This is an optimization exercise on Yosys and OpenROAD, whose aim is small area, a short achievable clock period and few clock cycles per item, not a production implementation. At most, simulation tests tie the RTL to the original design; equivalence was not proved. The series may have gaps, and a smaller design here may also do less where the tests do not look. Function not checked in runs 3, 4 and 14: the RTL went through the layout flow alone. With no activity given, the tool overestimates toggling in this design, so its power and IR-drop figures are unreliable.

==> flow/design.v <==
module MyDesign #(parameter OUTPUT_LENGTH       = 8,
                  parameter MAX_MESSAGE_LENGTH  = 55,
                  parameter NUMBER_OF_Ks        = 64,
                  parameter NUMBER_OF_Hs        = 8 ,
                  parameter SYMBOL_WIDTH        = 8  )
            (
            output reg                                      dut__xxx__finish     ,
            input  wire                                     xxx__dut__go         ,
            input  wire  [ $clog2(MAX_MESSAGE_LENGTH):0]    xxx__dut__msg_length ,
            output reg  [ $clog2(MAX_MESSAGE_LENGTH)-1:0]   dut__msg__address  ,
            output wire                                     dut__msg__enable   ,
            output wire                                     dut__msg__write    ,
            input  wire [7:0]                               msg__dut__data     ,
            output wire [ $clog2(NUMBER_OF_Ks)-1:0]         dut__kmem__address  ,
            output wire                                     dut__kmem__enable   ,
            output wire                                     dut__kmem__write    ,
            input  wire [31:0]                              kmem__dut__data     ,
            output reg  [ $clog2(NUMBER_OF_Hs)-1:0]         dut__hmem__address  ,
            output wire                                     dut__hmem__enable   ,
            output wire                                     dut__hmem__write    ,
            input  wire [31:0]                              hmem__dut__data     ,
            output reg  [ $clog2(OUTPUT_LENGTH)-1:0]        dut__dom__address  ,
            output reg  [31:0]                              dut__dom__data     ,
            output wire                                     dut__dom__enable   ,
            output wire                                     dut__dom__write    ,
            input  wire                 clk             ,
            input  wire                 reset
            );
assign dut__msg__enable  = 1'b1;
assign dut__msg__write   = 1'b0;
assign dut__kmem__enable = 1'b1;
assign dut__kmem__write  = 1'b0;
assign dut__hmem__enable = 1'b1;
assign dut__hmem__write  = 1'b0;
reg        busy;
reg  [6:0] r, p;
reg  [3:0] hcnt;
reg        dom_en;
wire [6:0] len   = xxx__dut__msg_length;
wire       start = xxx__dut__go & ~busy;
wire       act   = busy | xxx__dut__go;
wire       kwf   = p[0] ^ r[0];              
wire       hdone = hcnt[3];
wire       last  = (r == 7'd69);
assign dut__kmem__address = p[5:0];
assign dut__dom__enable   = dom_en;
assign dut__dom__write    = dom_en;
wire [5:0] maddr = dut__msg__address;
wire       mdone = ({1'b0, maddr} == len);
wire       wavail = (p[6:4] != 3'd0) | mdone | (maddr[5:2] == p[3:0] + 4'd1);
wire rstep = kwf & hdone & ~r[6];
wire pstep = busy & ~p[6] & wavail & (~kwf | rstep);
wire rd    = act & ~mdone & ((maddr[5:2] == p[3:0]) | pstep);
wire hload = act & ~hdone;
wire drain = busy & (r >= 7'd65) & (r <= 7'd67);
wire owr   = busy & (r >= 7'd61) & (r <= 7'd68);
wire [6:0] r_n    = last ? 7'd0 : ((rstep | (busy & r[6])) ? r + 7'd1 : r);
wire [3:0] hcnt_n = last ? 4'd0 : (hload ? hcnt + 4'd1 : hcnt);
wire [2:0] haddr_n = hcnt_n[3] ? (3'd0 - r_n[2:0]) : ~hcnt_n[2:0];
always @(posedge clk or posedge reset) begin
    if (reset) begin
        busy              <= 1'b0;
        r                 <= 7'd0;
        p                 <= 7'd0;
        hcnt              <= 4'd0;
        dut__msg__address <= 6'd0;
        dut__hmem__address<= 3'd7;
        dut__xxx__finish  <= 1'b0;
        dom_en            <= 1'b0;
    end else begin
        busy               <= start | (busy & ~last);
        r                  <= r_n;
        p                  <= last ? 7'd0 : (pstep ? p + 7'd1 : p);
        hcnt               <= hcnt_n;
        dut__msg__address  <= last ? 6'd0 : (rd ? maddr + 6'd1 : maddr);
        dut__hmem__address <= haddr_n;
        dut__xxx__finish   <= busy & last;
        dom_en             <= owr;
    end
end
reg  [31:0] wr [0:15];
reg  [31:0] kw;
function [31:0] rotr(input [31:0] x, input integer n);
    rotr = (x >> n) | (x << (32 - n));
endfunction
wire [3:0]  q     = start ? 4'd0 : p[3:0] + 4'd1;
wire        qlen  = (len[5:2] == q);
wire [31:0] padw  = {qlen & (len[1:0] == 2'd0), 7'd0,
                     qlen & (len[1:0] == 2'd1), 7'd0,
                     qlen & (len[1:0] == 2'd2), 7'd0,
                     qlen & (len[1:0] == 2'd3), 7'd0}
                  | ((q == 4'd15) ? {23'd0, len[5:0], 3'd0} : 32'd0);
wire        p_lt15 = (p[6:4] == 3'd0) & (p[3:0] != 4'd15);
wire [31:0] ss0 = rotr(wr[1], 7) ^ rotr(wr[1], 18) ^ (wr[1] >> 3);
wire [31:0] ss1 = rotr(wr[14], 17) ^ rotr(wr[14], 19) ^ (wr[14] >> 10);
wire [31:0] u0  = wr[0] ^ wr[9] ^ ss0;
wire [31:0] u1  = ((wr[0] & wr[9]) | (wr[0] & ss0) | (wr[9] & ss0)) << 1;
wire [31:0] v0  = u0 ^ u1 ^ ss1;
wire [31:0] v1  = ((u0 & u1) | (u0 & ss1) | (u1 & ss1)) << 1;
wire [31:0] sched = v0 + v1;
reg [31:0] w15n;
always @(*) begin
    w15n = wr[15];
    if (pstep)      w15n = p_lt15 ? padw : sched;
    else if (start) w15n = padw;
    if (rd) begin
        case (maddr[1:0])
            2'd0: w15n[31:24] = msg__dut__data;
            2'd1: w15n[23:16] = msg__dut__data;
            2'd2: w15n[15: 8] = msg__dut__data;
            2'd3: w15n[ 7: 0] = msg__dut__data;
        endcase
    end
end
integer i;
always @(posedge clk) begin
    if (pstep) begin
        for (i = 0; i < 15; i = i + 1) wr[i] <= wr[i+1];
        kw <= kmem__dut__data + wr[15];
    end
    wr[15] <= w15n;
end
reg [31:0] a, b, c, d, e, f, g, h;
wire [31:0] S0  = rotr(a, 2) ^ rotr(a, 13) ^ rotr(a, 22);
wire [31:0] S1  = rotr(e, 6) ^ rotr(e, 11) ^ rotr(e, 25);
wire [31:0] ch  = g ^ (e & (f ^ g));
wire [31:0] maj = (a & b) | (c & (a | b));
wire [31:0] x0 = h ^ kw ^ ch;
wire [31:0] x1 = ((h & kw) | (h & ch) | (kw & ch)) << 1;
wire [31:0] m0 = S0 ^ maj ^ S1;
wire [31:0] m1 = ((S0 & maj) | (S0 & S1) | (maj & S1)) << 1;
wire [31:0] n0 = x0 ^ x1 ^ m0;
wire [31:0] n1 = ((x0 & x1) | (x0 & m0) | (x1 & m0)) << 1;
wire [31:0] y0 = x0 ^ x1 ^ S1;
wire [31:0] y1 = ((x0 & x1) | (x0 & S1) | (x1 & S1)) << 1;
wire [31:0] z0 = y0 ^ y1 ^ d;
wire [31:0] z1 = ((y0 & y1) | (y0 & d) | (y1 & d)) << 1;
wire [31:0] o0 = n0 ^ n1 ^ m1;
wire [31:0] o1 = ((n0 & n1) | (n0 & m1) | (n1 & m1)) << 1;
wire [31:0] anew = o0 + o1;
wire [31:0] enew = z0 + z1;
always @(posedge clk) begin
    if (rstep) begin
        a <= anew; b <= a; c <= b; d <= c;
        e <= enew; f <= e; g <= f; h <= g;
    end else if (hload | drain) begin
        a <= hmem__dut__data; b <= a; c <= b; d <= c;
        e <= d;               f <= e; g <= f; h <= g;
    end
end
wire [31:0] tap = (r[6] & (r[2:0] != 3'd0)) ? h : a;
always @(posedge clk) begin
    if (owr) begin
        dut__dom__data    <= tap + hmem__dut__data;
        dut__dom__address <= dut__hmem__address;
    end
end
endmodule
==> flow/run.sh <==
#!/bin/bash
# synth_recipe.tcl (not shown) runs the flow's synth.tcl, then flattens the netlist and writes it again
# the make line also repeats each setting of config.mk as NAME=value (left out here)
make -C /OpenROAD-flow-scripts/flow DESIGN_CONFIG=/design/flow/config.mk WORK_HOME=/design/flow/orfs CLKGATE_MAP_FILE= SYNTH_SCRIPT=/design/flow/synth_recipe.tcl finish
==> flow/config.mk <==
export PLATFORM = sky130hd
export DESIGN_NAME = MyDesign
export DESIGN_NICKNAME = MyDesign
export VERILOG_FILES = /design/flow/design.v
export SDC_FILE = /design/flow/constraint.sdc
export NUM_CORES = 4
export LEC_CHECK = 0
export CAP_MARGIN = 20
export CORE_MARGIN = 2
export CORE_UTILIZATION = 40
export SLEW_MARGIN = 20
==> flow/constraint.sdc <==
create_clock -name core_clock -period 10.0 [get_ports {clk}]
set_input_delay 2.0000 -clock core_clock [delete_from_list [all_inputs] [get_ports {clk}]]
set_output_delay 2.0000 -clock core_clock [all_outputs]
set_load 0.01 [all_outputs]
==> results.sh, run 1 <==
export IMPL_routabilityCongestion=0.885
export IMPL_synth_top_area_frac=0.543
export IMPL_outcome="complete, no violations"
export IMPL_start_util=0.402
export IMPL_nNonClkInverters=230
export IMPL_nWellTaps=1488
export IMPL_finalCritPeriodShare=0.589
export IMPL_synth_edf_count=803
export IMPL_htreeDepth=3
export IMPL_crit_cells=19
export IMPL_cts_resized=0
export IMPL_dr_pass1_iters=5
export IMPL_ff2ff_path_depth=19
export IMPL_finalHoldViolations=0
export IMPL_ant_nets=0
export IMPL_worstHoldStart="wr[5][23]$_DFFE_PP_"
export IMPL_setup_worst_path_end="a[30]$_DFFE_PP_"
export IMPL_crit_chain="xnor2_1, xnor2_1, fa_1, inv_1, fa_1, inv_1, fa_1, ha_1, fa_1, a21o_1, a21oi_1, o21ai_0, nand3_1, nand2_1, o21a_1, a41o_1, o41ai_1, xor2_1, o21ai_0"
export IMPL_grt_setup_unrepaired="false"
export IMPL_ctsHoldBuffers=0
export IMPL_largest_reg_flops=512
export IMPL_r2r_start="e[26]$_DFFE_PP_"
export IMPL_final_layout_size_suffix_gt1_frac=0.0695
export IMPL_clk_latency_ns=0.67
export IMPL_multi_input_area_mm2=0.0176
export IMPL_grt_pass1_wl_um=157000
export IMPL_globalRouteMet3Util=0.0420
Testbench counts for the RTL of run 1, summed over its fixed seeds: cycles 17,711, hashes 192.
### Gate-type map, run 1

(1.5 px per um)
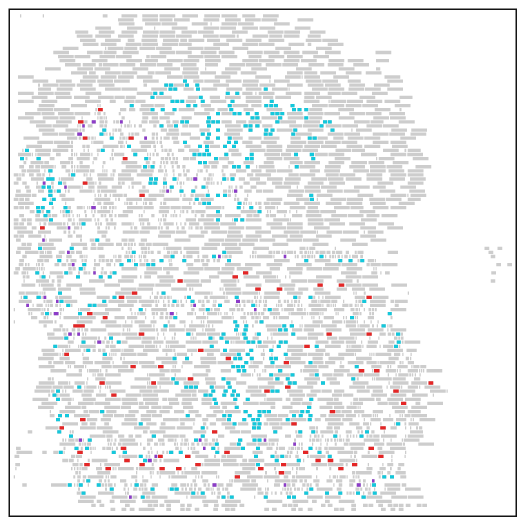
XOR/XNOR gates: in cyan, cells 424. multiplexers: in red, cells 71. AND and OR gates: in purple, cells 41.
Non-Filler Instances: 4,868
multi-input combinational area share: 0.349
most common cell after layout, fill and taps aside: edfxtp_1

### Cell placement, run 1

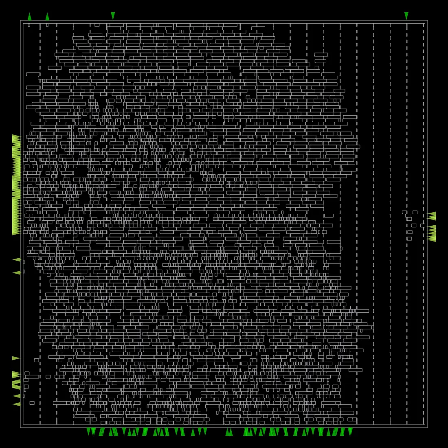
Core Footprint: 0.110 mm^2
sequential cells: 865

### Static IR drop, run 1

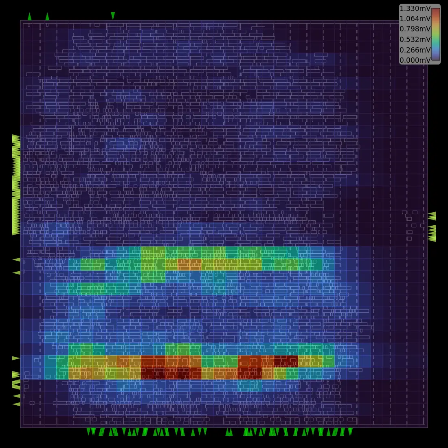

### Ports around the boundary, run 1

(1 px per um) Pins as bars across the die edge, other pins in grey.
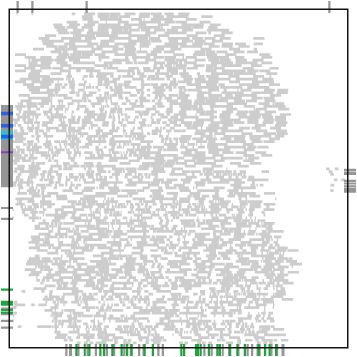
dut__msg__address: in blue, pins 6, direction output, edge west. hmem__dut__data: in green, pins 32, direction input, edge 26 south, 6 west. dut__dom__enable: in purple, pins 1, direction output, edge west. dut__hmem__address: in cyan, pins 3, direction output, edge west.
port bufs: 134
Chip Width: 337 um
Die Y: 337 um

--- run 2 (diff from run 1) ---
--- a/flow/config.mk
+++ b/flow/config.mk
@@ -10,2 +10,3 @@
 export CORE_UTILIZATION = 40
+export SETUP_SLACK_MARGIN = 5
 export SLEW_MARGIN = 20
### Gate-type map, run 2

(1.5 px per um)
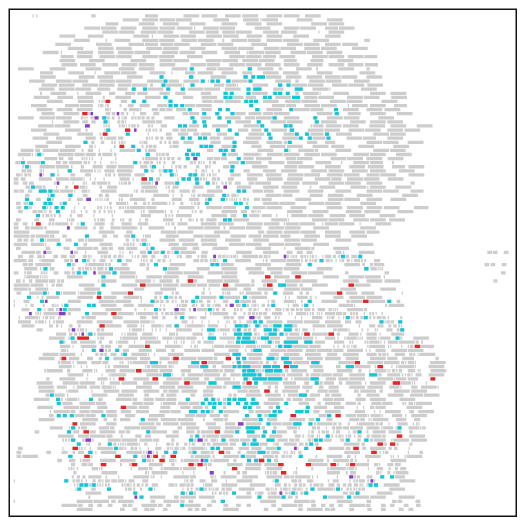
XOR/XNOR gates: in cyan, cells 424. AND and OR gates: in purple, cells 41. multiplexers: in red, cells 71.
multi-input combinational area share: 0.357
Non-Filler Instances: 5,014

### Static IR drop, run 2

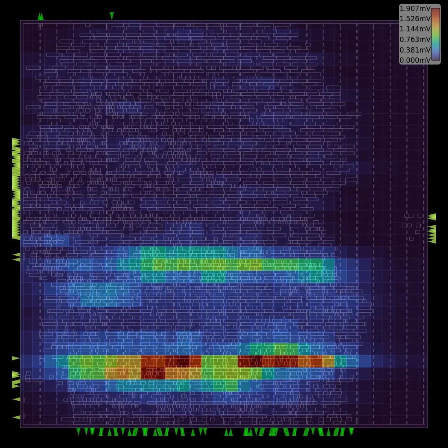

==> run 2 against run 1 <==
  * Sequential share of layout area down 2.2 points
  * Worst setup slack better by 0.74 ns
  * Flip-flop and latch count unchanged
  * Clock skew up 0.016 ns
  * Synthesized cell count unchanged
  * Critical endpoint is now a[31]$_DFFE_PP_
  * Die area unchanged
  * Global-route usage up 0.44 points
  * Hold slack worse by 0.0031 ns
  * Via count up 3.6%
  * Core utilization up 2.0 points
==> results.sh, run 2 <==
export IMPL_cts_resized=89
export IMPL_ff2ff_path_depth=18
export IMPL_globalRouteMet3Util=0.0489
export IMPL_nNonClkInverters=230
export IMPL_hold_slack_ns=0.408
export IMPL_outcome="complete, no violations"
export IMPL_grt_pass1_wl_um=161000
export IMPL_largest_reg_flops=512
export IMPL_seq_cells=865
export IMPL_start_util=0.402
export IMPL_die_h_um=337
export IMPL_ctsHoldBuffers=0
export IMPL_crit_chain="buf_6, xnor2_4, xnor2_2, fa_1, fa_1, fa_1, ha_4, buf_4, a211oi_4, o21ai_2, a21oi_4, nor3_4, o2111ai_4, a31oi_4, or4_4, a31oi_4, xnor2_1, o21ai_0"
export IMPL_ant_nets=0
export IMPL_detailroute_via_count=25868
export IMPL_multi_input_area_mm2=0.0188
export IMPL_reg2reg_to="a[31]$_DFFE_PP_"
export IMPL_synthTopCellsByArea="edfxtp_1 (54%), fa_1 (11%), xnor2_1 (6.7%)"
export IMPL_synth_edf_count=803
export IMPL_final_layout_size_suffix_gt1_frac=0.149
export IMPL_grt_setup_unrepaired="true"
export IMPL_htreeDepth=3
export IMPL_dr_pass1_iters=6
export IMPL_finalCritPeriodShare=0.516
export IMPL_fp_dieW_um=337
export IMPL_setup_worst_path_end="a[31]$_DFFE_PP_"
### Cell placement, run 2

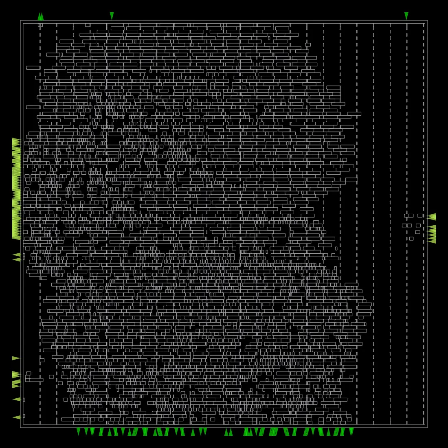
Final Util: 0.478
Fill cells: 9,586
Tapcells: 1,488
FP Rows: 122

--- run 3 (diff from run 2) ---
--- a/flow/design.v
+++ b/flow/design.v
@@ -129,14 +129,15 @@
 wire [31:0] x1 = ((h & kw) | (h & ch) | (kw & ch)) << 1;
-wire [31:0] m0 = S0 ^ maj ^ S1;
-wire [31:0] m1 = ((S0 & maj) | (S0 & S1) | (maj & S1)) << 1;
-wire [31:0] n0 = x0 ^ x1 ^ m0;
-wire [31:0] n1 = ((x0 & x1) | (x0 & m0) | (x1 & m0)) << 1;
-wire [31:0] y0 = x0 ^ x1 ^ S1;
-wire [31:0] y1 = ((x0 & x1) | (x0 & S1) | (x1 & S1)) << 1;
-wire [31:0] z0 = y0 ^ y1 ^ d;
-wire [31:0] z1 = ((y0 & y1) | (y0 & d) | (y1 & d)) << 1;
-wire [31:0] o0 = n0 ^ n1 ^ m1;
-wire [31:0] o1 = ((n0 & n1) | (n0 & m1) | (n1 & m1)) << 1;
-wire [31:0] anew = o0 + o1;
-wire [31:0] enew = z0 + z1;
+wire [31:0] m0 = x0 ^ x1 ^ maj;
+wire [31:0] m1 = ((x0 & x1) | (x0 & maj) | (x1 & maj)) << 1;
+wire [31:0] n0 = m0 ^ m1 ^ S0;
+wire [31:0] n1 = ((m0 & m1) | (m0 & S0) | (m1 & S0)) << 1;
+wire [31:0] o0 = n0 ^ n1 ^ S1;
+wire [31:0] o1 = ((n0 & n1) | (n0 & S1) | (n1 & S1)) << 1;
+wire [31:0] y0 = x0 ^ x1 ^ d;
+wire [31:0] y1 = ((x0 & x1) | (x0 & d) | (x1 & d)) << 1;
+wire [31:0] z0 = y0 ^ y1 ^ S1;
+wire [31:0] z1 = ((y0 & y1) | (y0 & S1) | (y1 & S1)) << 1;
+wire [31:0] anew, enew;
+ksadd32 adda (.x(o0), .y(o1), .s(anew));
+ksadd32 adde (.x(z0), .y(z1), .s(enew));
 always @(posedge clk) begin
@@ -158 +159,10 @@
 endmodule
+module ksadd32 (input wire [31:0] x, input wire [31:0] y, output wire [31:0] s);
+    wire [31:0] g0 = x & y, p0 = x ^ y;
+    wire [31:0] g1 = g0 | (p0 & {g0[30:0], 1'b0}),  p1 = p0 & {p0[30:0], 1'b0};
+    wire [31:0] g2 = g1 | (p1 & {g1[29:0], 2'b0}),  p2 = p1 & {p1[29:0], 2'b0};
+    wire [31:0] g3 = g2 | (p2 & {g2[27:0], 4'b0}),  p3 = p2 & {p2[27:0], 4'b0};
+    wire [31:0] g4 = g3 | (p3 & {g3[23:0], 8'b0}),  p4 = p3 & {p3[23:0], 8'b0};
+    wire [31:0] g5 = g4 | (p4 & {g4[15:0], 16'b0});
+    assign s = p0 ^ {g5[30:0], 1'b0};
+endmodule
### Static IR drop, run 3

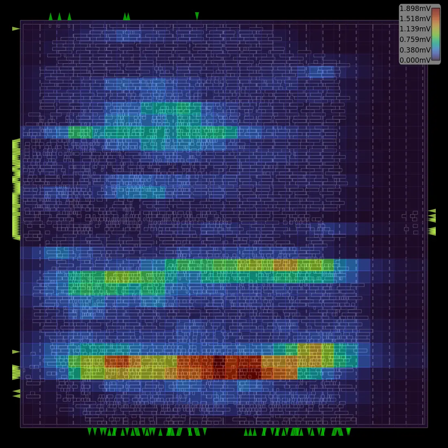

### Gate-type map, run 3

(1.5 px per um)
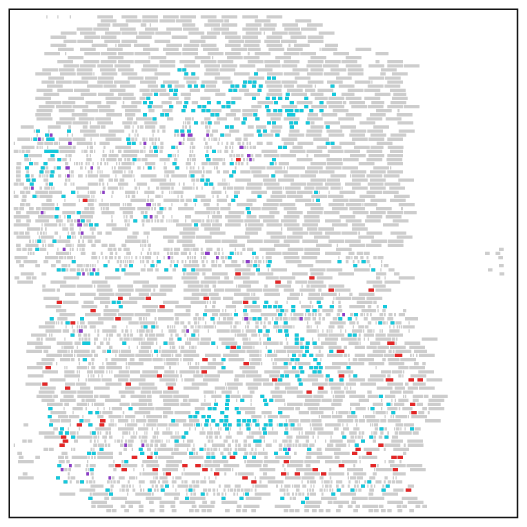
XOR/XNOR gates: in cyan, cells 424. AND and OR gates: in purple, cells 41. multiplexers: in red, cells 72.
multi-input combinational area share: 0.351
Non-Filler Instances: 4,967

==> run 3 against run 2 <==
  * Still clean
  * Critical path type unchanged
  * Routed wire length is 2.5% lower
  * Hold slack better by 0.0043 ns
  * Synthesized cell count is 0.79% higher
==> results.sh, run 3 <==
export IMPL_layout_commonest_cell="edfxtp_1"
export IMPL_hold_slack_ns=0.412
export IMPL_die_h_um=338
export IMPL_io_buffers=134
export IMPL_r2r_start="e[1]$_DFFE_PP_"
export IMPL_routedWlPerCell_um=21.7
export IMPL_routabilityCongestion=0.891
export IMPL_fin_area_mm2=0.0515
export IMPL_finalHoldViolations=0
export IMPL_seq_area_frac_synth=0.572
export IMPL_core_mm2=0.111
export IMPL_synthTopCellsByArea="edfxtp_1 (54%), fa_1 (11%), xnor2_1 (6.2%)"
export IMPL_ff2ff_path_depth=22
export IMPL_syn_area_per_cell_um2=14.0
export IMPL_ant_nets=0
export IMPL_finalCritPeriodShare=0.538
export IMPL_std_cell_rows=122
export IMPL_globalRouteMet3Util=0.0426
export IMPL_largest_reg_flops=512
export IMPL_nWellTaps=1488
export IMPL_crit_chain="mux2_4, fa_1, inv_1, fa_1, fa_1, inv_1, fa_1, ha_2, inv_2, fa_2, nor2b_1, o21a_1, o21ai_2, a21oi_4, a311oi_4, buf_6, o41ai_4, buf_4, a211o_1, a31o_2, xnor2_1, o21ai_1"
export IMPL_critical_path_endpoint_type="flip-flop"
export IMPL_slowest_stage="fa_1"
export IMPL_fp_dieW_um=338
export IMPL_dr_pass1_iters=6
export IMPL_seq_cells=865
export IMPL_setup_worst_path_end="a[31]$_DFFE_PP_"
export IMPL_clockBufferDepth=3
export IMPL_ctsHoldBuffers=0
export IMPL_grt_pass1_vias=24507
export IMPL_crit_cells=22
export IMPL_clk_latency_ns=0.67
export IMPL_dpl_cell_count=4736
export IMPL_synth_top_area_frac=0.541
export IMPL_synth_edf_count=803
export IMPL_area_growth_synth_to_final_pct=15.6
export IMPL_multi_input_area_mm2=0.0181
export IMPL_start_util=0.403
export IMPL_nNonClkInverters=283
export IMPL_num_multi_input_gates=1953
export IMPL_detailroute_via_count=25459
export IMPL_outcome="complete, no violations"
export IMPL_htreeDepth=3
export IMPL_final_layout_size_suffix_gt1_frac=0.110
export IMPL_grt_usage=0.188
export IMPL_worstHoldStart="wr[13][27]$_DFFE_PP_"
### Cell placement, run 3

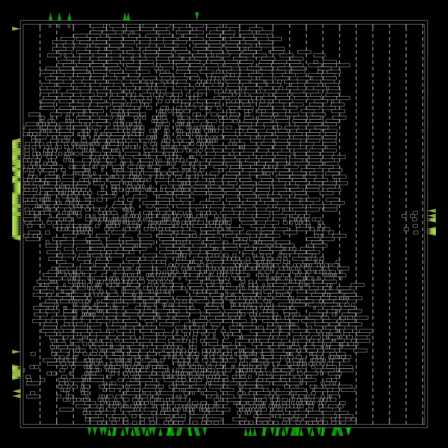
Fill cells: 9,924
Final Util: 0.466

### Ports around the boundary, run 3

(1 px per um) Pins as bars across the die edge, other pins in grey.
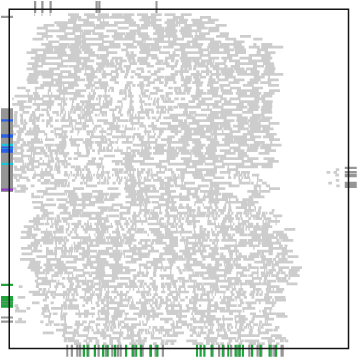

## Run 4: files that changed since run 3, shown whole
==> flow/design.v <==
module MyDesign #(parameter OUTPUT_LENGTH       = 8,
                  parameter MAX_MESSAGE_LENGTH  = 55,
                  parameter NUMBER_OF_Ks        = 64,
                  parameter NUMBER_OF_Hs        = 8 ,
                  parameter SYMBOL_WIDTH        = 8  )
            (
            output reg                                      dut__xxx__finish     ,
            input  wire                                     xxx__dut__go         ,
            input  wire  [ $clog2(MAX_MESSAGE_LENGTH):0]    xxx__dut__msg_length ,
            output reg  [ $clog2(MAX_MESSAGE_LENGTH)-1:0]   dut__msg__address  ,
            output wire                                     dut__msg__enable   ,
            output wire                                     dut__msg__write    ,
            input  wire [7:0]                               msg__dut__data     ,
            output wire [ $clog2(NUMBER_OF_Ks)-1:0]         dut__kmem__address  ,
            output wire                                     dut__kmem__enable   ,
            output wire                                     dut__kmem__write    ,
            input  wire [31:0]                              kmem__dut__data     ,
            output reg  [ $clog2(NUMBER_OF_Hs)-1:0]         dut__hmem__address  ,
            output wire                                     dut__hmem__enable   ,
            output wire                                     dut__hmem__write    ,
            input  wire [31:0]                              hmem__dut__data     ,
            output reg  [ $clog2(OUTPUT_LENGTH)-1:0]        dut__dom__address  ,
            output reg  [31:0]                              dut__dom__data     ,
            output wire                                     dut__dom__enable   ,
            output wire                                     dut__dom__write    ,
            input  wire                 clk             ,
            input  wire                 reset
            );
assign dut__msg__enable  = 1'b1;
assign dut__msg__write   = 1'b0;
assign dut__kmem__enable = 1'b1;
assign dut__kmem__write  = 1'b0;
assign dut__hmem__enable = 1'b1;
assign dut__hmem__write  = 1'b0;
reg        busy;
reg  [6:0] r, p;
reg  [3:0] hcnt;
reg        dom_en;
reg  [5:0] lenr;                             
reg  [5:0] kaddr;                            
reg  [31:0] kreg;                            
reg  [31:0] hreg;                            
wire       start = xxx__dut__go & ~busy;
wire       act   = busy | xxx__dut__go;
wire       kwf   = p[0] ^ r[0];              
wire       hdone = hcnt[3];
wire       last  = (r == 7'd69);
assign dut__kmem__address = kaddr;
assign dut__dom__enable   = dom_en;
assign dut__dom__write    = dom_en;
wire [5:0] maddr = dut__msg__address;
wire       mdone = (maddr == lenr);
wire       wavail = (p[6:4] != 3'd0) | mdone | (maddr[5:2] == p[3:0] + 4'd1);
wire rstep = kwf & hdone & ~r[6];
wire pstep = busy & ~p[6] & wavail & (~kwf | rstep);
wire rd    = start | (busy & ~mdone & ((maddr[5:2] == p[3:0]) | pstep));
wire hload = act & ~hdone;
wire drain = busy & (r >= 7'd65) & (r <= 7'd67);
wire owr   = busy & (r >= 7'd61) & (r <= 7'd68);
wire [6:0] r_n    = last ? 7'd0 : ((rstep | (busy & r[6])) ? r + 7'd1 : r);
wire [3:0] hcnt_n = last ? 4'd0 : (hload ? hcnt + 4'd1 : hcnt);
wire [2:0] haddr_n = ~(hcnt_n[3] ? r_n[2:0] : hcnt_n[2:0]);
always @(posedge clk or posedge reset) begin
    if (reset) begin
        busy              <= 1'b0;
        r                 <= 7'd0;
        p                 <= 7'd0;
        hcnt              <= 4'd0;
        dut__msg__address <= 6'd0;
        kaddr             <= 6'd0;
        dut__hmem__address<= 3'd7;
        dut__xxx__finish  <= 1'b0;
        dom_en            <= 1'b0;
    end else begin
        busy               <= start | (busy & ~last);
        r                  <= r_n;
        p                  <= last ? 7'd0 : (pstep ? p + 7'd1 : p);
        hcnt               <= hcnt_n;
        dut__msg__address  <= last ? 6'd0 : (rd ? maddr + 6'd1 : maddr);
        kaddr              <= last ? 6'd0 : ((start | pstep) ? kaddr + 6'd1 : kaddr);
        dut__hmem__address <= haddr_n;
        dut__xxx__finish   <= busy & last;
        dom_en             <= owr;
    end
end
reg  [31:0] wr [0:15];
reg  [31:0] kw;
function [31:0] rotr(input [31:0] x, input integer n);
    rotr = (x >> n) | (x << (32 - n));
endfunction
always @(posedge clk) begin
    if (start) lenr <= xxx__dut__msg_length[5:0];
    if (start | pstep) kreg <= kmem__dut__data;
    hreg <= hmem__dut__data;
end
wire [5:0]  len   = start ? xxx__dut__msg_length[5:0] : lenr;
wire [3:0]  q     = start ? 4'd0 : p[3:0] + 4'd1;
wire        qlen  = (len[5:2] == q);
wire [31:0] padw  = {qlen & (len[1:0] == 2'd0), 7'd0,
                     qlen & (len[1:0] == 2'd1), 7'd0,
                     qlen & (len[1:0] == 2'd2), 7'd0,
                     qlen & (len[1:0] == 2'd3), 7'd0}
                  | ((q == 4'd15) ? {23'd0, len[5:0], 3'd0} : 32'd0);
wire        p_lt15 = (p[6:4] == 3'd0) & (p[3:0] != 4'd15);
wire [31:0] ss0 = rotr(wr[1], 7) ^ rotr(wr[1], 18) ^ (wr[1] >> 3);
wire [31:0] ss1 = rotr(wr[14], 17) ^ rotr(wr[14], 19) ^ (wr[14] >> 10);
wire [31:0] u0  = wr[0] ^ wr[9] ^ ss0;
wire [31:0] u1  = ((wr[0] & wr[9]) | (wr[0] & ss0) | (wr[9] & ss0)) << 1;
wire [31:0] v0  = u0 ^ u1 ^ ss1;
wire [31:0] v1  = ((u0 & u1) | (u0 & ss1) | (u1 & ss1)) << 1;
wire [31:0] sched = v0 + v1;
wire selS = pstep & ~p_lt15;
reg [31:0] wrest;
always @(*) begin
    wrest = ((pstep & p_lt15) | start) ? padw : wr[15];
    if (rd) begin
        case (maddr[1:0])
            2'd0: wrest[31:24] = msg__dut__data;
            2'd1: wrest[23:16] = msg__dut__data;
            2'd2: wrest[15: 8] = msg__dut__data;
            2'd3: wrest[ 7: 0] = msg__dut__data;
        endcase
    end
end
wire [31:0] w15n = selS ? sched : wrest;
integer i;
always @(posedge clk) begin
    if (pstep) begin
        for (i = 0; i < 15; i = i + 1) wr[i] <= wr[i+1];
        kw <= kreg + wr[15];
    end
    wr[15] <= w15n;
end
reg [31:0] a, b, c, d, e, f, g, h;
wire [31:0] S0  = rotr(a, 2) ^ rotr(a, 13) ^ rotr(a, 22);
wire [31:0] S1  = rotr(e, 6) ^ rotr(e, 11) ^ rotr(e, 25);
wire [31:0] ch  = g ^ (e & (f ^ g));
wire [31:0] maj = (a & b) | (c & (a | b));
wire [31:0] x0 = h ^ kw ^ ch;
wire [31:0] x1 = ((h & kw) | (h & ch) | (kw & ch)) << 1;
wire [31:0] m0 = S0 ^ maj ^ S1;
wire [31:0] m1 = ((S0 & maj) | (S0 & S1) | (maj & S1)) << 1;
wire [31:0] n0 = x0 ^ x1 ^ m0;
wire [31:0] n1 = ((x0 & x1) | (x0 & m0) | (x1 & m0)) << 1;
wire [31:0] y0 = x0 ^ x1 ^ S1;
wire [31:0] y1 = ((x0 & x1) | (x0 & S1) | (x1 & S1)) << 1;
wire [31:0] z0 = y0 ^ y1 ^ d;
wire [31:0] z1 = ((y0 & y1) | (y0 & d) | (y1 & d)) << 1;
wire [31:0] o0 = n0 ^ n1 ^ m1;
wire [31:0] o1 = ((n0 & n1) | (n0 & m1) | (n1 & m1)) << 1;
wire [31:0] anew = o0 + o1;
wire [31:0] enew = z0 + z1;
always @(posedge clk) begin
    if (rstep) begin
        a <= anew; b <= a; c <= b; d <= c;
        e <= enew; f <= e; g <= f; h <= g;
    end else if (hload | drain) begin
        a <= hmem__dut__data; b <= a; c <= b; d <= c;
        e <= d;               f <= e; g <= f; h <= g;
    end
end
wire [31:0] tap = (r[6] & (r[2:0] != 3'd0)) ? h : a;
always @(posedge clk) begin
    if (owr) begin
        dut__dom__data    <= tap + hreg;
        dut__dom__address <= 3'd0 - r[2:0];
    end
end
endmodule
### Ports around the boundary, run 4

(1 px per um) Pins as bars across the die edge, other pins in grey.
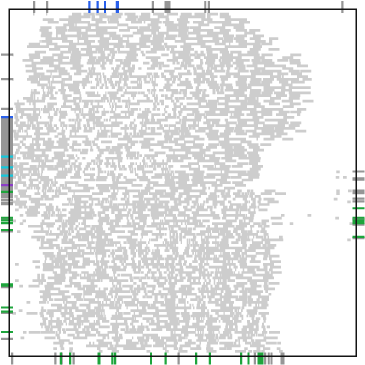
dut__dom__enable: in purple, pins 1, direction output, edge west. hmem__dut__data: in green, pins 32, direction input, edge 16 south, 10 west, 6 east. dut__hmem__address: in cyan, pins 3, direction output, edge west. dut__msg__address: in blue, pins 6, direction output, edge 5 north, 1 west.
Chip Width: 345 um
Die Y: 345 um
port bufs: 133

### Close-up of the layout, run 4

Region (76, 76) to (96, 96) um. Cells in grey, sequential cells in the stronger grey; small squares are vias.
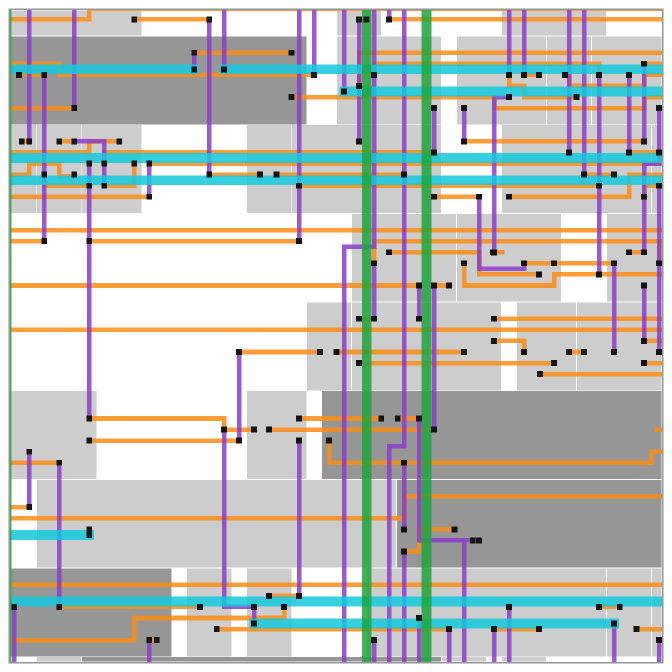
metal 3: in cyan. metal 1: in orange. metal 4: in green. metal 2: in purple.
Netlist names of flops here include e (2), d (1). 26 logic cells have their middle in the window. Most frequent: inv_1 (6), ha_1 (3), edfxtp_1 (3). Sequential cells in the window: 3.

### Gate-type map, run 4

(1.5 px per um)
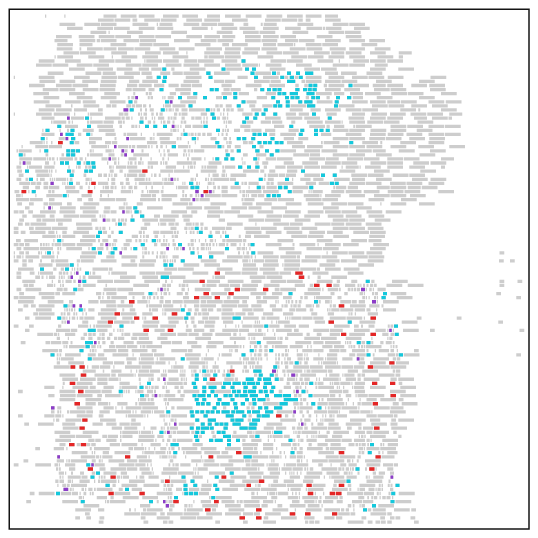
XOR/XNOR gates: in cyan, cells 420. multiplexers: in red, cells 79. AND and OR gates: in purple, cells 55.
multi-input combinational area share: 0.343
Non-Filler Instances: 5,189

==> run 4 against run 3 <==
  * Still clean on timing, DRC and antenna
  * First-iteration DRC count is 16% higher
  * Clock skew decreased by 0.0082 ns
  * Routed wire length increased by 8.2%
  * Via count grew 5.4%
  * Area after synthesis is 4.7% higher
  * Worst setup slack lost 0.0026 ns
  * Hold slack worse by 0.0081 ns
==> results.sh, run 4 <==
export IMPL_ff2ff_path_depth=20
export IMPL_grt_usage=0.193
export IMPL_routabilityCongestion=0.899
export IMPL_grt_pass1_vias=26343
export IMPL_r2r_start="a[16]$_DFFE_PP_"
export IMPL_dpl_cell_count=4887
export IMPL_synth_top_area_frac=0.538
export IMPL_final_layout_size_suffix_gt1_frac=0.148
export IMPL_routedWlPerCell_um=22.4
export IMPL_detailroute_via_count=26842
export IMPL_seq_area_frac_synth=0.587
export IMPL_multi_input_area_mm2=0.0189
export IMPL_synth_edf_count=835
export IMPL_crit_chain="xnor2_2, xnor2_2, fa_1, fa_1, inv_1, fa_1, inv_2, fa_2, a211o_1, o211ai_1, o31ai_4, o41ai_2, buf_4, o211a_4, buf_12, o22ai_4, o41ai_4, buf_4, xor2_1, o21ai_0"
export IMPL_largest_reg_flops=512
export IMPL_nWellTaps=1524
export IMPL_setup_worst_path_end="a[28]$_DFFE_PP_"
export IMPL_ctsHoldBuffers=0
export IMPL_ant_nets=0
export IMPL_clockBufferDepth=3
export IMPL_critical_path_endpoint_type="flip-flop"
export IMPL_grt_setup_unrepaired="true"
export IMPL_crit_cells=20
export IMPL_nNonClkInverters=234
export IMPL_seq_cells=941
export IMPL_syn_area_per_cell_um2=14.1
export IMPL_start_util=0.402
export IMPL_cts_resized=110
export IMPL_area_growth_synth_to_final_pct=18.1
export IMPL_reg2reg_to="a[28]$_DFFE_PP_"
export IMPL_synthTopCellsByArea="edfxtp_1 (54%), fa_1 (11%), xnor2_1 (6.2%)"
export IMPL_globalRouteMet3Util=0.0441
export IMPL_std_cell_rows=125
export IMPL_core_mm2=0.116
export IMPL_finalCritPeriodShare=0.539
export IMPL_hold_slack_ns=0.404
export IMPL_dr_pass1_iters=5
export IMPL_fin_area_mm2=0.0551
export IMPL_utilization=0.475
export IMPL_outcome="complete, no violations"
export IMPL_worstHoldStart="wr[13][0]$_DFFE_PP_"
--- run 5 (diff from run 4) ---
--- a/flow/design.v
+++ b/flow/design.v
@@ -45,3 +45,3 @@
 wire       kwf   = p[0] ^ r[0];              
-wire       hdone = hcnt[3];
+wire       hdone = hcnt[3] | (hcnt[2:0] == 3'd7);
 wire       last  = (r == 7'd69);
@@ -57,7 +57,20 @@
 wire hload = act & ~hdone;
+wire h0ld  = rstep & (r == 7'd0);
 wire drain = busy & (r >= 7'd65) & (r <= 7'd67);
 wire owr   = busy & (r >= 7'd61) & (r <= 7'd68);
+function [2:0] wordof(input [2:0] km1);
+    case (km1)
+        3'd4: wordof = 3'd7;
+        3'd5: wordof = 3'd3;
+        3'd6: wordof = 3'd2;
+        3'd7: wordof = 3'd1;
+        3'd0: wordof = 3'd0;
+        3'd1: wordof = 3'd6;
+        3'd2: wordof = 3'd5;
+        default: wordof = 3'd4;
+    endcase
+endfunction
 wire [6:0] r_n    = last ? 7'd0 : ((rstep | (busy & r[6])) ? r + 7'd1 : r);
-wire [3:0] hcnt_n = last ? 4'd0 : (hload ? hcnt + 4'd1 : hcnt);
-wire [2:0] haddr_n = ~(hcnt_n[3] ? r_n[2:0] : hcnt_n[2:0]);
+wire [3:0] hcnt_n = last ? 4'd0 : ((hload | h0ld) ? hcnt + 4'd1 : hcnt);
+wire [2:0] haddr_n = hcnt_n[3] ? wordof(r_n[2:0]) : ~hcnt_n[2:0];
 always @(posedge clk or posedge reset) begin
@@ -133,35 +146,40 @@
 end
-reg [31:0] a, b, c, d, e, f, g, h;
-wire [31:0] S0  = rotr(a, 2) ^ rotr(a, 13) ^ rotr(a, 22);
+reg [31:0] A1, A2, A3, A4, e, f, g, h;
+wire [31:0] S0  = rotr(A1, 2) ^ rotr(A1, 13) ^ rotr(A1, 22);
 wire [31:0] S1  = rotr(e, 6) ^ rotr(e, 11) ^ rotr(e, 25);
 wire [31:0] ch  = g ^ (e & (f ^ g));
-wire [31:0] maj = (a & b) | (c & (a | b));
-wire [31:0] x0 = h ^ kw ^ ch;
-wire [31:0] x1 = ((h & kw) | (h & ch) | (kw & ch)) << 1;
-wire [31:0] m0 = S0 ^ maj ^ S1;
-wire [31:0] m1 = ((S0 & maj) | (S0 & S1) | (maj & S1)) << 1;
-wire [31:0] n0 = x0 ^ x1 ^ m0;
-wire [31:0] n1 = ((x0 & x1) | (x0 & m0) | (x1 & m0)) << 1;
-wire [31:0] y0 = x0 ^ x1 ^ S1;
-wire [31:0] y1 = ((x0 & x1) | (x0 & S1) | (x1 & S1)) << 1;
-wire [31:0] z0 = y0 ^ y1 ^ d;
-wire [31:0] z1 = ((y0 & y1) | (y0 & d) | (y1 & d)) << 1;
-wire [31:0] o0 = n0 ^ n1 ^ m1;
-wire [31:0] o1 = ((n0 & n1) | (n0 & m1) | (n1 & m1)) << 1;
-wire [31:0] anew = o0 + o1;
+wire [31:0] maj = (A1 & A2) | (A3 & (A1 | A2));
+wire [31:0] nA4 = ~A4;
+wire [31:0] x0 = A3 ^ h ^ kw;
+wire [31:0] x1 = ((A3 & h) | (A3 & kw) | (h & kw)) << 1;
+wire [31:0] y0 = x0 ^ x1 ^ ch;
+wire [31:0] y1 = ((x0 & x1) | (x0 & ch) | (x1 & ch)) << 1;
+wire [31:0] z0 = y0 ^ y1 ^ S1;
+wire [31:0] z1 = ((y0 & y1) | (y0 & S1) | (y1 & S1)) << 1;
 wire [31:0] enew = z0 + z1;
+wire [31:0] ua = e ^ nA4 ^ maj;
+wire [31:0] ub = {((e[30:0] & nA4[30:0]) | (e[30:0] & maj[30:0]) | (nA4[30:0] & maj[30:0])), 1'b1};
+wire [31:0] va = ua ^ ub ^ S0;
+wire [31:0] vb = ((ua & ub) | (ua & S0) | (ub & S0)) << 1;
+wire [31:0] anew = va + vb;
+wire r0     = (r == 7'd0);
+wire ashift = hload | rstep | (busy & (r == 7'd64));
+wire eshift = hload | rstep | drain;
 always @(posedge clk) begin
-    if (rstep) begin
-        a <= anew; b <= a; c <= b; d <= c;
-        e <= enew; f <= e; g <= f; h <= g;
-    end else if (hload | drain) begin
-        a <= hmem__dut__data; b <= a; c <= b; d <= c;
-        e <= d;               f <= e; g <= f; h <= g;
+    if (ashift) begin
+        A1 <= (hload | r0) ? hmem__dut__data : anew;
+        A2 <= A1; A3 <= A2; A4 <= A3;
+    end
+    if (eshift) begin
+        e <= hload ? A3 : enew;
+        f <= e; g <= f; h <= g;
     end
 end
-wire [31:0] tap = (r[6] & (r[2:0] != 3'd0)) ? h : a;
+reg  [1:0] tsel;                             
+wire [31:0] tap = tsel[1] ? h : (tsel[0] ? A1 : e);
 always @(posedge clk) begin
+    tsel <= (r_n == 7'd61) ? 2'd0 : ((r_n <= 7'd65) ? 2'd1 : 2'd2);
     if (owr) begin
         dut__dom__data    <= tap + hreg;
-        dut__dom__address <= 3'd0 - r[2:0];
+        dut__dom__address <= wordof(r[2:0] - 3'd1);
     end
### Cell placement, run 5

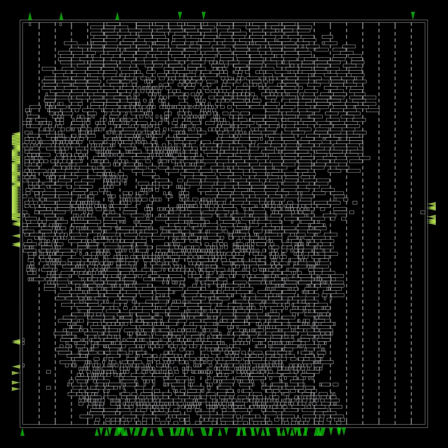
FP Rows: 126
Tapcells: 1,536
sequential cells: 943
Core Footprint: 0.118 mm^2

### Cell classes on the final placement, run 5

(2 px per um)
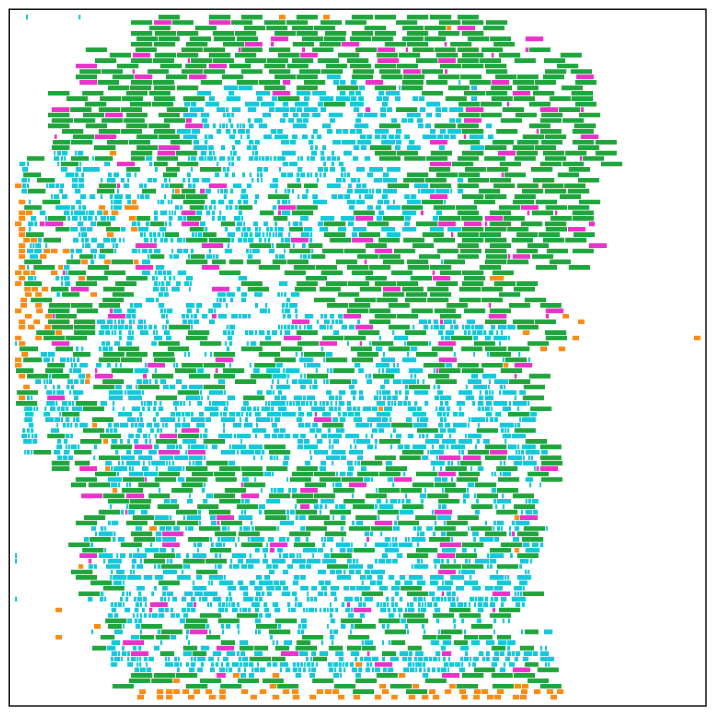
clock drivers and dummy loads: in magenta, cells 183. flops: in green, cells 943. combinational and other logic: in cyan, cells 2,476. other buffers and delay cells: in orange, cells 154.
fraction of area in registers: 0.511
Final Util: 0.456
Final Instance Area: 0.0536 mm^2

### Close-up of the layout, run 5

Region (77, 77) to (97, 97) um. Cells in grey, sequential cells in the stronger grey; small squares are vias.
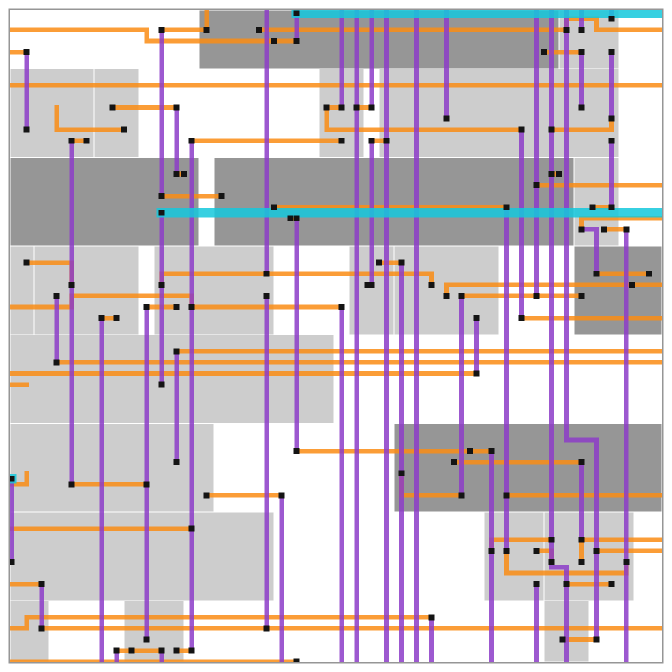
metal 1: in orange. metal 3: in cyan. metal 2: in purple.
20 logic cells have their middle in the window. Sequential cells in the window: 4. Netlist names of flops here include A4 (2). Most frequent: edfxtp_1 (4), inv_1 (4), o21ai_0 (3).

==> run 5 against run 4 <==
  * Worst setup slack gained 0.53 ns
  * First-iteration DRC count is 7.1% higher
  * Core utilization is 1.9 points lower
  * Clock-buffer cell count is 1 higher
  * Area after synthesis grew 1.3%
  * Register-to-register slack better by 0.53 ns
  * Flip-flop and latch count grew 2
  * Global-route usage decreased by 0.91 points
  * Critical path depth decreased by 6
==> results.sh, run 5 <==
export IMPL_num_multi_input_gates=2163
export IMPL_dr_pass1_iters=6
export IMPL_crit_cells=14
export IMPL_nFillCells=10584
export IMPL_syn_area_per_cell_um2=13.3
export IMPL_grt_pass1_wl_um=166000
export IMPL_routedWlPerCell_um=21.2
export IMPL_critical_path_endpoint_type="flip-flop"
export IMPL_grt_setup_unrepaired="true"
export IMPL_detailroute_via_count=27519
export IMPL_routabilityCongestion=0.921
export IMPL_clockBufferDepth=3
export IMPL_cts_resized=2
export IMPL_outcome="complete, no violations"
export IMPL_synth_top_area_frac=0.531
export IMPL_synth_edf_count=835
export IMPL_ff2ff_path_depth=14
export IMPL_fp_dieW_um=348
export IMPL_synthTopCellsByArea="edfxtp_1 (53%), fa_1 (9.2%), xnor2_1 (6.2%)"
export IMPL_hold_slack_ns=0.410
export IMPL_finalHoldViolations=0
export IMPL_slowest_stage="edfxtp_1"
export IMPL_largest_reg_flops=512
export IMPL_multi_input_area_share=0.340
export IMPL_htreeDepth=3
export IMPL_dpl_cell_count=5106
export IMPL_clk_latency_ns=0.70
export IMPL_setup_worst_path_end="A1[29]$_DFFE_PP_"
export IMPL_ctsHoldBuffers=0
export IMPL_globalRouteMet3Util=0.0428
export IMPL_layout_cells_non_filler=5293
export IMPL_start_util=0.402
export IMPL_die_h_um=348
Testbench counts for the RTL of run 5, summed over its fixed seeds: cycles 17,686, hashes 192.
--- run 6 (diff from run 5) ---
==> flow/flow/run.sh (new file) <==
#!/bin/bash
bash standard.sh SETUP_SLACK_MARGIN=7 finish > standard.log 2>&1
==> flow/standard.sh (new file) <==
#!/bin/bash
# synth_recipe.tcl (not shown) runs the flow's synth.tcl, then flattens the netlist and writes it again
# the make line also repeats each setting of config.mk as NAME=value (left out here)
make -C /OpenROAD-flow-scripts/flow DESIGN_CONFIG=/design/flow/config.mk WORK_HOME=/design/flow/orfs CLKGATE_MAP_FILE= SYNTH_SCRIPT=/design/flow/synth_recipe.tcl "${@:-finish}"
removed: flow/run.sh
==> run 6 against run 5 <==
  * Still clean
  * Clock-buffer cell count down 5
  * Largest cell class unchanged
  * Cell area up 10%
  * Area after synthesis unchanged
  * Global-route usage up 2.1 points
  * Fmax up 9.6%
  * Routed wire length up 13%
  * Via count up 8.0%
  * Core utilization up 4.6 points
  * Non-clock buffer count up 286
  * Clock skew up 0.0027 ns
==> results.sh, run 6 <==
export IMPL_reg2reg_to="e[21]$_DFFE_PP_"
export IMPL_setup_worst_path_end="e[21]$_DFFE_PP_"
export IMPL_outcome="complete, no violations"
export IMPL_nWellTaps=1536
export IMPL_start_util=0.402
export IMPL_seq_area_frac_synth=0.581
export IMPL_core_mm2=0.118
export IMPL_finalCritPeriodShare=0.443
export IMPL_finalHoldViolations=0
export IMPL_slowest_stage="fa_1"
export IMPL_syn_area_per_cell_um2=13.3
export IMPL_nNonClkInverters=313
export IMPL_globalRouteMet3Util=0.0339
export IMPL_grt_pass1_vias=28376
export IMPL_std_cell_rows=126
export IMPL_largest_reg_flops=512
export IMPL_ff2ff_path_depth=16
export IMPL_clockBufferDepth=3
export IMPL_dpl_cell_count=5103
export IMPL_grt_setup_unrepaired="true"
export IMPL_multi_input_area_mm2=0.0206
export IMPL_fin_area_mm2=0.0590
export IMPL_num_multi_input_gates=2174
export IMPL_crit_chain="inv_1, fa_1, fa_1, inv_1, fa_1, ha_1, nor2b_2, o31a_1, o311ai_4, a31oi_4, buf_4, buf_6, nand3_2, nand2_2, xor2_1, mux2_4"
export IMPL_seq_cells=943
export IMPL_routedWlPerCell_um=22.6
### Ports around the boundary, run 6

(1 px per um) Pins as bars across the die edge, other pins in grey.
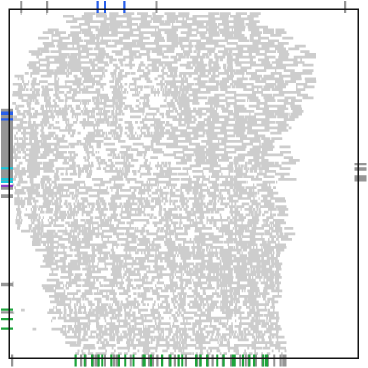
dut__msg__address: in blue, pins 6, direction output, edge 3 north, 3 west. dut__dom__enable: in purple, pins 1, direction output, edge west. hmem__dut__data: in green, pins 32, direction input, edge 29 south, 3 west. dut__hmem__address: in cyan, pins 3, direction output, edge west.
Die Y: 348 um
Chip Width: 348 um

### Gate-type map, run 6

(1.5 px per um)
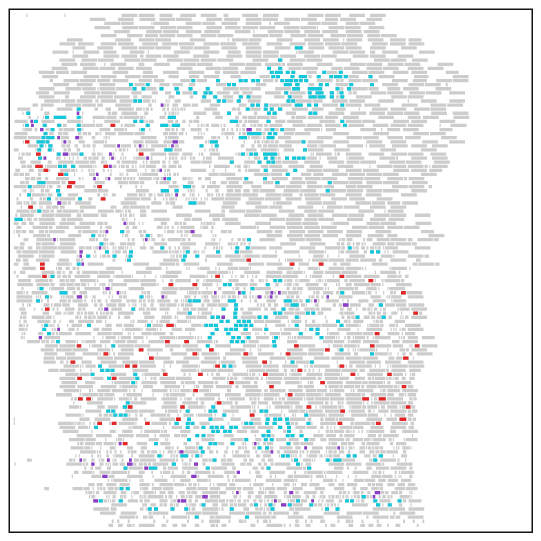
AND and OR gates: in purple, cells 79. XOR/XNOR gates: in cyan, cells 418. multiplexers: in red, cells 83.
Non-Filler Instances: 5,591
multi-input combinational area share: 0.349

### Cell placement, run 6

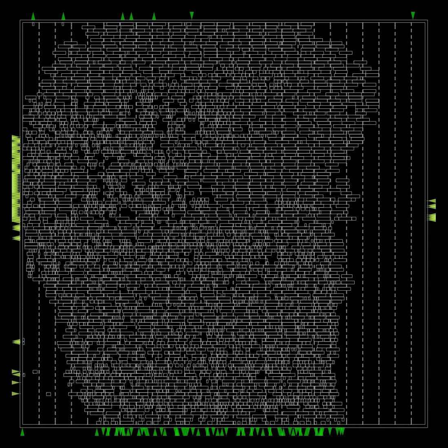
Fill cells: 10,054
fraction of area in registers: 0.465
Final Util: 0.502

--- run 7 (diff from run 6) ---
==> flow/flow/run.sh (replaced) <==
#!/bin/bash
bash standard.sh SETUP_SLACK_MARGIN=6 finish > standard.log 2>&1
==> run 7 against run 6 <==
  * Still clean on timing, DRC and antenna
  * Non-clock buffer count is 128 lower
  * Die area stayed put
  * Area after synthesis stayed put
  * Routed wire length is 5.2% lower
  * Highest routed layer is now met5
==> results.sh, run 7 <==
export IMPL_nFillCells=10372
export IMPL_hold_slack_ns=0.411
export IMPL_syn_area_per_cell_um2=13.3
export IMPL_synthTopCellsByArea="edfxtp_1 (53%), fa_1 (9.2%), xnor2_1 (6.2%)"
export IMPL_fin_area_mm2=0.0565
export IMPL_synth_top_area_frac=0.531
export IMPL_largest_reg_flops=512
export IMPL_slowest_stage="fa_1"
export IMPL_core_mm2=0.118
export IMPL_routedWlPerCell_um=22.0
export IMPL_routabilityCongestion=0.907
export IMPL_synth_compound_area_share=0.0909
export IMPL_finalCritPeriodShare=0.440
export IMPL_start_util=0.402
export IMPL_std_cell_rows=126
export IMPL_seq_area_frac_synth=0.581
export IMPL_critical_path_endpoint_type="flip-flop"
export IMPL_ff2ff_path_depth=15
export IMPL_setup_worst_path_end="e[25]$_DFFE_PP_"
export IMPL_clk_latency_ns=0.71
export IMPL_multi_input_area_mm2=0.0195
export IMPL_ctsHoldBuffers=0
export IMPL_seq_share=0.486
export IMPL_dr_pass1_iters=6
export IMPL_crit_chain="buf_4, inv_1, fa_1, fa_1, inv_1, fa_1, ha_4, a21oi_1, o211ai_1, a221oi_1, nand2_1, a31oi_4, o31ai_2, xnor2_1, a21oi_1"
export IMPL_maxCapViolCount=0
export IMPL_ant_nets=0
export IMPL_worstHoldStart="wr[11][5]$_DFFE_PP_"
export IMPL_outcome="complete, no violations"
export IMPL_io_buffers=133
export IMPL_nWellTaps=1536
export IMPL_finalHoldViolations=0
export IMPL_grt_setup_unrepaired="true"
export IMPL_fp_dieW_um=348
export IMPL_grt_usage=0.196
export IMPL_utilization=0.480
export IMPL_globalRouteMet3Util=0.0435
export IMPL_dpl_cell_count=5105
export IMPL_num_multi_input_gates=2167
export IMPL_async_flop_share=0.0382
export IMPL_yosysTopAreaCell="edfxtp_1"
export IMPL_clockBufferDepth=3
export IMPL_htreeDepth=3
export IMPL_layout_commonest_cell="edfxtp_1"
export IMPL_grt_pass1_wl_um=175000
export IMPL_grt_pass1_vias=27863
### Ports around the boundary, run 7

(1 px per um) Pins as bars across the die edge, other pins in grey.
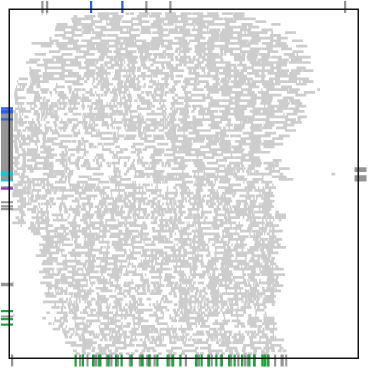
dut__msg__address: in blue, pins 6, direction output, edge 4 west, 2 north. dut__hmem__address: in cyan, pins 3, direction output, edge west. dut__dom__enable: in purple, pins 1, direction output, edge west. hmem__dut__data: in green, pins 32, direction input, edge 29 south, 3 west.

### Close-up of the layout, run 7

Region (77, 77) to (97, 97) um. Cells in grey, sequential cells in the stronger grey; small squares are vias.
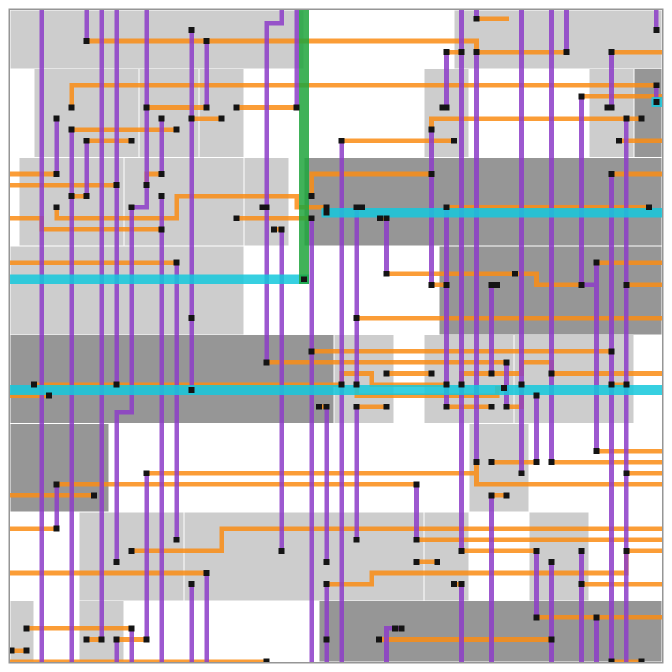
metal 3: in cyan. metal 1: in orange. metal 4: in green. metal 2: in purple.
24 logic cells have their middle in the window. Netlist names of flops here include A3 (2). Most frequent: edfxtp_1 (4), o21ai_0 (4), inv_1 (4). Sequential cells in the window: 4.

### Gate-type map, run 7

(1.5 px per um)
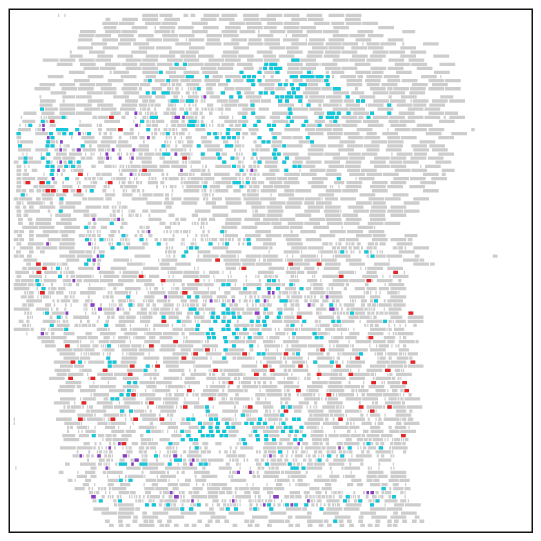
multiplexers: in red, cells 83. XOR/XNOR gates: in cyan, cells 418. AND and OR gates: in purple, cells 77.
multi-input combinational area share: 0.345
Non-Filler Instances: 5,455

### Cell placement, run 7

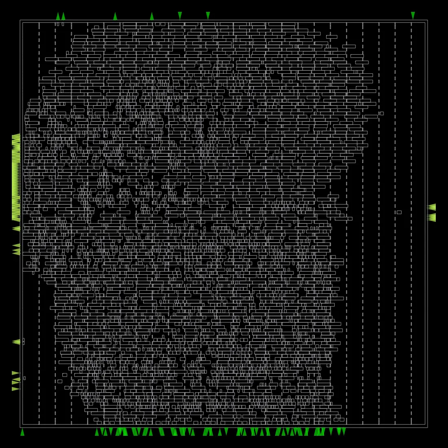

--- run 8 (diff from run 7) ---
--- a/flow/config.mk
+++ b/flow/config.mk
@@ -9,3 +9,4 @@
 export CORE_MARGIN = 2
-export CORE_UTILIZATION = 40
+export CORE_UTILIZATION = 55
+export CTS_BUF_LIST = sky130_fd_sc_hd__clkbuf_8
 export SETUP_SLACK_MARGIN = 5
### Cell placement, run 8

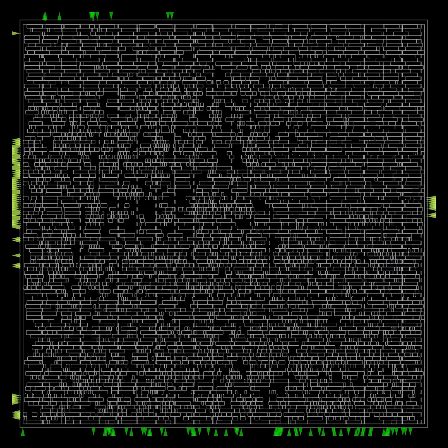
Tapcells: 1,144
Final Util: 0.653

### Ports around the boundary, run 8

(1 px per um) Pins as bars across the die edge, other pins in grey.
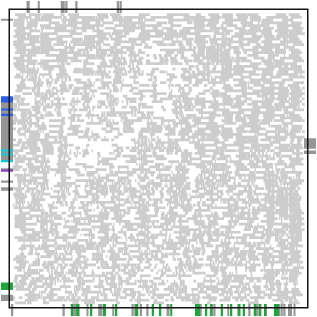
dut__msg__address: in blue, pins 6, direction output, edge west. dut__hmem__address: in cyan, pins 3, direction output, edge west. hmem__dut__data: in green, pins 32, direction input, edge 27 south, 5 west. dut__dom__enable: in purple, pins 1, direction output, edge west.
Chip Width: 297 um
Die Y: 297 um

==> run 8 against run 7 <==
  * Final cell count decreased by 5.3%
  * First-iteration DRC count grew 17%
  * Die area shrank 27%
  * Hold slack worse by 0.014 ns
  * Synthesized cell count is the same
  * Cell area down 1.5%
  * Sequential share of layout area grew 0.74 points
  * Routed wire length is 2.8% higher
  * Worst setup slack got worse by 0.12 ns
  * Critical endpoint is now e[29]$_DFFE_PP_
==> results.sh, run 8 <==
export IMPL_layout_commonest_cell="edfxtp_1"
export IMPL_dpl_cell_count=4719
export IMPL_maxCapViolCount=0
export IMPL_hold_slack_ns=0.397
export IMPL_finalCritPeriodShare=0.452
export IMPL_clk_latency_ns=0.85
export IMPL_multi_input_area_share=0.353
export IMPL_worstHoldStart="wr[8][0]$_DFFE_PP_"
export IMPL_largest_reg_flops=512
export IMPL_critical_path_endpoint_type="flip-flop"
export IMPL_globalRouteMet3Util=0.0668
export IMPL_nFillCells=6451
export IMPL_multi_input_area_mm2=0.0196
export IMPL_std_cell_rows=107
export IMPL_ff2ff_path_depth=17
export IMPL_routedWlPerCell_um=23.9
export IMPL_grt_pass1_vias=29321
export IMPL_yosysTopAreaCell="edfxtp_1"
export IMPL_dr_pass1_iters=5
export IMPL_ant_nets=0
export IMPL_finalHoldViolations=0
export IMPL_synth_compound_area_share=0.0909
export IMPL_grt_usage=0.276
export IMPL_core_mm2=0.0851
export IMPL_outcome="complete, no violations"
export IMPL_reg2reg_to="e[29]$_DFFE_PP_"
export IMPL_synth_top_area_frac=0.531
export IMPL_crit_cells=17
### Cell classes on the final placement, run 8

(2 px per um)
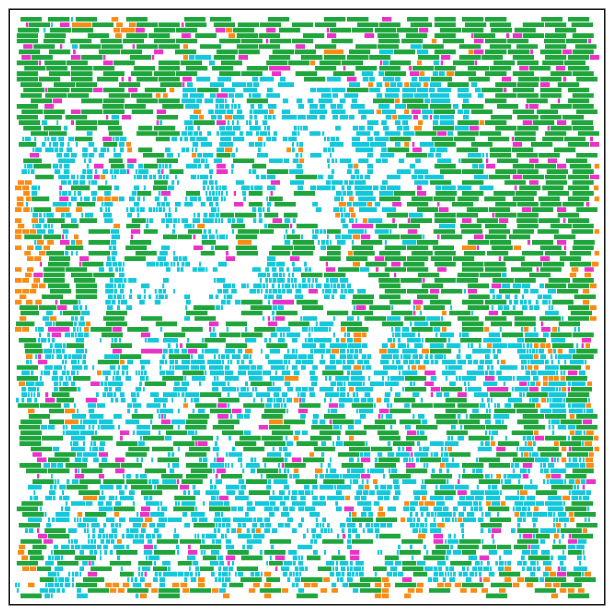
combinational and other logic: in cyan, cells 2,480. other buffers and delay cells: in orange, cells 308. flops: in green, cells 943. clock drivers and dummy loads: in magenta, cells 288.
fraction of area in registers: 0.493
Final Instance Area: 0.0556 mm^2

### Static IR drop, run 8

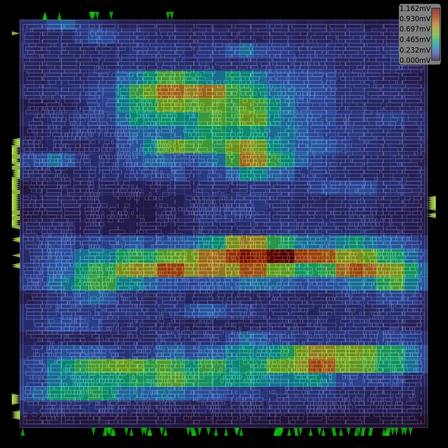

--- run 9 (diff from run 8) ---
--- a/flow/design.v
+++ b/flow/design.v
@@ -41,3 +41,2 @@
 reg  [31:0] kreg;                            
-reg  [31:0] hreg;                            
 wire       start = xxx__dut__go & ~busy;
@@ -74,3 +73,3 @@
 wire [3:0] hcnt_n = last ? 4'd0 : ((hload | h0ld) ? hcnt + 4'd1 : hcnt);
-wire [2:0] haddr_n = hcnt_n[3] ? wordof(r_n[2:0]) : ~hcnt_n[2:0];
+wire [2:0] haddr_n = hcnt_n[3] ? wordof(r_n[2:0] - 3'd1) : ~hcnt_n[2:0];
 always @(posedge clk or posedge reset) begin
@@ -106,3 +105,2 @@
     if (start | pstep) kreg <= kmem__dut__data;
-    hreg <= hmem__dut__data;
 end
@@ -181,6 +179,4 @@
     tsel <= (r_n == 7'd61) ? 2'd0 : ((r_n <= 7'd65) ? 2'd1 : 2'd2);
-    if (owr) begin
-        dut__dom__data    <= tap + hreg;
-        dut__dom__address <= wordof(r[2:0] - 3'd1);
-    end
+    dut__dom__data    <= tap + hmem__dut__data;
+    dut__dom__address <= dut__hmem__address;
 end
--- a/flow/config.mk
+++ b/flow/config.mk
@@ -9,4 +9,3 @@
 export CORE_MARGIN = 2
-export CORE_UTILIZATION = 55
-export CTS_BUF_LIST = sky130_fd_sc_hd__clkbuf_8
+export CORE_UTILIZATION = 40
 export SETUP_SLACK_MARGIN = 5
### Static IR drop, run 9

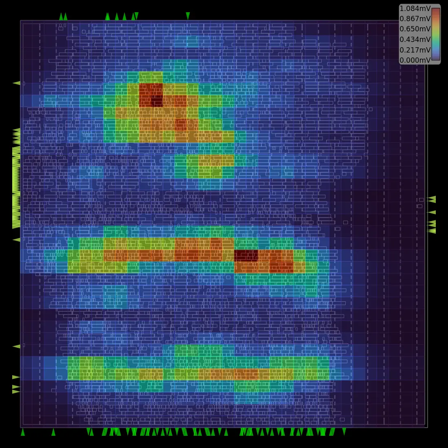

### Gate-type map, run 9

(1.5 px per um)
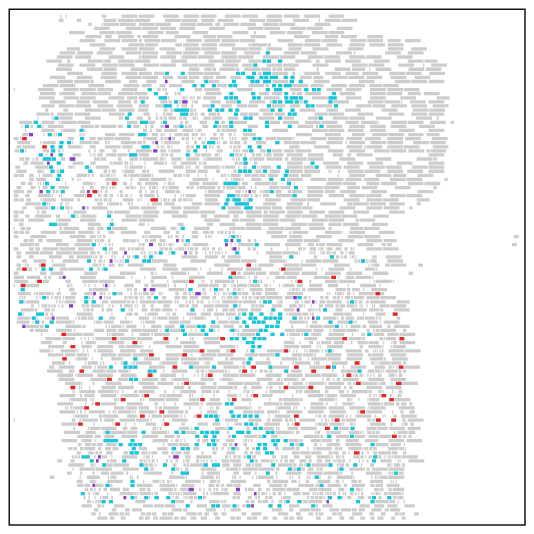
XOR/XNOR gates: in cyan, cells 434. AND and OR gates: in purple, cells 47. multiplexers: in red, cells 75.
multi-input combinational area share: 0.353
Non-Filler Instances: 5,364

==> run 9 against run 8 <==
  * Via count is 6.2% lower
  * Die area is 33% higher
  * Non-clock buffer count is 49 higher
  * Sequential share of layout area is 1.8 points lower
  * Critical endpoint is now wr[15][31]$_DFF_P_
  * Largest cell class unchanged
==> results.sh, run 9 <==
export IMPL_start_util=0.403
export IMPL_nWellTaps=1512
export IMPL_synth_compound_area_share=0.0908
export IMPL_seq_area_frac_synth=0.576
export IMPL_grt_usage=0.193
export IMPL_die_h_um=343
export IMPL_final_layout_size_suffix_gt1_frac=0.178
export IMPL_finalHoldViolations=0
export IMPL_multi_input_area_mm2=0.0196
export IMPL_num_multi_input_gates=2091
export IMPL_critical_path_endpoint_type="flip-flop"
export IMPL_seq_cells=911
export IMPL_async_flop_share=0.0395
export IMPL_layout_commonest_cell="edfxtp_1"
export IMPL_core_mm2=0.114
export IMPL_seq_share=0.475
export IMPL_io_buffers=133
export IMPL_area_growth_synth_to_final_pct=21.1
export IMPL_syn_area_per_cell_um2=13.3
export IMPL_clockBufferDepth=3
export IMPL_reg2reg_to="wr[15][31]$_DFF_P_"
export IMPL_setup_worst_path_end="wr[15][31]$_DFF_P_"
export IMPL_largest_reg_flops=512
export IMPL_grt_setup_unrepaired="true"
export IMPL_hold_slack_ns=0.403
export IMPL_outcome="complete, no violations"
export IMPL_crit_chain="xnor2_2, xnor2_2, fa_1, fa_1, ha_2, inv_2, fa_2, nor2b_2, o31a_1, o311a_4, o21a_1, o31ai_4, buf_6, o2111ai_2, a31o_2, xnor2_4, o21ai_1"
export IMPL_synth_edf_count=800
export IMPL_dpl_cell_count=4979
export IMPL_std_cell_rows=124
export IMPL_worstHoldStart="wr[5][17]$_DFFE_PP_"
export IMPL_fp_dieW_um=343
export IMPL_routabilityCongestion=0.897
export IMPL_crit_cells=17
export IMPL_routedWlPerCell_um=21.4
export IMPL_grt_pass1_vias=27108
export IMPL_synthTopCellsByArea="edfxtp_1 (52%), fa_1 (9.5%), xnor2_1 (6.5%)"
export IMPL_maxCapViolCount=0
export IMPL_grt_pass1_wl_um=169000
export IMPL_finalCritPeriodShare=0.447
Testbench counts for the RTL of run 9, summed over its fixed seeds: cycles 17,686, hashes 192.
### Cell classes on the final placement, run 9

(2 px per um)
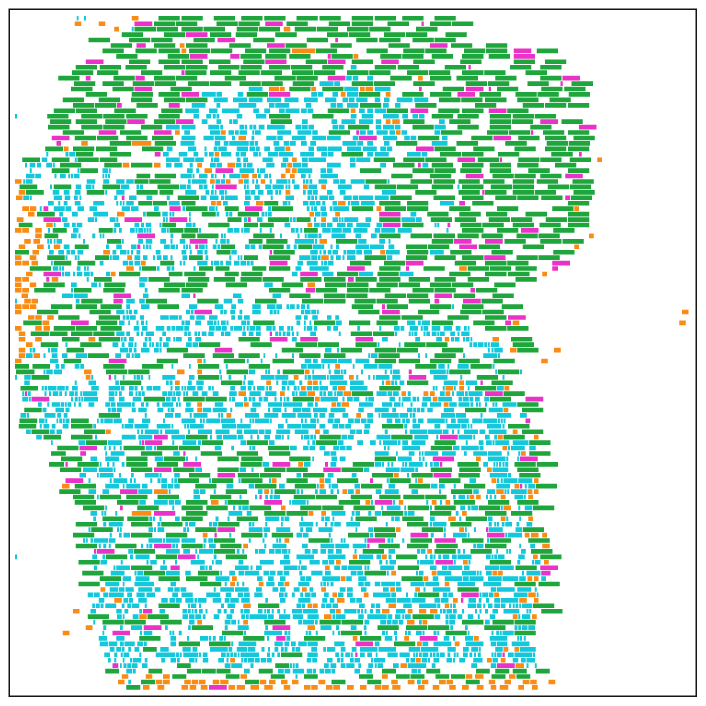
clock drivers and dummy loads: in magenta, cells 178. other buffers and delay cells: in orange, cells 357. flops: in green, cells 911. combinational and other logic: in cyan, cells 2,406.
Final Instance Area: 0.0556 mm^2
Final Util: 0.487

### Cell placement, run 9

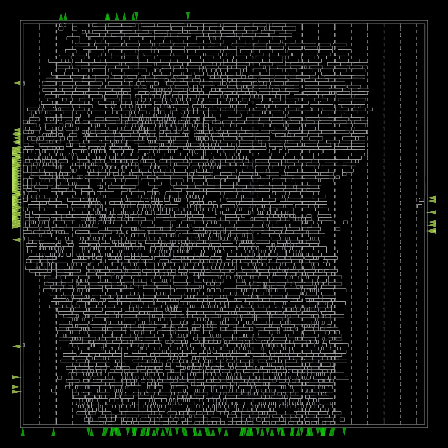

--- run 10 (diff from run 9) ---
--- a/flow/config.mk
+++ b/flow/config.mk
@@ -10,2 +10,4 @@
 export CORE_UTILIZATION = 40
+export CTS_CLUSTER_DIAMETER = 100
+export CTS_CLUSTER_SIZE = 24
 export SETUP_SLACK_MARGIN = 5
### Cell placement, run 10

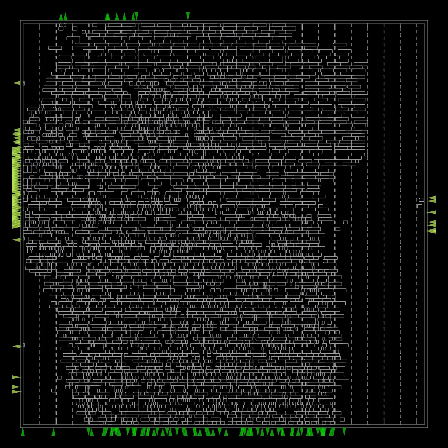
Final Util: 0.470
Non-Filler Instances: 5,236
Fill cells: 10,081

### Gate-type map, run 10

(1.5 px per um)
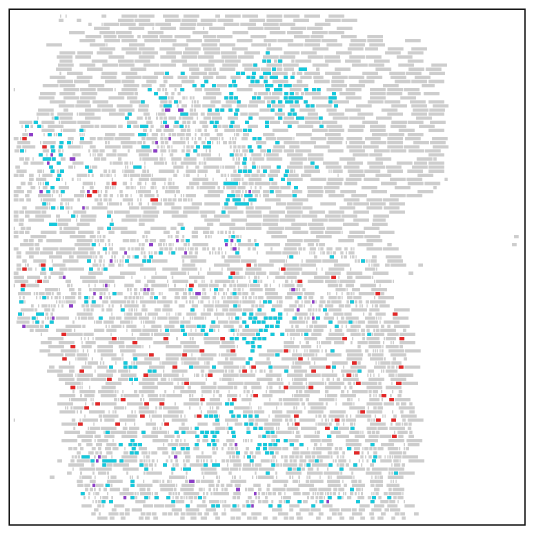
AND and OR gates: in purple, cells 47. multiplexers: in red, cells 75. XOR/XNOR gates: in cyan, cells 434.
multi-input combinational area share: 0.367

### Ports around the boundary, run 10

(1 px per um) Pins as bars across the die edge, other pins in grey.
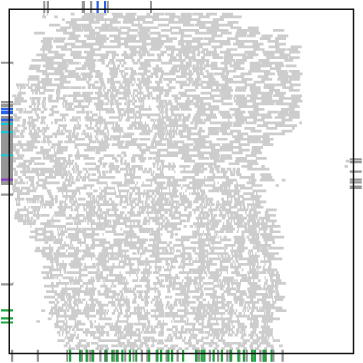
dut__msg__address: in blue, pins 6, direction output, edge 4 west, 2 north. dut__dom__enable: in purple, pins 1, direction output, edge west. dut__hmem__address: in cyan, pins 3, direction output, edge west. hmem__dut__data: in green, pins 32, direction input, edge 29 south, 3 west.
Die Y: 343 um
Chip Width: 343 um

==> run 10 against run 9 <==
  * First-iteration DRC count grew 1.0%
  * Still clean
  * Cell area down 3.5%
  * Critical path type unchanged
==> results.sh, run 10 <==
export IMPL_fin_area_mm2=0.0536
export IMPL_finalHoldViolations=0
export IMPL_cts_resized=270
export IMPL_detailroute_via_count=27419
export IMPL_largest_reg_flops=512
export IMPL_area_growth_synth_to_final_pct=16.8
export IMPL_seq_area_frac_synth=0.576
export IMPL_synthTopCellsByArea="edfxtp_1 (52%), fa_1 (9.5%), xnor2_1 (6.5%)"
export IMPL_routabilityCongestion=0.897
export IMPL_slowest_stage="fa_1"
export IMPL_worstHoldStart="wr[4][10]$_DFFE_PP_"
export IMPL_std_cell_rows=124
export IMPL_layout_commonest_cell="edfxtp_1"
export IMPL_syn_area_per_cell_um2=13.3
export IMPL_finalCritPeriodShare=0.451
export IMPL_dpl_cell_count=4979
export IMPL_multi_input_area_mm2=0.0197
export IMPL_nNonClkInverters=315
export IMPL_reg2reg_to="wr[15][31]$_DFF_P_"
export IMPL_dr_pass1_iters=5
export IMPL_setup_worst_path_end="wr[15][31]$_DFF_P_"
export IMPL_grt_usage=0.189
export IMPL_grt_pass1_vias=26367
export IMPL_start_util=0.403
export IMPL_grt_pass1_wl_um=166000
export IMPL_hold_slack_ns=0.415
export IMPL_outcome="complete, no violations"
export IMPL_maxCapViolCount=0
export IMPL_ff2ff_path_depth=17
export IMPL_r2r_start="wr[1][19]$_DFFE_PP_"
export IMPL_synth_top_area_frac=0.523
export IMPL_crit_cells=17
export IMPL_routedWlPerCell_um=21.6
export IMPL_nWellTaps=1512
export IMPL_crit_chain="xnor2_2, xnor2_2, fa_1, fa_1, ha_2, inv_2, fa_2, nor2b_2, o31a_1, o311a_4, o21a_1, o31ai_4, buf_6, o2111ai_2, a31o_2, xnor2_4, o21ai_1"
export IMPL_final_layout_size_suffix_gt1_frac=0.155
export IMPL_seq_share=0.493
export IMPL_num_multi_input_gates=2092
export IMPL_synth_compound_area_share=0.0908
export IMPL_async_flop_share=0.0395
--- run 11 (diff from run 10) ---
--- a/flow/config.mk
+++ b/flow/config.mk
@@ -12,2 +12,3 @@
 export CTS_CLUSTER_SIZE = 24
+export PLACE_DENSITY = 0.75
 export SETUP_SLACK_MARGIN = 5
### Cell placement, run 11

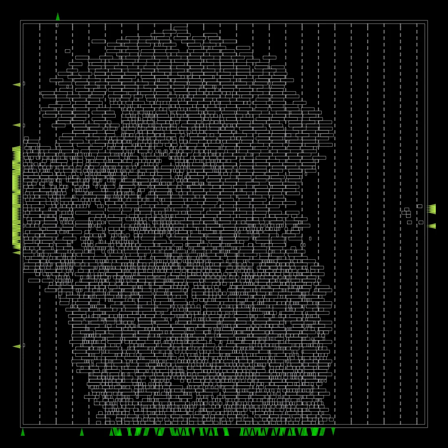
Fill cells: 9,696
sequential cells: 911
Final Util: 0.472

### Cell classes on the final placement, run 11

(2 px per um)
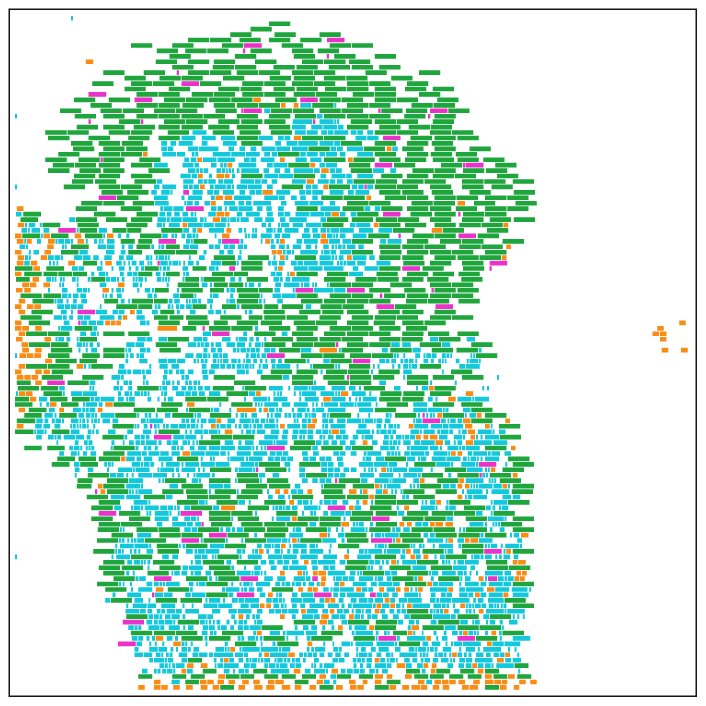
other buffers and delay cells: in orange, cells 349. flops: in green, cells 911. combinational and other logic: in cyan, cells 2,406. clock drivers and dummy loads: in magenta, cells 84.
FP Rows: 124
fraction of area in registers: 0.491
Final Instance Area: 0.0538 mm^2

### Ports around the boundary, run 11

(1 px per um) Pins as bars across the die edge, other pins in grey.
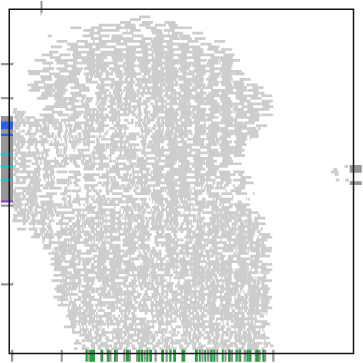
dut__hmem__address: in cyan, pins 3, direction output, edge west. dut__msg__address: in blue, pins 6, direction output, edge west. hmem__dut__data: in green, pins 32, direction input, edge south. dut__dom__enable: in purple, pins 1, direction output, edge west.
All pins by edge: 67 west, 66 south, 7 east, 1 north.

==> run 11 against run 10 <==
  * Worst setup slack got worse by 0.13 ns
  * Register-to-register slack got worse by 0.13 ns
  * Flip-flop and latch count unchanged
  * Sequential share of layout area down 0.18 points
  * Cell area grew 0.37%
  * First-iteration DRC count is 10% higher
  * Area after synthesis unchanged
  * Critical endpoint unchanged
==> results.sh, run 11 <==
export IMPL_slowest_stage="edfxtp_1"
export IMPL_r2r_start="wr[1][18]$_DFFE_PP_"
export IMPL_seq_area_frac_synth=0.576
export IMPL_routedWlPerCell_um=20.9
export IMPL_final_layout_size_suffix_gt1_frac=0.154
export IMPL_grt_setup_unrepaired="true"
export IMPL_num_multi_input_gates=2091
export IMPL_detailroute_via_count=27842
export IMPL_dr_pass1_iters=6
export IMPL_crit_chain="xor2_1, xnor2_1, fa_1, inv_1, fa_1, ha_2, inv_2, fa_2, nor2b_2, o31a_1, o311a_1, o21a_1, o31ai_4, o2111ai_1, a31o_2, xnor2_4, o21ai_1"
export IMPL_critical_path_endpoint_type="flip-flop"
export IMPL_ant_nets=0
export IMPL_cts_resized=264
export IMPL_outcome="complete, no violations"
export IMPL_synth_edf_count=800
export IMPL_grt_pass1_wl_um=161000
export IMPL_setup_worst_path_end="wr[15][31]$_DFF_P_"
export IMPL_synth_top_area_frac=0.523
export IMPL_async_flop_share=0.0395
export IMPL_largest_reg_flops=512
export IMPL_multi_input_area_mm2=0.0197
export IMPL_ctsHoldBuffers=0
export IMPL_worstHoldStart="dut__hmem__address[1]$_DFF_PP1_"
--- run 12 (diff from run 11) ---
==> flow/flow/run.sh (replaced) <==
#!/bin/bash
bash standard.sh SETUP_SLACK_MARGIN=5.5 finish > standard.log 2>&1
--- a/flow/config.mk
+++ b/flow/config.mk
@@ -12,3 +12,2 @@
 export CTS_CLUSTER_SIZE = 24
-export PLACE_DENSITY = 0.75
 export SETUP_SLACK_MARGIN = 5
### Static IR drop, run 12

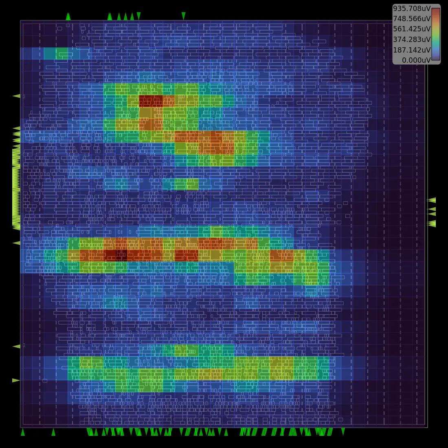

### Ports around the boundary, run 12

(1 px per um) Pins as bars across the die edge, other pins in grey.
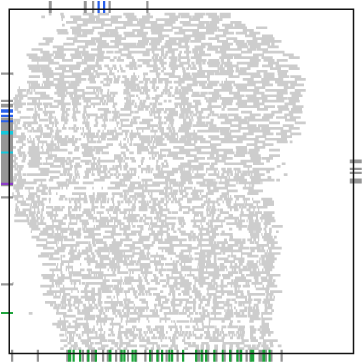
dut__msg__address: in blue, pins 6, direction output, edge 4 west, 2 north. dut__dom__enable: in purple, pins 1, direction output, edge west. hmem__dut__data: in green, pins 32, direction input, edge 31 south, 1 west. dut__hmem__address: in cyan, pins 3, direction output, edge west.
All pins by edge: 65 south, 60 west, 9 north, 7 east.

### Gate-type map, run 12

(1.5 px per um)
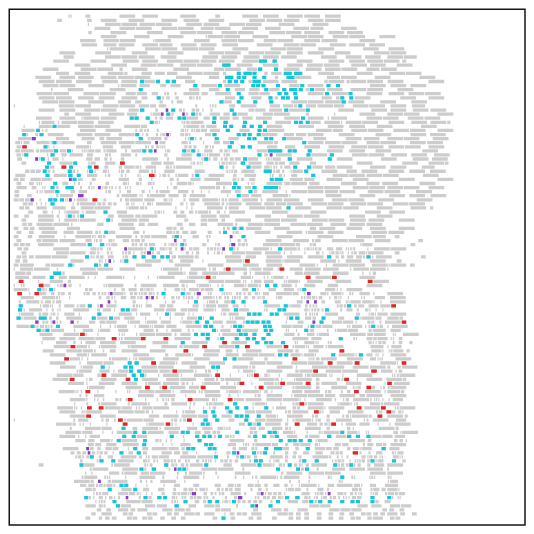
AND and OR gates: in purple, cells 47. multiplexers: in red, cells 75. XOR/XNOR gates: in cyan, cells 434.
multi-input combinational area share: 0.357
Non-Filler Instances: 5,148

==> run 12 against run 11 <==
  * Final cell count fell by 2.2%
  * Flip-flop and latch count unchanged
  * Clock skew rose by 0.013 ns
  * Synthesized cell count stayed put
  * Non-clock buffer count fell by 105
  * Critical path depth fell by 3
  * Cell area fell by 4.3%
  * Register-to-register slack about the same
  * Fmax shrank 0.27%
  * Largest cell class unchanged
  * Highest routed layer unchanged
  * Die area stayed put
==> results.sh, run 12 <==
export IMPL_std_cell_rows=124
export IMPL_clockBufferDepth=3
export IMPL_ff2ff_path_depth=14
export IMPL_critical_path_endpoint_type="flip-flop"
export IMPL_io_buffers=133
export IMPL_nFillCells=10230
export IMPL_final_layout_size_suffix_gt1_frac=0.0833
export IMPL_nNonClkInverters=315
export IMPL_nWellTaps=1512
export IMPL_synthTopCellsByArea="edfxtp_1 (52%), fa_1 (9.5%), xnor2_1 (6.5%)"
export IMPL_start_util=0.403
export IMPL_dr_pass1_iters=5
export IMPL_synth_top_area_frac=0.523
export IMPL_crit_cells=14
export IMPL_grt_usage=0.183
export IMPL_clk_latency_ns=0.68
export IMPL_finalCritPeriodShare=0.466
export IMPL_grt_pass1_vias=25538
export IMPL_yosysTopAreaCell="edfxtp_1"
export IMPL_outcome="complete, no violations"
export IMPL_hold_slack_ns=0.412
export IMPL_die_h_um=343
export IMPL_core_mm2=0.114
export IMPL_cts_resized=43
export IMPL_seq_share=0.513
export IMPL_setup_worst_path_end="wr[15][31]$_DFF_P_"
export IMPL_r2r_start="wr[1][6]$_DFFE_PP_"
export IMPL_dpl_cell_count=4978
export IMPL_largest_reg_flops=512
export IMPL_grt_pass1_wl_um=160000
export IMPL_seq_area_frac_synth=0.576
--- run 13 (diff from run 12) ---
==> flow/flow/run.sh (replaced) <==
#!/bin/bash
bash standard.sh SETUP_SLACK_MARGIN=5.5 "BUFFER_PORTS_ARGS=-buffer_cell sky130_fd_sc_hd__buf_1" finish > standard.log 2>&1
### Cell classes on the final placement, run 13

(2 px per um)
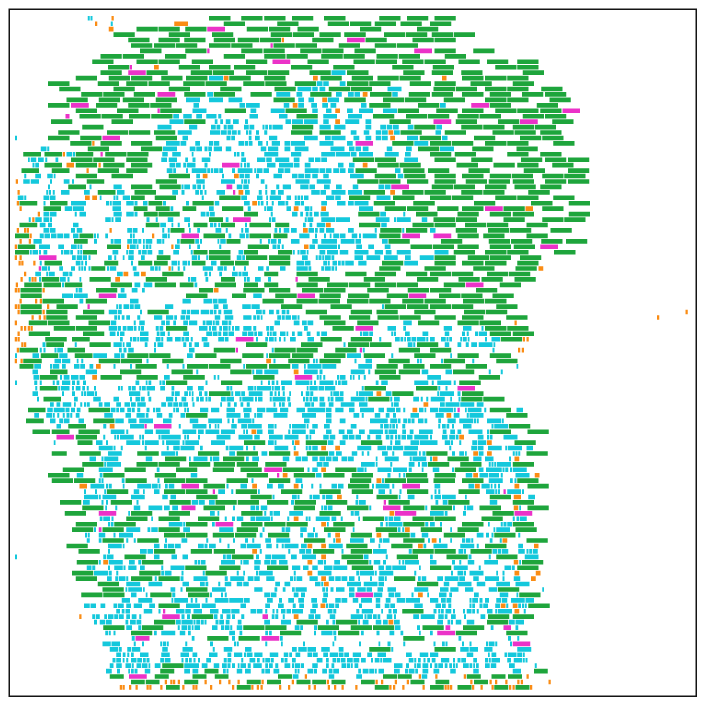
flops: in green, cells 911. other buffers and delay cells: in orange, cells 230. combinational and other logic: in cyan, cells 2,406. clock drivers and dummy loads: in magenta, cells 72.
Core Footprint: 0.114 mm^2
fraction of area in registers: 0.525
Final Util: 0.441
Final Instance Area: 0.0503 mm^2

### Gate-type map, run 13

(1.5 px per um)
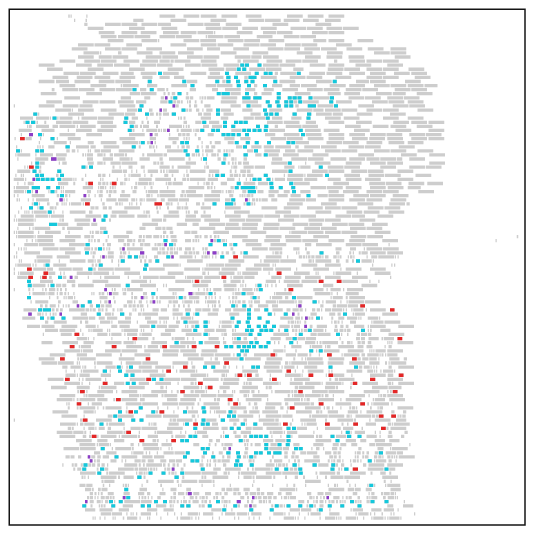
XOR/XNOR gates: in cyan, cells 434. multiplexers: in red, cells 75. AND and OR gates: in purple, cells 47.
Non-Filler Instances: 5,131
multi-input combinational area share: 0.362

### Cell placement, run 13

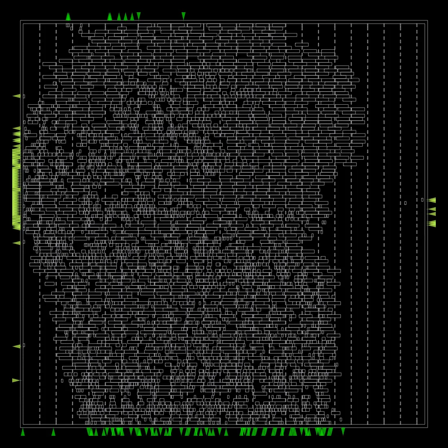
Fill cells: 10,442
Tapcells: 1,512

==> run 13 against run 12 <==
  * Still clean on timing, DRC and antenna
  * Synthesized cell count unchanged
  * Sequential share of layout area up 1.3 points
  * First-iteration DRC count up 4.4%
  * Non-clock buffer count down 14
  * Register-to-register slack better by 0.08 ns
  * Clock skew down 0.015 ns
  * Clock-buffer cell count down 2
  * Hold slack better by 0.0043 ns
  * Die area unchanged
  * Largest cell class unchanged
==> results.sh, run 13 <==
export IMPL_seq_area_frac_synth=0.576
export IMPL_start_util=0.403
export IMPL_outcome="complete, no violations"
export IMPL_finalHoldViolations=0
export IMPL_crit_chain="xnor2_2, xnor2_2, fa_1, fa_1, ha_2, inv_2, fa_2, nor2b_2, o31a_1, o311a_1, o21a_1, o31ai_4, buf_4, o21ai_2, a21boi_2, xnor2_2, mux2_4"
export IMPL_crit_fanout=4
export IMPL_syn_area_per_cell_um2=13.3
export IMPL_clk_latency_ns=0.67
export IMPL_hold_slack_ns=0.416
export IMPL_cts_resized=32
export IMPL_slowest_stage="edfxtp_1"
export IMPL_grt_setup_unrepaired="true"
export IMPL_ctsHoldBuffers=0
export IMPL_r2r_start="wr[1][19]$_DFFE_PP_"
export IMPL_synth_top_area_frac=0.523
export IMPL_worstHoldStart="wr[3][23]$_DFFE_PP_"
export IMPL_reg2reg_to="wr[15][29]$_DFF_P_"
export IMPL_final_layout_size_suffix_gt1_frac=0.0735
export IMPL_seq_cells=911
export IMPL_clockBufferDepth=3
export IMPL_skew_ns=0.0358
export IMPL_grt_pass1_vias=25412
export IMPL_layout_commonest_cell="edfxtp_1"
export IMPL_area_growth_synth_to_final_pct=9.58
export IMPL_ant_nets=0
export IMPL_grt_pass1_wl_um=158000
export IMPL_yosys_top_cells_count="edfxtp_1 (800), xnor2_1 (343), inv_1 (314)"
export IMPL_grt_usage=0.180
export IMPL_multi_input_area_mm2=0.0182
export IMPL_synthTopCellsByArea="edfxtp_1 (52%), fa_1 (9.5%), xnor2_1 (6.5%)"
export IMPL_synth_compound_area_share=0.0908
export IMPL_num_multi_input_gates=2091
export IMPL_critical_path_endpoint_type="flip-flop"
export IMPL_detailroute_via_count=26592
export IMPL_async_flop_share=0.0395
export IMPL_fp_dieW_um=343
export IMPL_globalRouteMet3Util=0.0368
export IMPL_maxCapViolCount=0
export IMPL_htreeDepth=2
export IMPL_crit_cells=17
export IMPL_dr_pass1_iters=5
export IMPL_die_h_um=343
export IMPL_std_cell_rows=124
export IMPL_dpl_cell_count=4980
export IMPL_synth_edf_count=800
export IMPL_routedWlPerCell_um=20.9
export IMPL_finalCritPeriodShare=0.458
export IMPL_routabilityCongestion=0.895
export IMPL_nNonClkInverters=315
export IMPL_largest_reg_flops=512
--- run 14 (diff from run 13) ---
--- a/flow/design.v
+++ b/flow/design.v
@@ -39,4 +39,2 @@
 reg  [5:0] lenr;                             
-reg  [5:0] kaddr;                            
-reg  [31:0] kreg;                            
 wire       start = xxx__dut__go & ~busy;
@@ -46,3 +44,3 @@
 wire       last  = (r == 7'd69);
-assign dut__kmem__address = kaddr;
+assign dut__kmem__address = p[5:0];
 assign dut__dom__enable   = dom_en;
@@ -81,3 +79,2 @@
         dut__msg__address <= 6'd0;
-        kaddr             <= 6'd0;
         dut__hmem__address<= 3'd7;
@@ -91,3 +88,2 @@
         dut__msg__address  <= last ? 6'd0 : (rd ? maddr + 6'd1 : maddr);
-        kaddr              <= last ? 6'd0 : ((start | pstep) ? kaddr + 6'd1 : kaddr);
         dut__hmem__address <= haddr_n;
@@ -104,3 +100,2 @@
     if (start) lenr <= xxx__dut__msg_length[5:0];
-    if (start | pstep) kreg <= kmem__dut__data;
 end
@@ -140,3 +135,3 @@
         for (i = 0; i < 15; i = i + 1) wr[i] <= wr[i+1];
-        kw <= kreg + wr[15];
+        kw <= kmem__dut__data + wr[15];
     end
==> run 14 against run 13 <==
  * Still clean
  * Flip-flop and latch count is 38 lower
  * Hold slack got worse by 0.0065 ns
  * Non-clock buffer count is 23 higher
  * Final cell count is 0.86% lower
  * First-iteration DRC count is 4.6% lower
  * Worst setup slack worse by 0.018 ns
  * Core utilization increased by 0.66 points
==> results.sh, run 14 <==
export IMPL_syn_area_per_cell_um2=13.1
export IMPL_cts_resized=63
export IMPL_die_h_um=339
export IMPL_seq_area_frac_synth=0.564
export IMPL_slowest_stage="fa_1"
export IMPL_finalCritPeriodShare=0.460
export IMPL_fin_area_mm2=0.0497
export IMPL_fp_dieW_um=339
export IMPL_r2r_start="wr[1][19]$_DFFE_PP_"
export IMPL_final_layout_size_suffix_gt1_frac=0.0909
export IMPL_dpl_cell_count=4911
export IMPL_dr_pass1_iters=6
export IMPL_ctsHoldBuffers=0
export IMPL_routedWlPerCell_um=21.1
export IMPL_layout_commonest_cell="edfxtp_1"
export IMPL_detailroute_via_count=26607
export IMPL_finalHoldViolations=0
export IMPL_largest_reg_flops=512
export IMPL_setup_worst_path_end="wr[15][30]$_DFF_P_"
export IMPL_synthTopCellsByArea="edfxtp_1 (51%), fa_1 (9.7%), xnor2_1 (6.7%)"
export IMPL_ff2ff_path_depth=16
export IMPL_yosysTopAreaCell="edfxtp_1"
export IMPL_reg2reg_to="wr[15][30]$_DFF_P_"
export IMPL_outcome="complete, no violations"
export IMPL_crit_chain="buf_4, xnor2_4, xnor2_2, fa_1, fa_1, ha_4, and4_4, and3_4, a221o_1, a221o_1, o311ai_4, buf_4, a31oi_1, xor2_1, nand2_1, o21ai_0"
export IMPL_worstHoldStart="wr[10][29]$_DFFE_PP_"
### Cell placement, run 14

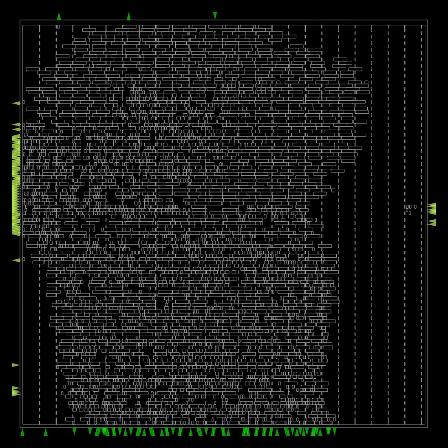
sequential cells: 873
fraction of area in registers: 0.510

### Close-up of the layout, run 14

Region (75, 75) to (95, 95) um. Cells in grey, sequential cells in the stronger grey; small squares are vias.
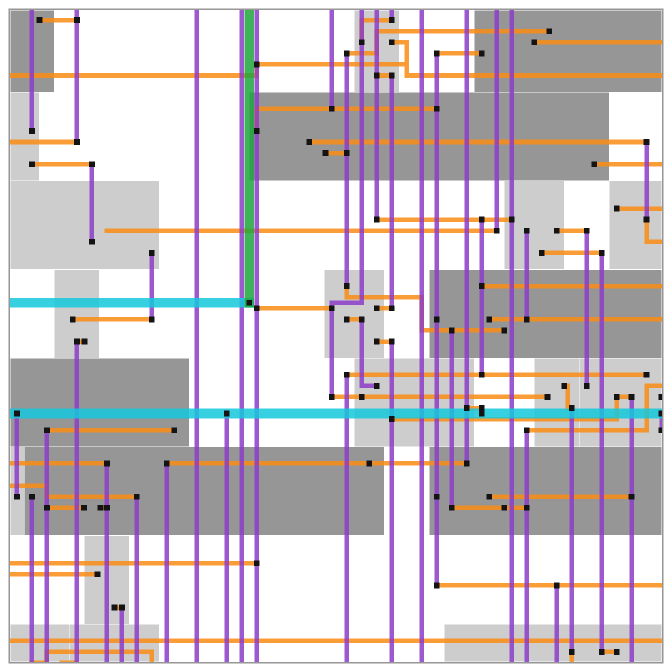
metal 4: in green. metal 1: in orange. metal 2: in purple. metal 3: in cyan.
Sequential cells in the window: 5. Netlist names of flops here include A3 (3), A2 (2). 15 logic cells have their middle in the window. Most frequent: edfxtp_1 (5), inv_1 (3).

### Gate-type map, run 14

(1.5 px per um)
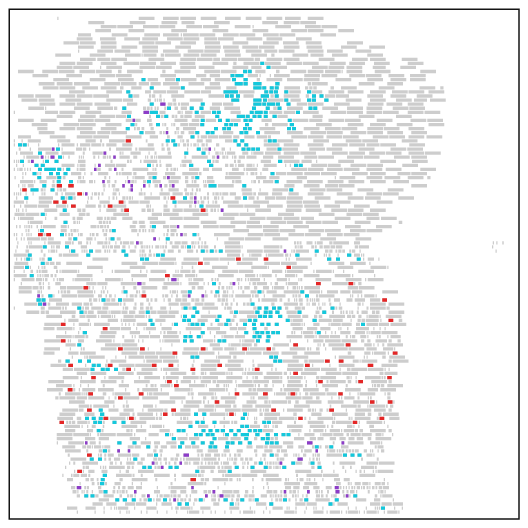
AND and OR gates: in purple, cells 65. XOR/XNOR gates: in cyan, cells 425. multiplexers: in red, cells 83.
multi-input combinational area share: 0.373
Non-Filler Instances: 5,087

--- run 15 (diff from run 14) ---
--- a/flow/design.v
+++ b/flow/design.v
@@ -38,3 +38,2 @@
 reg        dom_en;
-reg  [5:0] lenr;                             
 wire       start = xxx__dut__go & ~busy;
@@ -48,3 +47,3 @@
 wire [5:0] maddr = dut__msg__address;
-wire       mdone = (maddr == lenr);
+wire       mdone = (maddr == xxx__dut__msg_length[5:0]);    
 wire       wavail = (p[6:4] != 3'd0) | mdone | (maddr[5:2] == p[3:0] + 4'd1);
@@ -98,6 +97,3 @@
 endfunction
-always @(posedge clk) begin
-    if (start) lenr <= xxx__dut__msg_length[5:0];
-end
-wire [5:0]  len   = start ? xxx__dut__msg_length[5:0] : lenr;
+wire [5:0]  len   = xxx__dut__msg_length[5:0];
 wire [3:0]  q     = start ? 4'd0 : p[3:0] + 4'd1;
### Cell placement, run 15

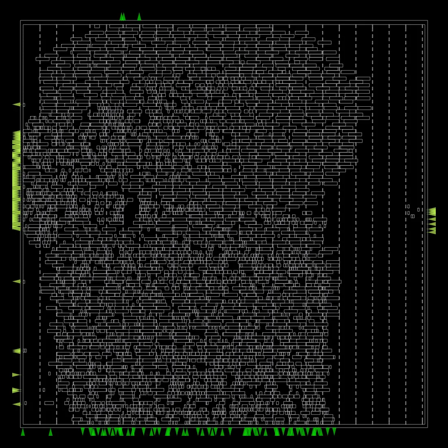
Tapcells: 1,488
Final Util: 0.443
Fill cells: 10,058
sequential cells: 867
Core Footprint: 0.111 mm^2

### Close-up of the layout, run 15

Region (75, 75) to (95, 95) um. Cells in grey, sequential cells in the stronger grey; small squares are vias.
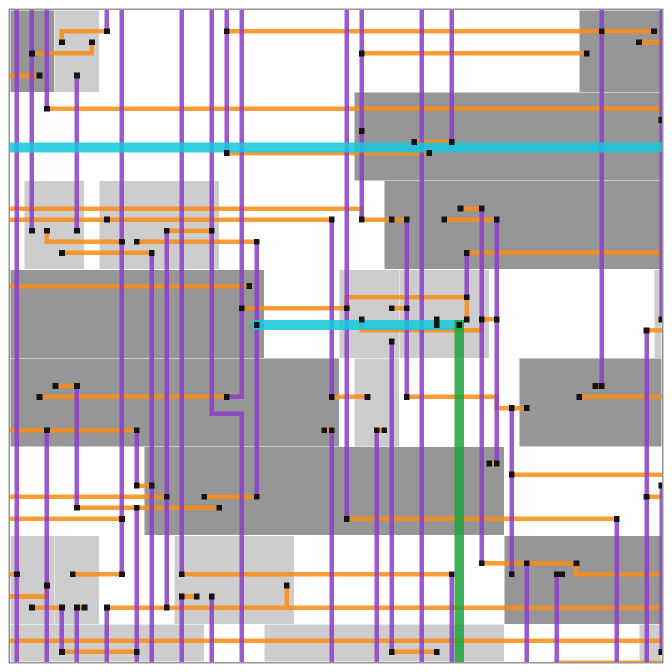
metal 2: in purple. metal 3: in cyan. metal 4: in green. metal 1: in orange.
Netlist names of flops here include A3 (2). 14 logic cells have their middle in the window. Most frequent: edfxtp_1 (5), o21ai_0 (3). Sequential cells in the window: 5.

### Cell classes on the final placement, run 15

(2 px per um)
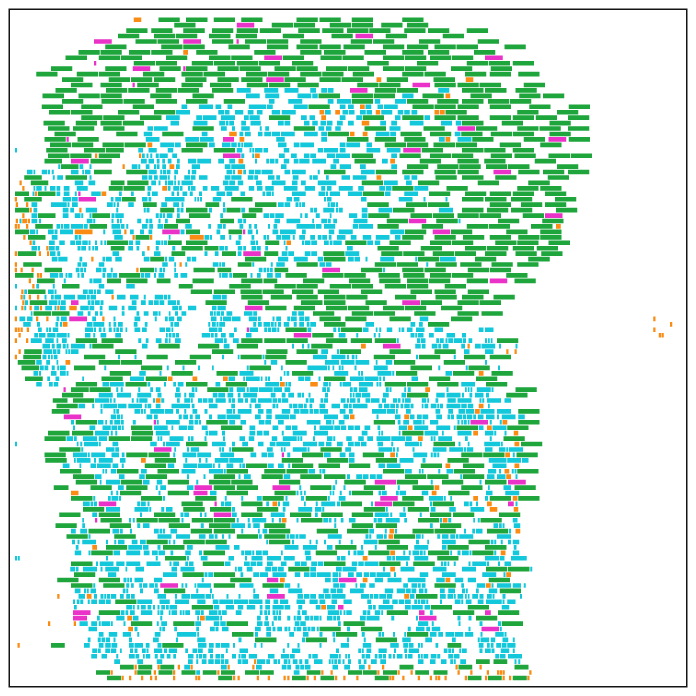
combinational and other logic: in cyan, cells 2,358. clock drivers and dummy loads: in magenta, cells 68. other buffers and delay cells: in orange, cells 225. flops: in green, cells 867.
FP Rows: 122
Final Instance Area: 0.0490 mm^2
fraction of area in registers: 0.515

==> run 15 against run 14 <==
  * Register-to-register slack better by 0.10 ns
  * Via count down 2.5%
  * Clock skew is 0.026 ns higher
  * Highest routed layer unchanged
==> results.sh, run 15 <==
export IMPL_routedWlPerCell_um=21.2
export IMPL_ctsHoldBuffers=0
export IMPL_globalRouteMet3Util=0.0330
export IMPL_slowest_stage="fa_1"
export IMPL_synth_compound_area_share=0.0939
export IMPL_largest_reg_flops=512
export IMPL_ant_nets=0
export IMPL_finalCritPeriodShare=0.450
export IMPL_die_h_um=338
export IMPL_synth_top_area_frac=0.517
export IMPL_async_flop_share=0.0346
export IMPL_synth_edf_count=768
export IMPL_cts_resized=36
export IMPL_r2r_start="A3[1]$_DFFE_PP_"
export IMPL_synthTopCellsByArea="edfxtp_1 (52%), fa_1 (9.8%), xnor2_1 (6.7%)"
export IMPL_yosys_top_cells_count="edfxtp_1 (768), xnor2_1 (340), inv_1 (311)"
export IMPL_crit_chain="inv_1, fa_1, fa_1, fa_1, inv_2, ha_4, inv_2, fa_2, nor2b_2, o31a_1, o211ai_1, buf_4, a2111oi_4, buf_6, o211ai_1, nand2_1, a21oi_2, xor2_1, o21ai_1"
export IMPL_routabilityCongestion=0.886
export IMPL_clockBufferDepth=3
export IMPL_nNonClkInverters=311
export IMPL_outcome="complete, no violations"
export IMPL_syn_area_per_cell_um2=13.3
export IMPL_start_util=0.403
export IMPL_final_layout_size_suffix_gt1_frac=0.0776
export IMPL_clk_latency_ns=0.67
export IMPL_dr_pass1_iters=5
export IMPL_fp_dieW_um=338
export IMPL_num_multi_input_gates=2047
export IMPL_io_buffers=133
export IMPL_area_growth_synth_to_final_pct=9.72
export IMPL_yosysTopAreaCell="edfxtp_1"
export IMPL_grt_pass1_vias=24833
Testbench counts for the RTL of run 15, summed over its fixed seeds: cycles 17,686, hashes 192.
--- run 16 (diff from run 15) ---
--- a/flow/config.mk
+++ b/flow/config.mk
@@ -7,2 +7,3 @@
 export LEC_CHECK = 0
+export ABC_AREA = 1
 export CAP_MARGIN = 20
### Close-up of the layout, run 16

Region (76, 76) to (96, 96) um. Cells in grey, sequential cells in the stronger grey; small squares are vias.
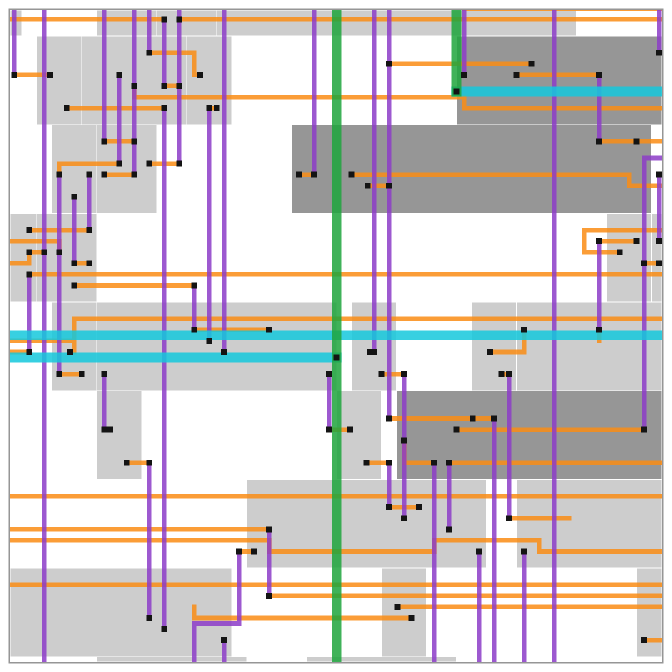
metal 1: in orange. metal 2: in purple. metal 3: in cyan. metal 4: in green.
Sequential cells in the window: 3. Most frequent: inv_1 (9), fa_1 (5), edfxtp_1 (3). 22 logic cells have their middle in the window.

### Ports around the boundary, run 16

(1 px per um) Pins as bars across the die edge, other pins in grey.
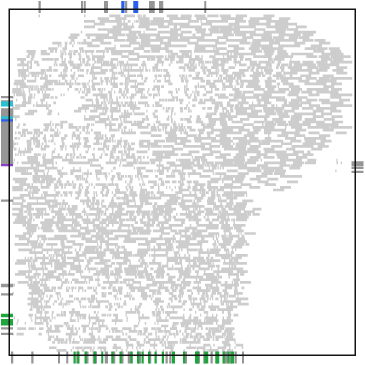
dut__msg__address: in blue, pins 6, direction output, edge 5 north, 1 west. hmem__dut__data: in green, pins 32, direction input, edge 26 south, 6 west. dut__dom__enable: in purple, pins 1, direction output, edge west. dut__hmem__address: in cyan, pins 3, direction output, edge west.
All pins by edge: 59 west, 58 south, 19 north, 5 east.
Die Y: 345 um
Chip Width: 345 um

==> run 16 against run 15 <==
  * Highest routed layer unchanged
  * Cell area up 2.5%
  * Largest cell class unchanged
  * Area after synthesis up 3.9%
  * Hold slack about the same
  * Non-clock buffer count down 60
  * Still clean
  * Clock skew down 0.021 ns
  * Clock-buffer cell count down 4
  * First-iteration DRC count up 47%
  * Worst setup slack better by 0.20 ns
  * Flip-flop and latch count unchanged
  * Core utilization down 0.48 points
==> results.sh, run 16 <==
export IMPL_synthTopCellsByArea="edfxtp_1 (50%), fa_1 (9.4%), nand2_1 (5.8%)"
export IMPL_seq_area_frac_synth=0.543
export IMPL_num_multi_input_gates=2578
export IMPL_outcome="complete, no violations"
export IMPL_maxCapViolCount=0
export IMPL_max_freq_mhz=233
export IMPL_layout_commonest_cell="edfxtp_1"
export IMPL_final_layout_size_suffix_gt1_frac=0.0330
export IMPL_yosysTopAreaCell="edfxtp_1"
export IMPL_detailroute_via_count=29644
export IMPL_nNonClkInverters=655
export IMPL_yosys_top_cells_count="edfxtp_1 (768), nand2_1 (713), inv_1 (651)"
export IMPL_dpl_cell_count=5762
export IMPL_multi_input_area_mm2=0.0184
export IMPL_async_flop_share=0.0346
export IMPL_synth_compound_area_share=0.0682
export IMPL_area_growth_synth_to_final_pct=8.19
export IMPL_routabilityCongestion=0.910
export IMPL_clk_latency_ns=0.69
export IMPL_dr_pass1_iters=7
export IMPL_syn_area_per_cell_um2=11.1
export IMPL_grt_pass1_vias=27570
export IMPL_grt_pass1_wl_um=178000
export IMPL_start_util=0.405
export IMPL_multi_input_area_share=0.366
export IMPL_hold_slack_ns=0.412
export IMPL_ctsHoldBuffers=0
export IMPL_grt_usage=0.205
export IMPL_slowest_stage="fa_1"
export IMPL_synth_top_area_frac=0.497
export IMPL_io_buffers=133
export IMPL_clockBufferDepth=3
export IMPL_critical_path_endpoint_type="flip-flop"
export IMPL_core_mm2=0.115
export IMPL_use_met1=0.319
export IMPL_htreeDepth=2
export IMPL_r2r_start="A3[8]$_DFFE_PP_"
export IMPL_synth_edf_count=768
export IMPL_cts_resized=9
export IMPL_nFillCells=10737
export IMPL_grt_setup_unrepaired="false"
export IMPL_skew_ns=0.0361
export IMPL_utilization=0.438
export IMPL_finalHoldViolations=0
export IMPL_crit_fanout=5
export IMPL_finalCritPeriodShare=0.430
export IMPL_largest_reg_flops=512
export IMPL_ff2ff_path_depth=15
export IMPL_seq_cells=867
### Cell classes on the final placement, run 16

(2 px per um)
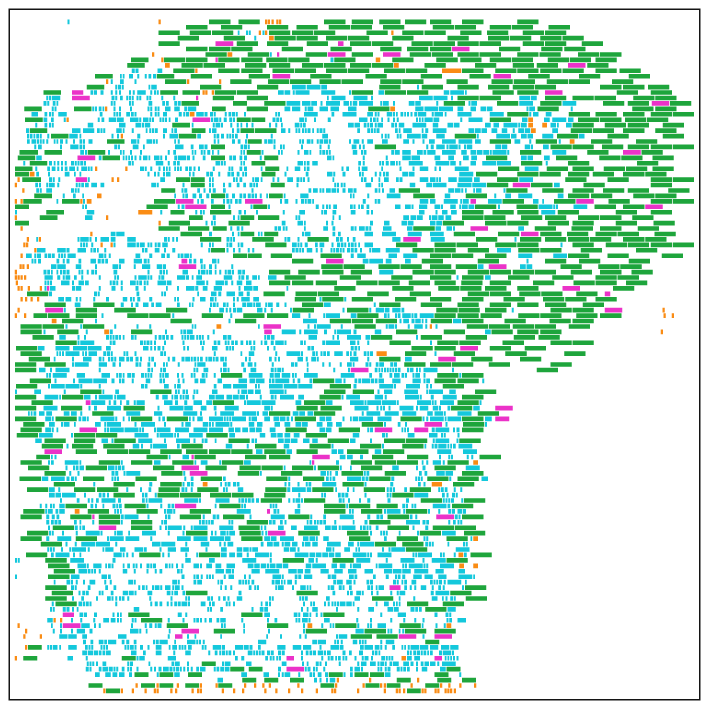
clock drivers and dummy loads: in magenta, cells 72. other buffers and delay cells: in orange, cells 165. flops: in green, cells 867. combinational and other logic: in cyan, cells 3,233.
FP Rows: 124
fraction of area in registers: 0.502
Final Instance Area: 0.0502 mm^2

--- run 17 (diff from run 16) ---
==> flow/flow/run.sh (replaced) <==
#!/bin/bash
bash standard.sh SETUP_SLACK_MARGIN=5 "BUFFER_PORTS_ARGS=-buffer_cell sky130_fd_sc_hd__buf_1" finish > standard.log 2>&1
### Static IR drop, run 17

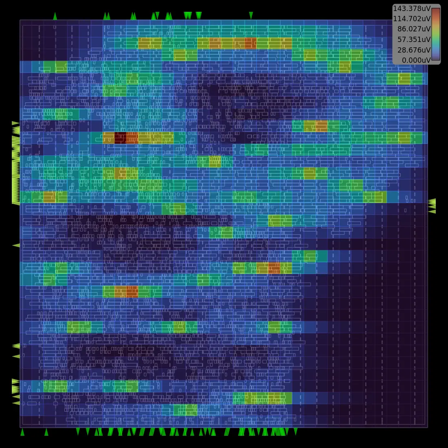

### Ports around the boundary, run 17

(1 px per um) Pins as bars across the die edge, other pins in grey.
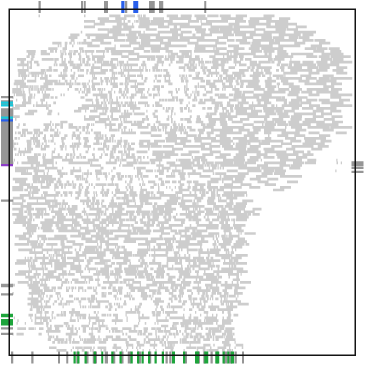
dut__msg__address: in blue, pins 6, direction output, edge 5 north, 1 west. dut__dom__enable: in purple, pins 1, direction output, edge west. dut__hmem__address: in cyan, pins 3, direction output, edge west. hmem__dut__data: in green, pins 32, direction input, edge 26 south, 6 west.

### Gate-type map, run 17

(1.5 px per um)
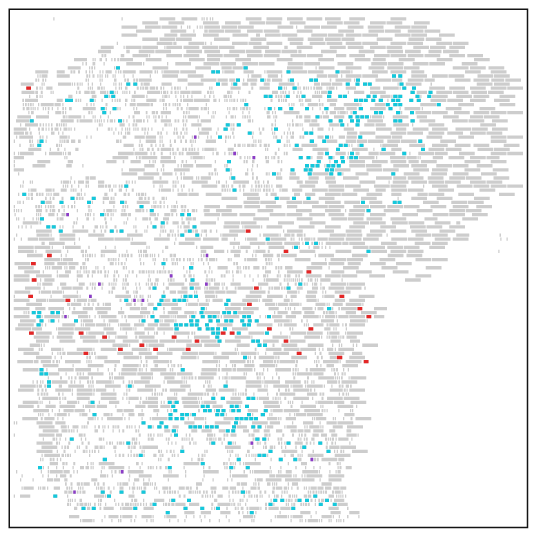
XOR/XNOR gates: in cyan, cells 380. AND and OR gates: in purple, cells 16. multiplexers: in red, cells 32.
multi-input combinational area share: 0.367
Non-Filler Instances: 5,837

==> run 17 against run 16 <==
  * Final cell count down 0.22%
  * Critical path depth up 3
  * First-iteration DRC count up 4.8%
  * Area after synthesis unchanged
  * Global-route usage unchanged
==> results.sh, run 17 <==
export IMPL_outcome="complete, no violations"
export IMPL_critical_path_endpoint_type="flip-flop"
export IMPL_start_util=0.405
export IMPL_layout_commonest_cell="edfxtp_1"
export IMPL_crit_fanout=4
export IMPL_dpl_cell_count=5762
export IMPL_ctsHoldBuffers=0
export IMPL_synth_edf_count=768
export IMPL_detailroute_via_count=29545
export IMPL_r2r_start="wr[1][19]$_DFFE_PP_"
export IMPL_finalCritPeriodShare=0.468
export IMPL_utilization=0.436
export IMPL_num_multi_input_gates=2578
export IMPL_syn_area_per_cell_um2=11.1
export IMPL_seq_area_frac_synth=0.543
export IMPL_synth_compound_area_share=0.0682
export IMPL_std_cell_rows=124
export IMPL_final_layout_size_suffix_gt1_frac=0.0280
export IMPL_fp_dieW_um=345
export IMPL_hold_slack_ns=0.410
export IMPL_crit_cells=18
export IMPL_max_freq_mhz=214
export IMPL_skew_ns=0.0341

==> layout pictures side by side <==
Cell classes on the final placement.
(2 px per um)
panel A
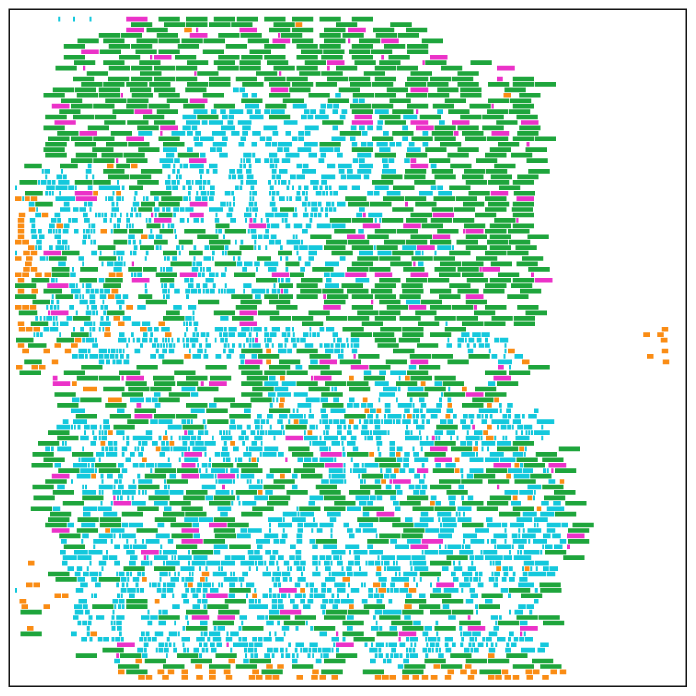
panel B
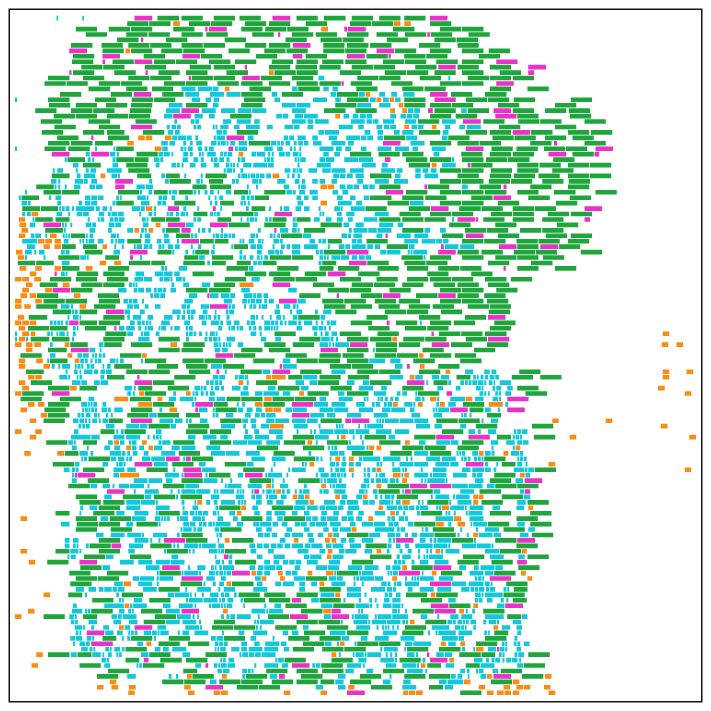
panel C
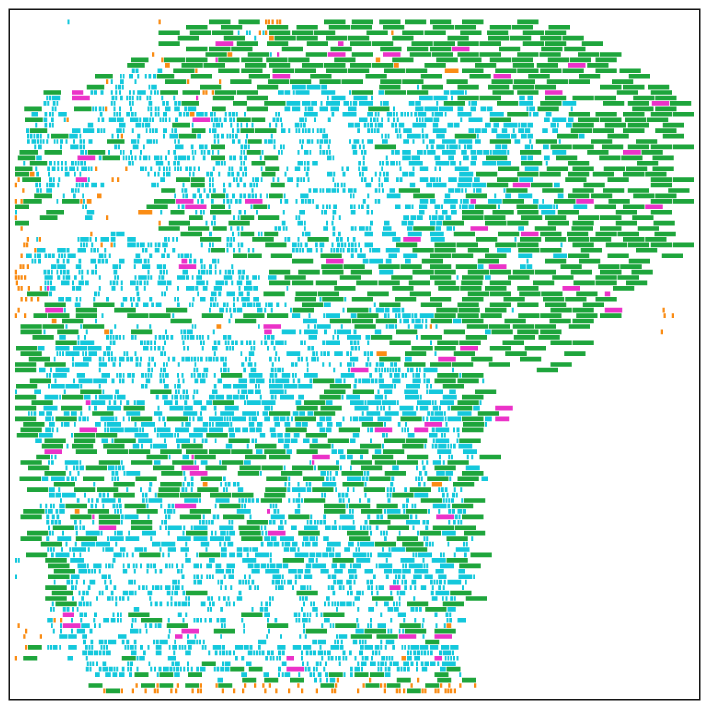
Panel B is run 4.
Panel C is run 17.
Panel A is run 3.

static timing again, ports no longer ideal:
In the flow no input, the clock included, has a driving cell. The finished layouts below were timed again as built, in two steps. Step 1 assumes that a clkbuf_16 drives the clock port and a buf_2 every other input. Step 2 times the ports against the registers' clock, not the clock port: input delays grow and output delays shrink by t, the midpoint of the rising clock arrivals with the driver on. a / b / c = ideal ports / drivers / drivers and shift; a / b = the first two.
run | shift t [ns] | slack for setup (ns) | worst slew at a driven data input, ns | cell pins on the clock port's net
run 1 | 0.732 | 4.105 / 4.105 / 4.105 | 0.08 | 1
run 2 | 0.734 | 4.841 / 4.841 / 4.388 | 0.09 | 1
run 3 | 0.720 | 4.617 / 4.617 / 4.489 | 0.09 | 1
run 4 | 0.754 | 4.614 / 4.614 / 4.614 | 0.11 | 1
run 5 | 0.752 | 5.144 / 5.144 / 4.543 | 0.09 | 1
run 6 | 0.764 | 5.571 / 5.571 / 5.571 | 0.09 | 1
run 7 | 0.756 | 5.599 / 5.599 / 5.432 | 0.10 | 1
run 8 | 0.895 | 5.479 / 5.479 / 5.125 | 0.07 | 1
run 9 | 0.736 | 5.528 / 5.528 / 5.360 | 0.08 | 1
run 10 | 0.710 | 5.489 / 5.489 / 5.409 | 0.08 | 1
run 11 | 0.704 | 5.355 / 5.355 / 5.355 | 0.08 | 1
run 12 | 0.716 | 5.342 / 5.342 / 4.903 | 0.08 | 1
run 13 | 0.713 | 5.418 / 5.418 / 5.061 | 0.10 | 1
run 14 | 0.710 | 5.400 / 5.400 / 4.956 | 0.11 | 1
run 15 | 0.709 | 5.501 / 5.501 / 5.048 | 0.09 | 1
run 16 | 0.734 | 5.700 / 5.700 / 5.004 | 0.13 | 1
run 17 | 0.735 | 5.320 / 5.320 / 4.750 | 0.14 | 1
After both steps every run listed still meets setup and hold. For run 16, which loses most, drivers alone change the setup slack by 0.000 ns; drivers and shift together by -0.696 ns.
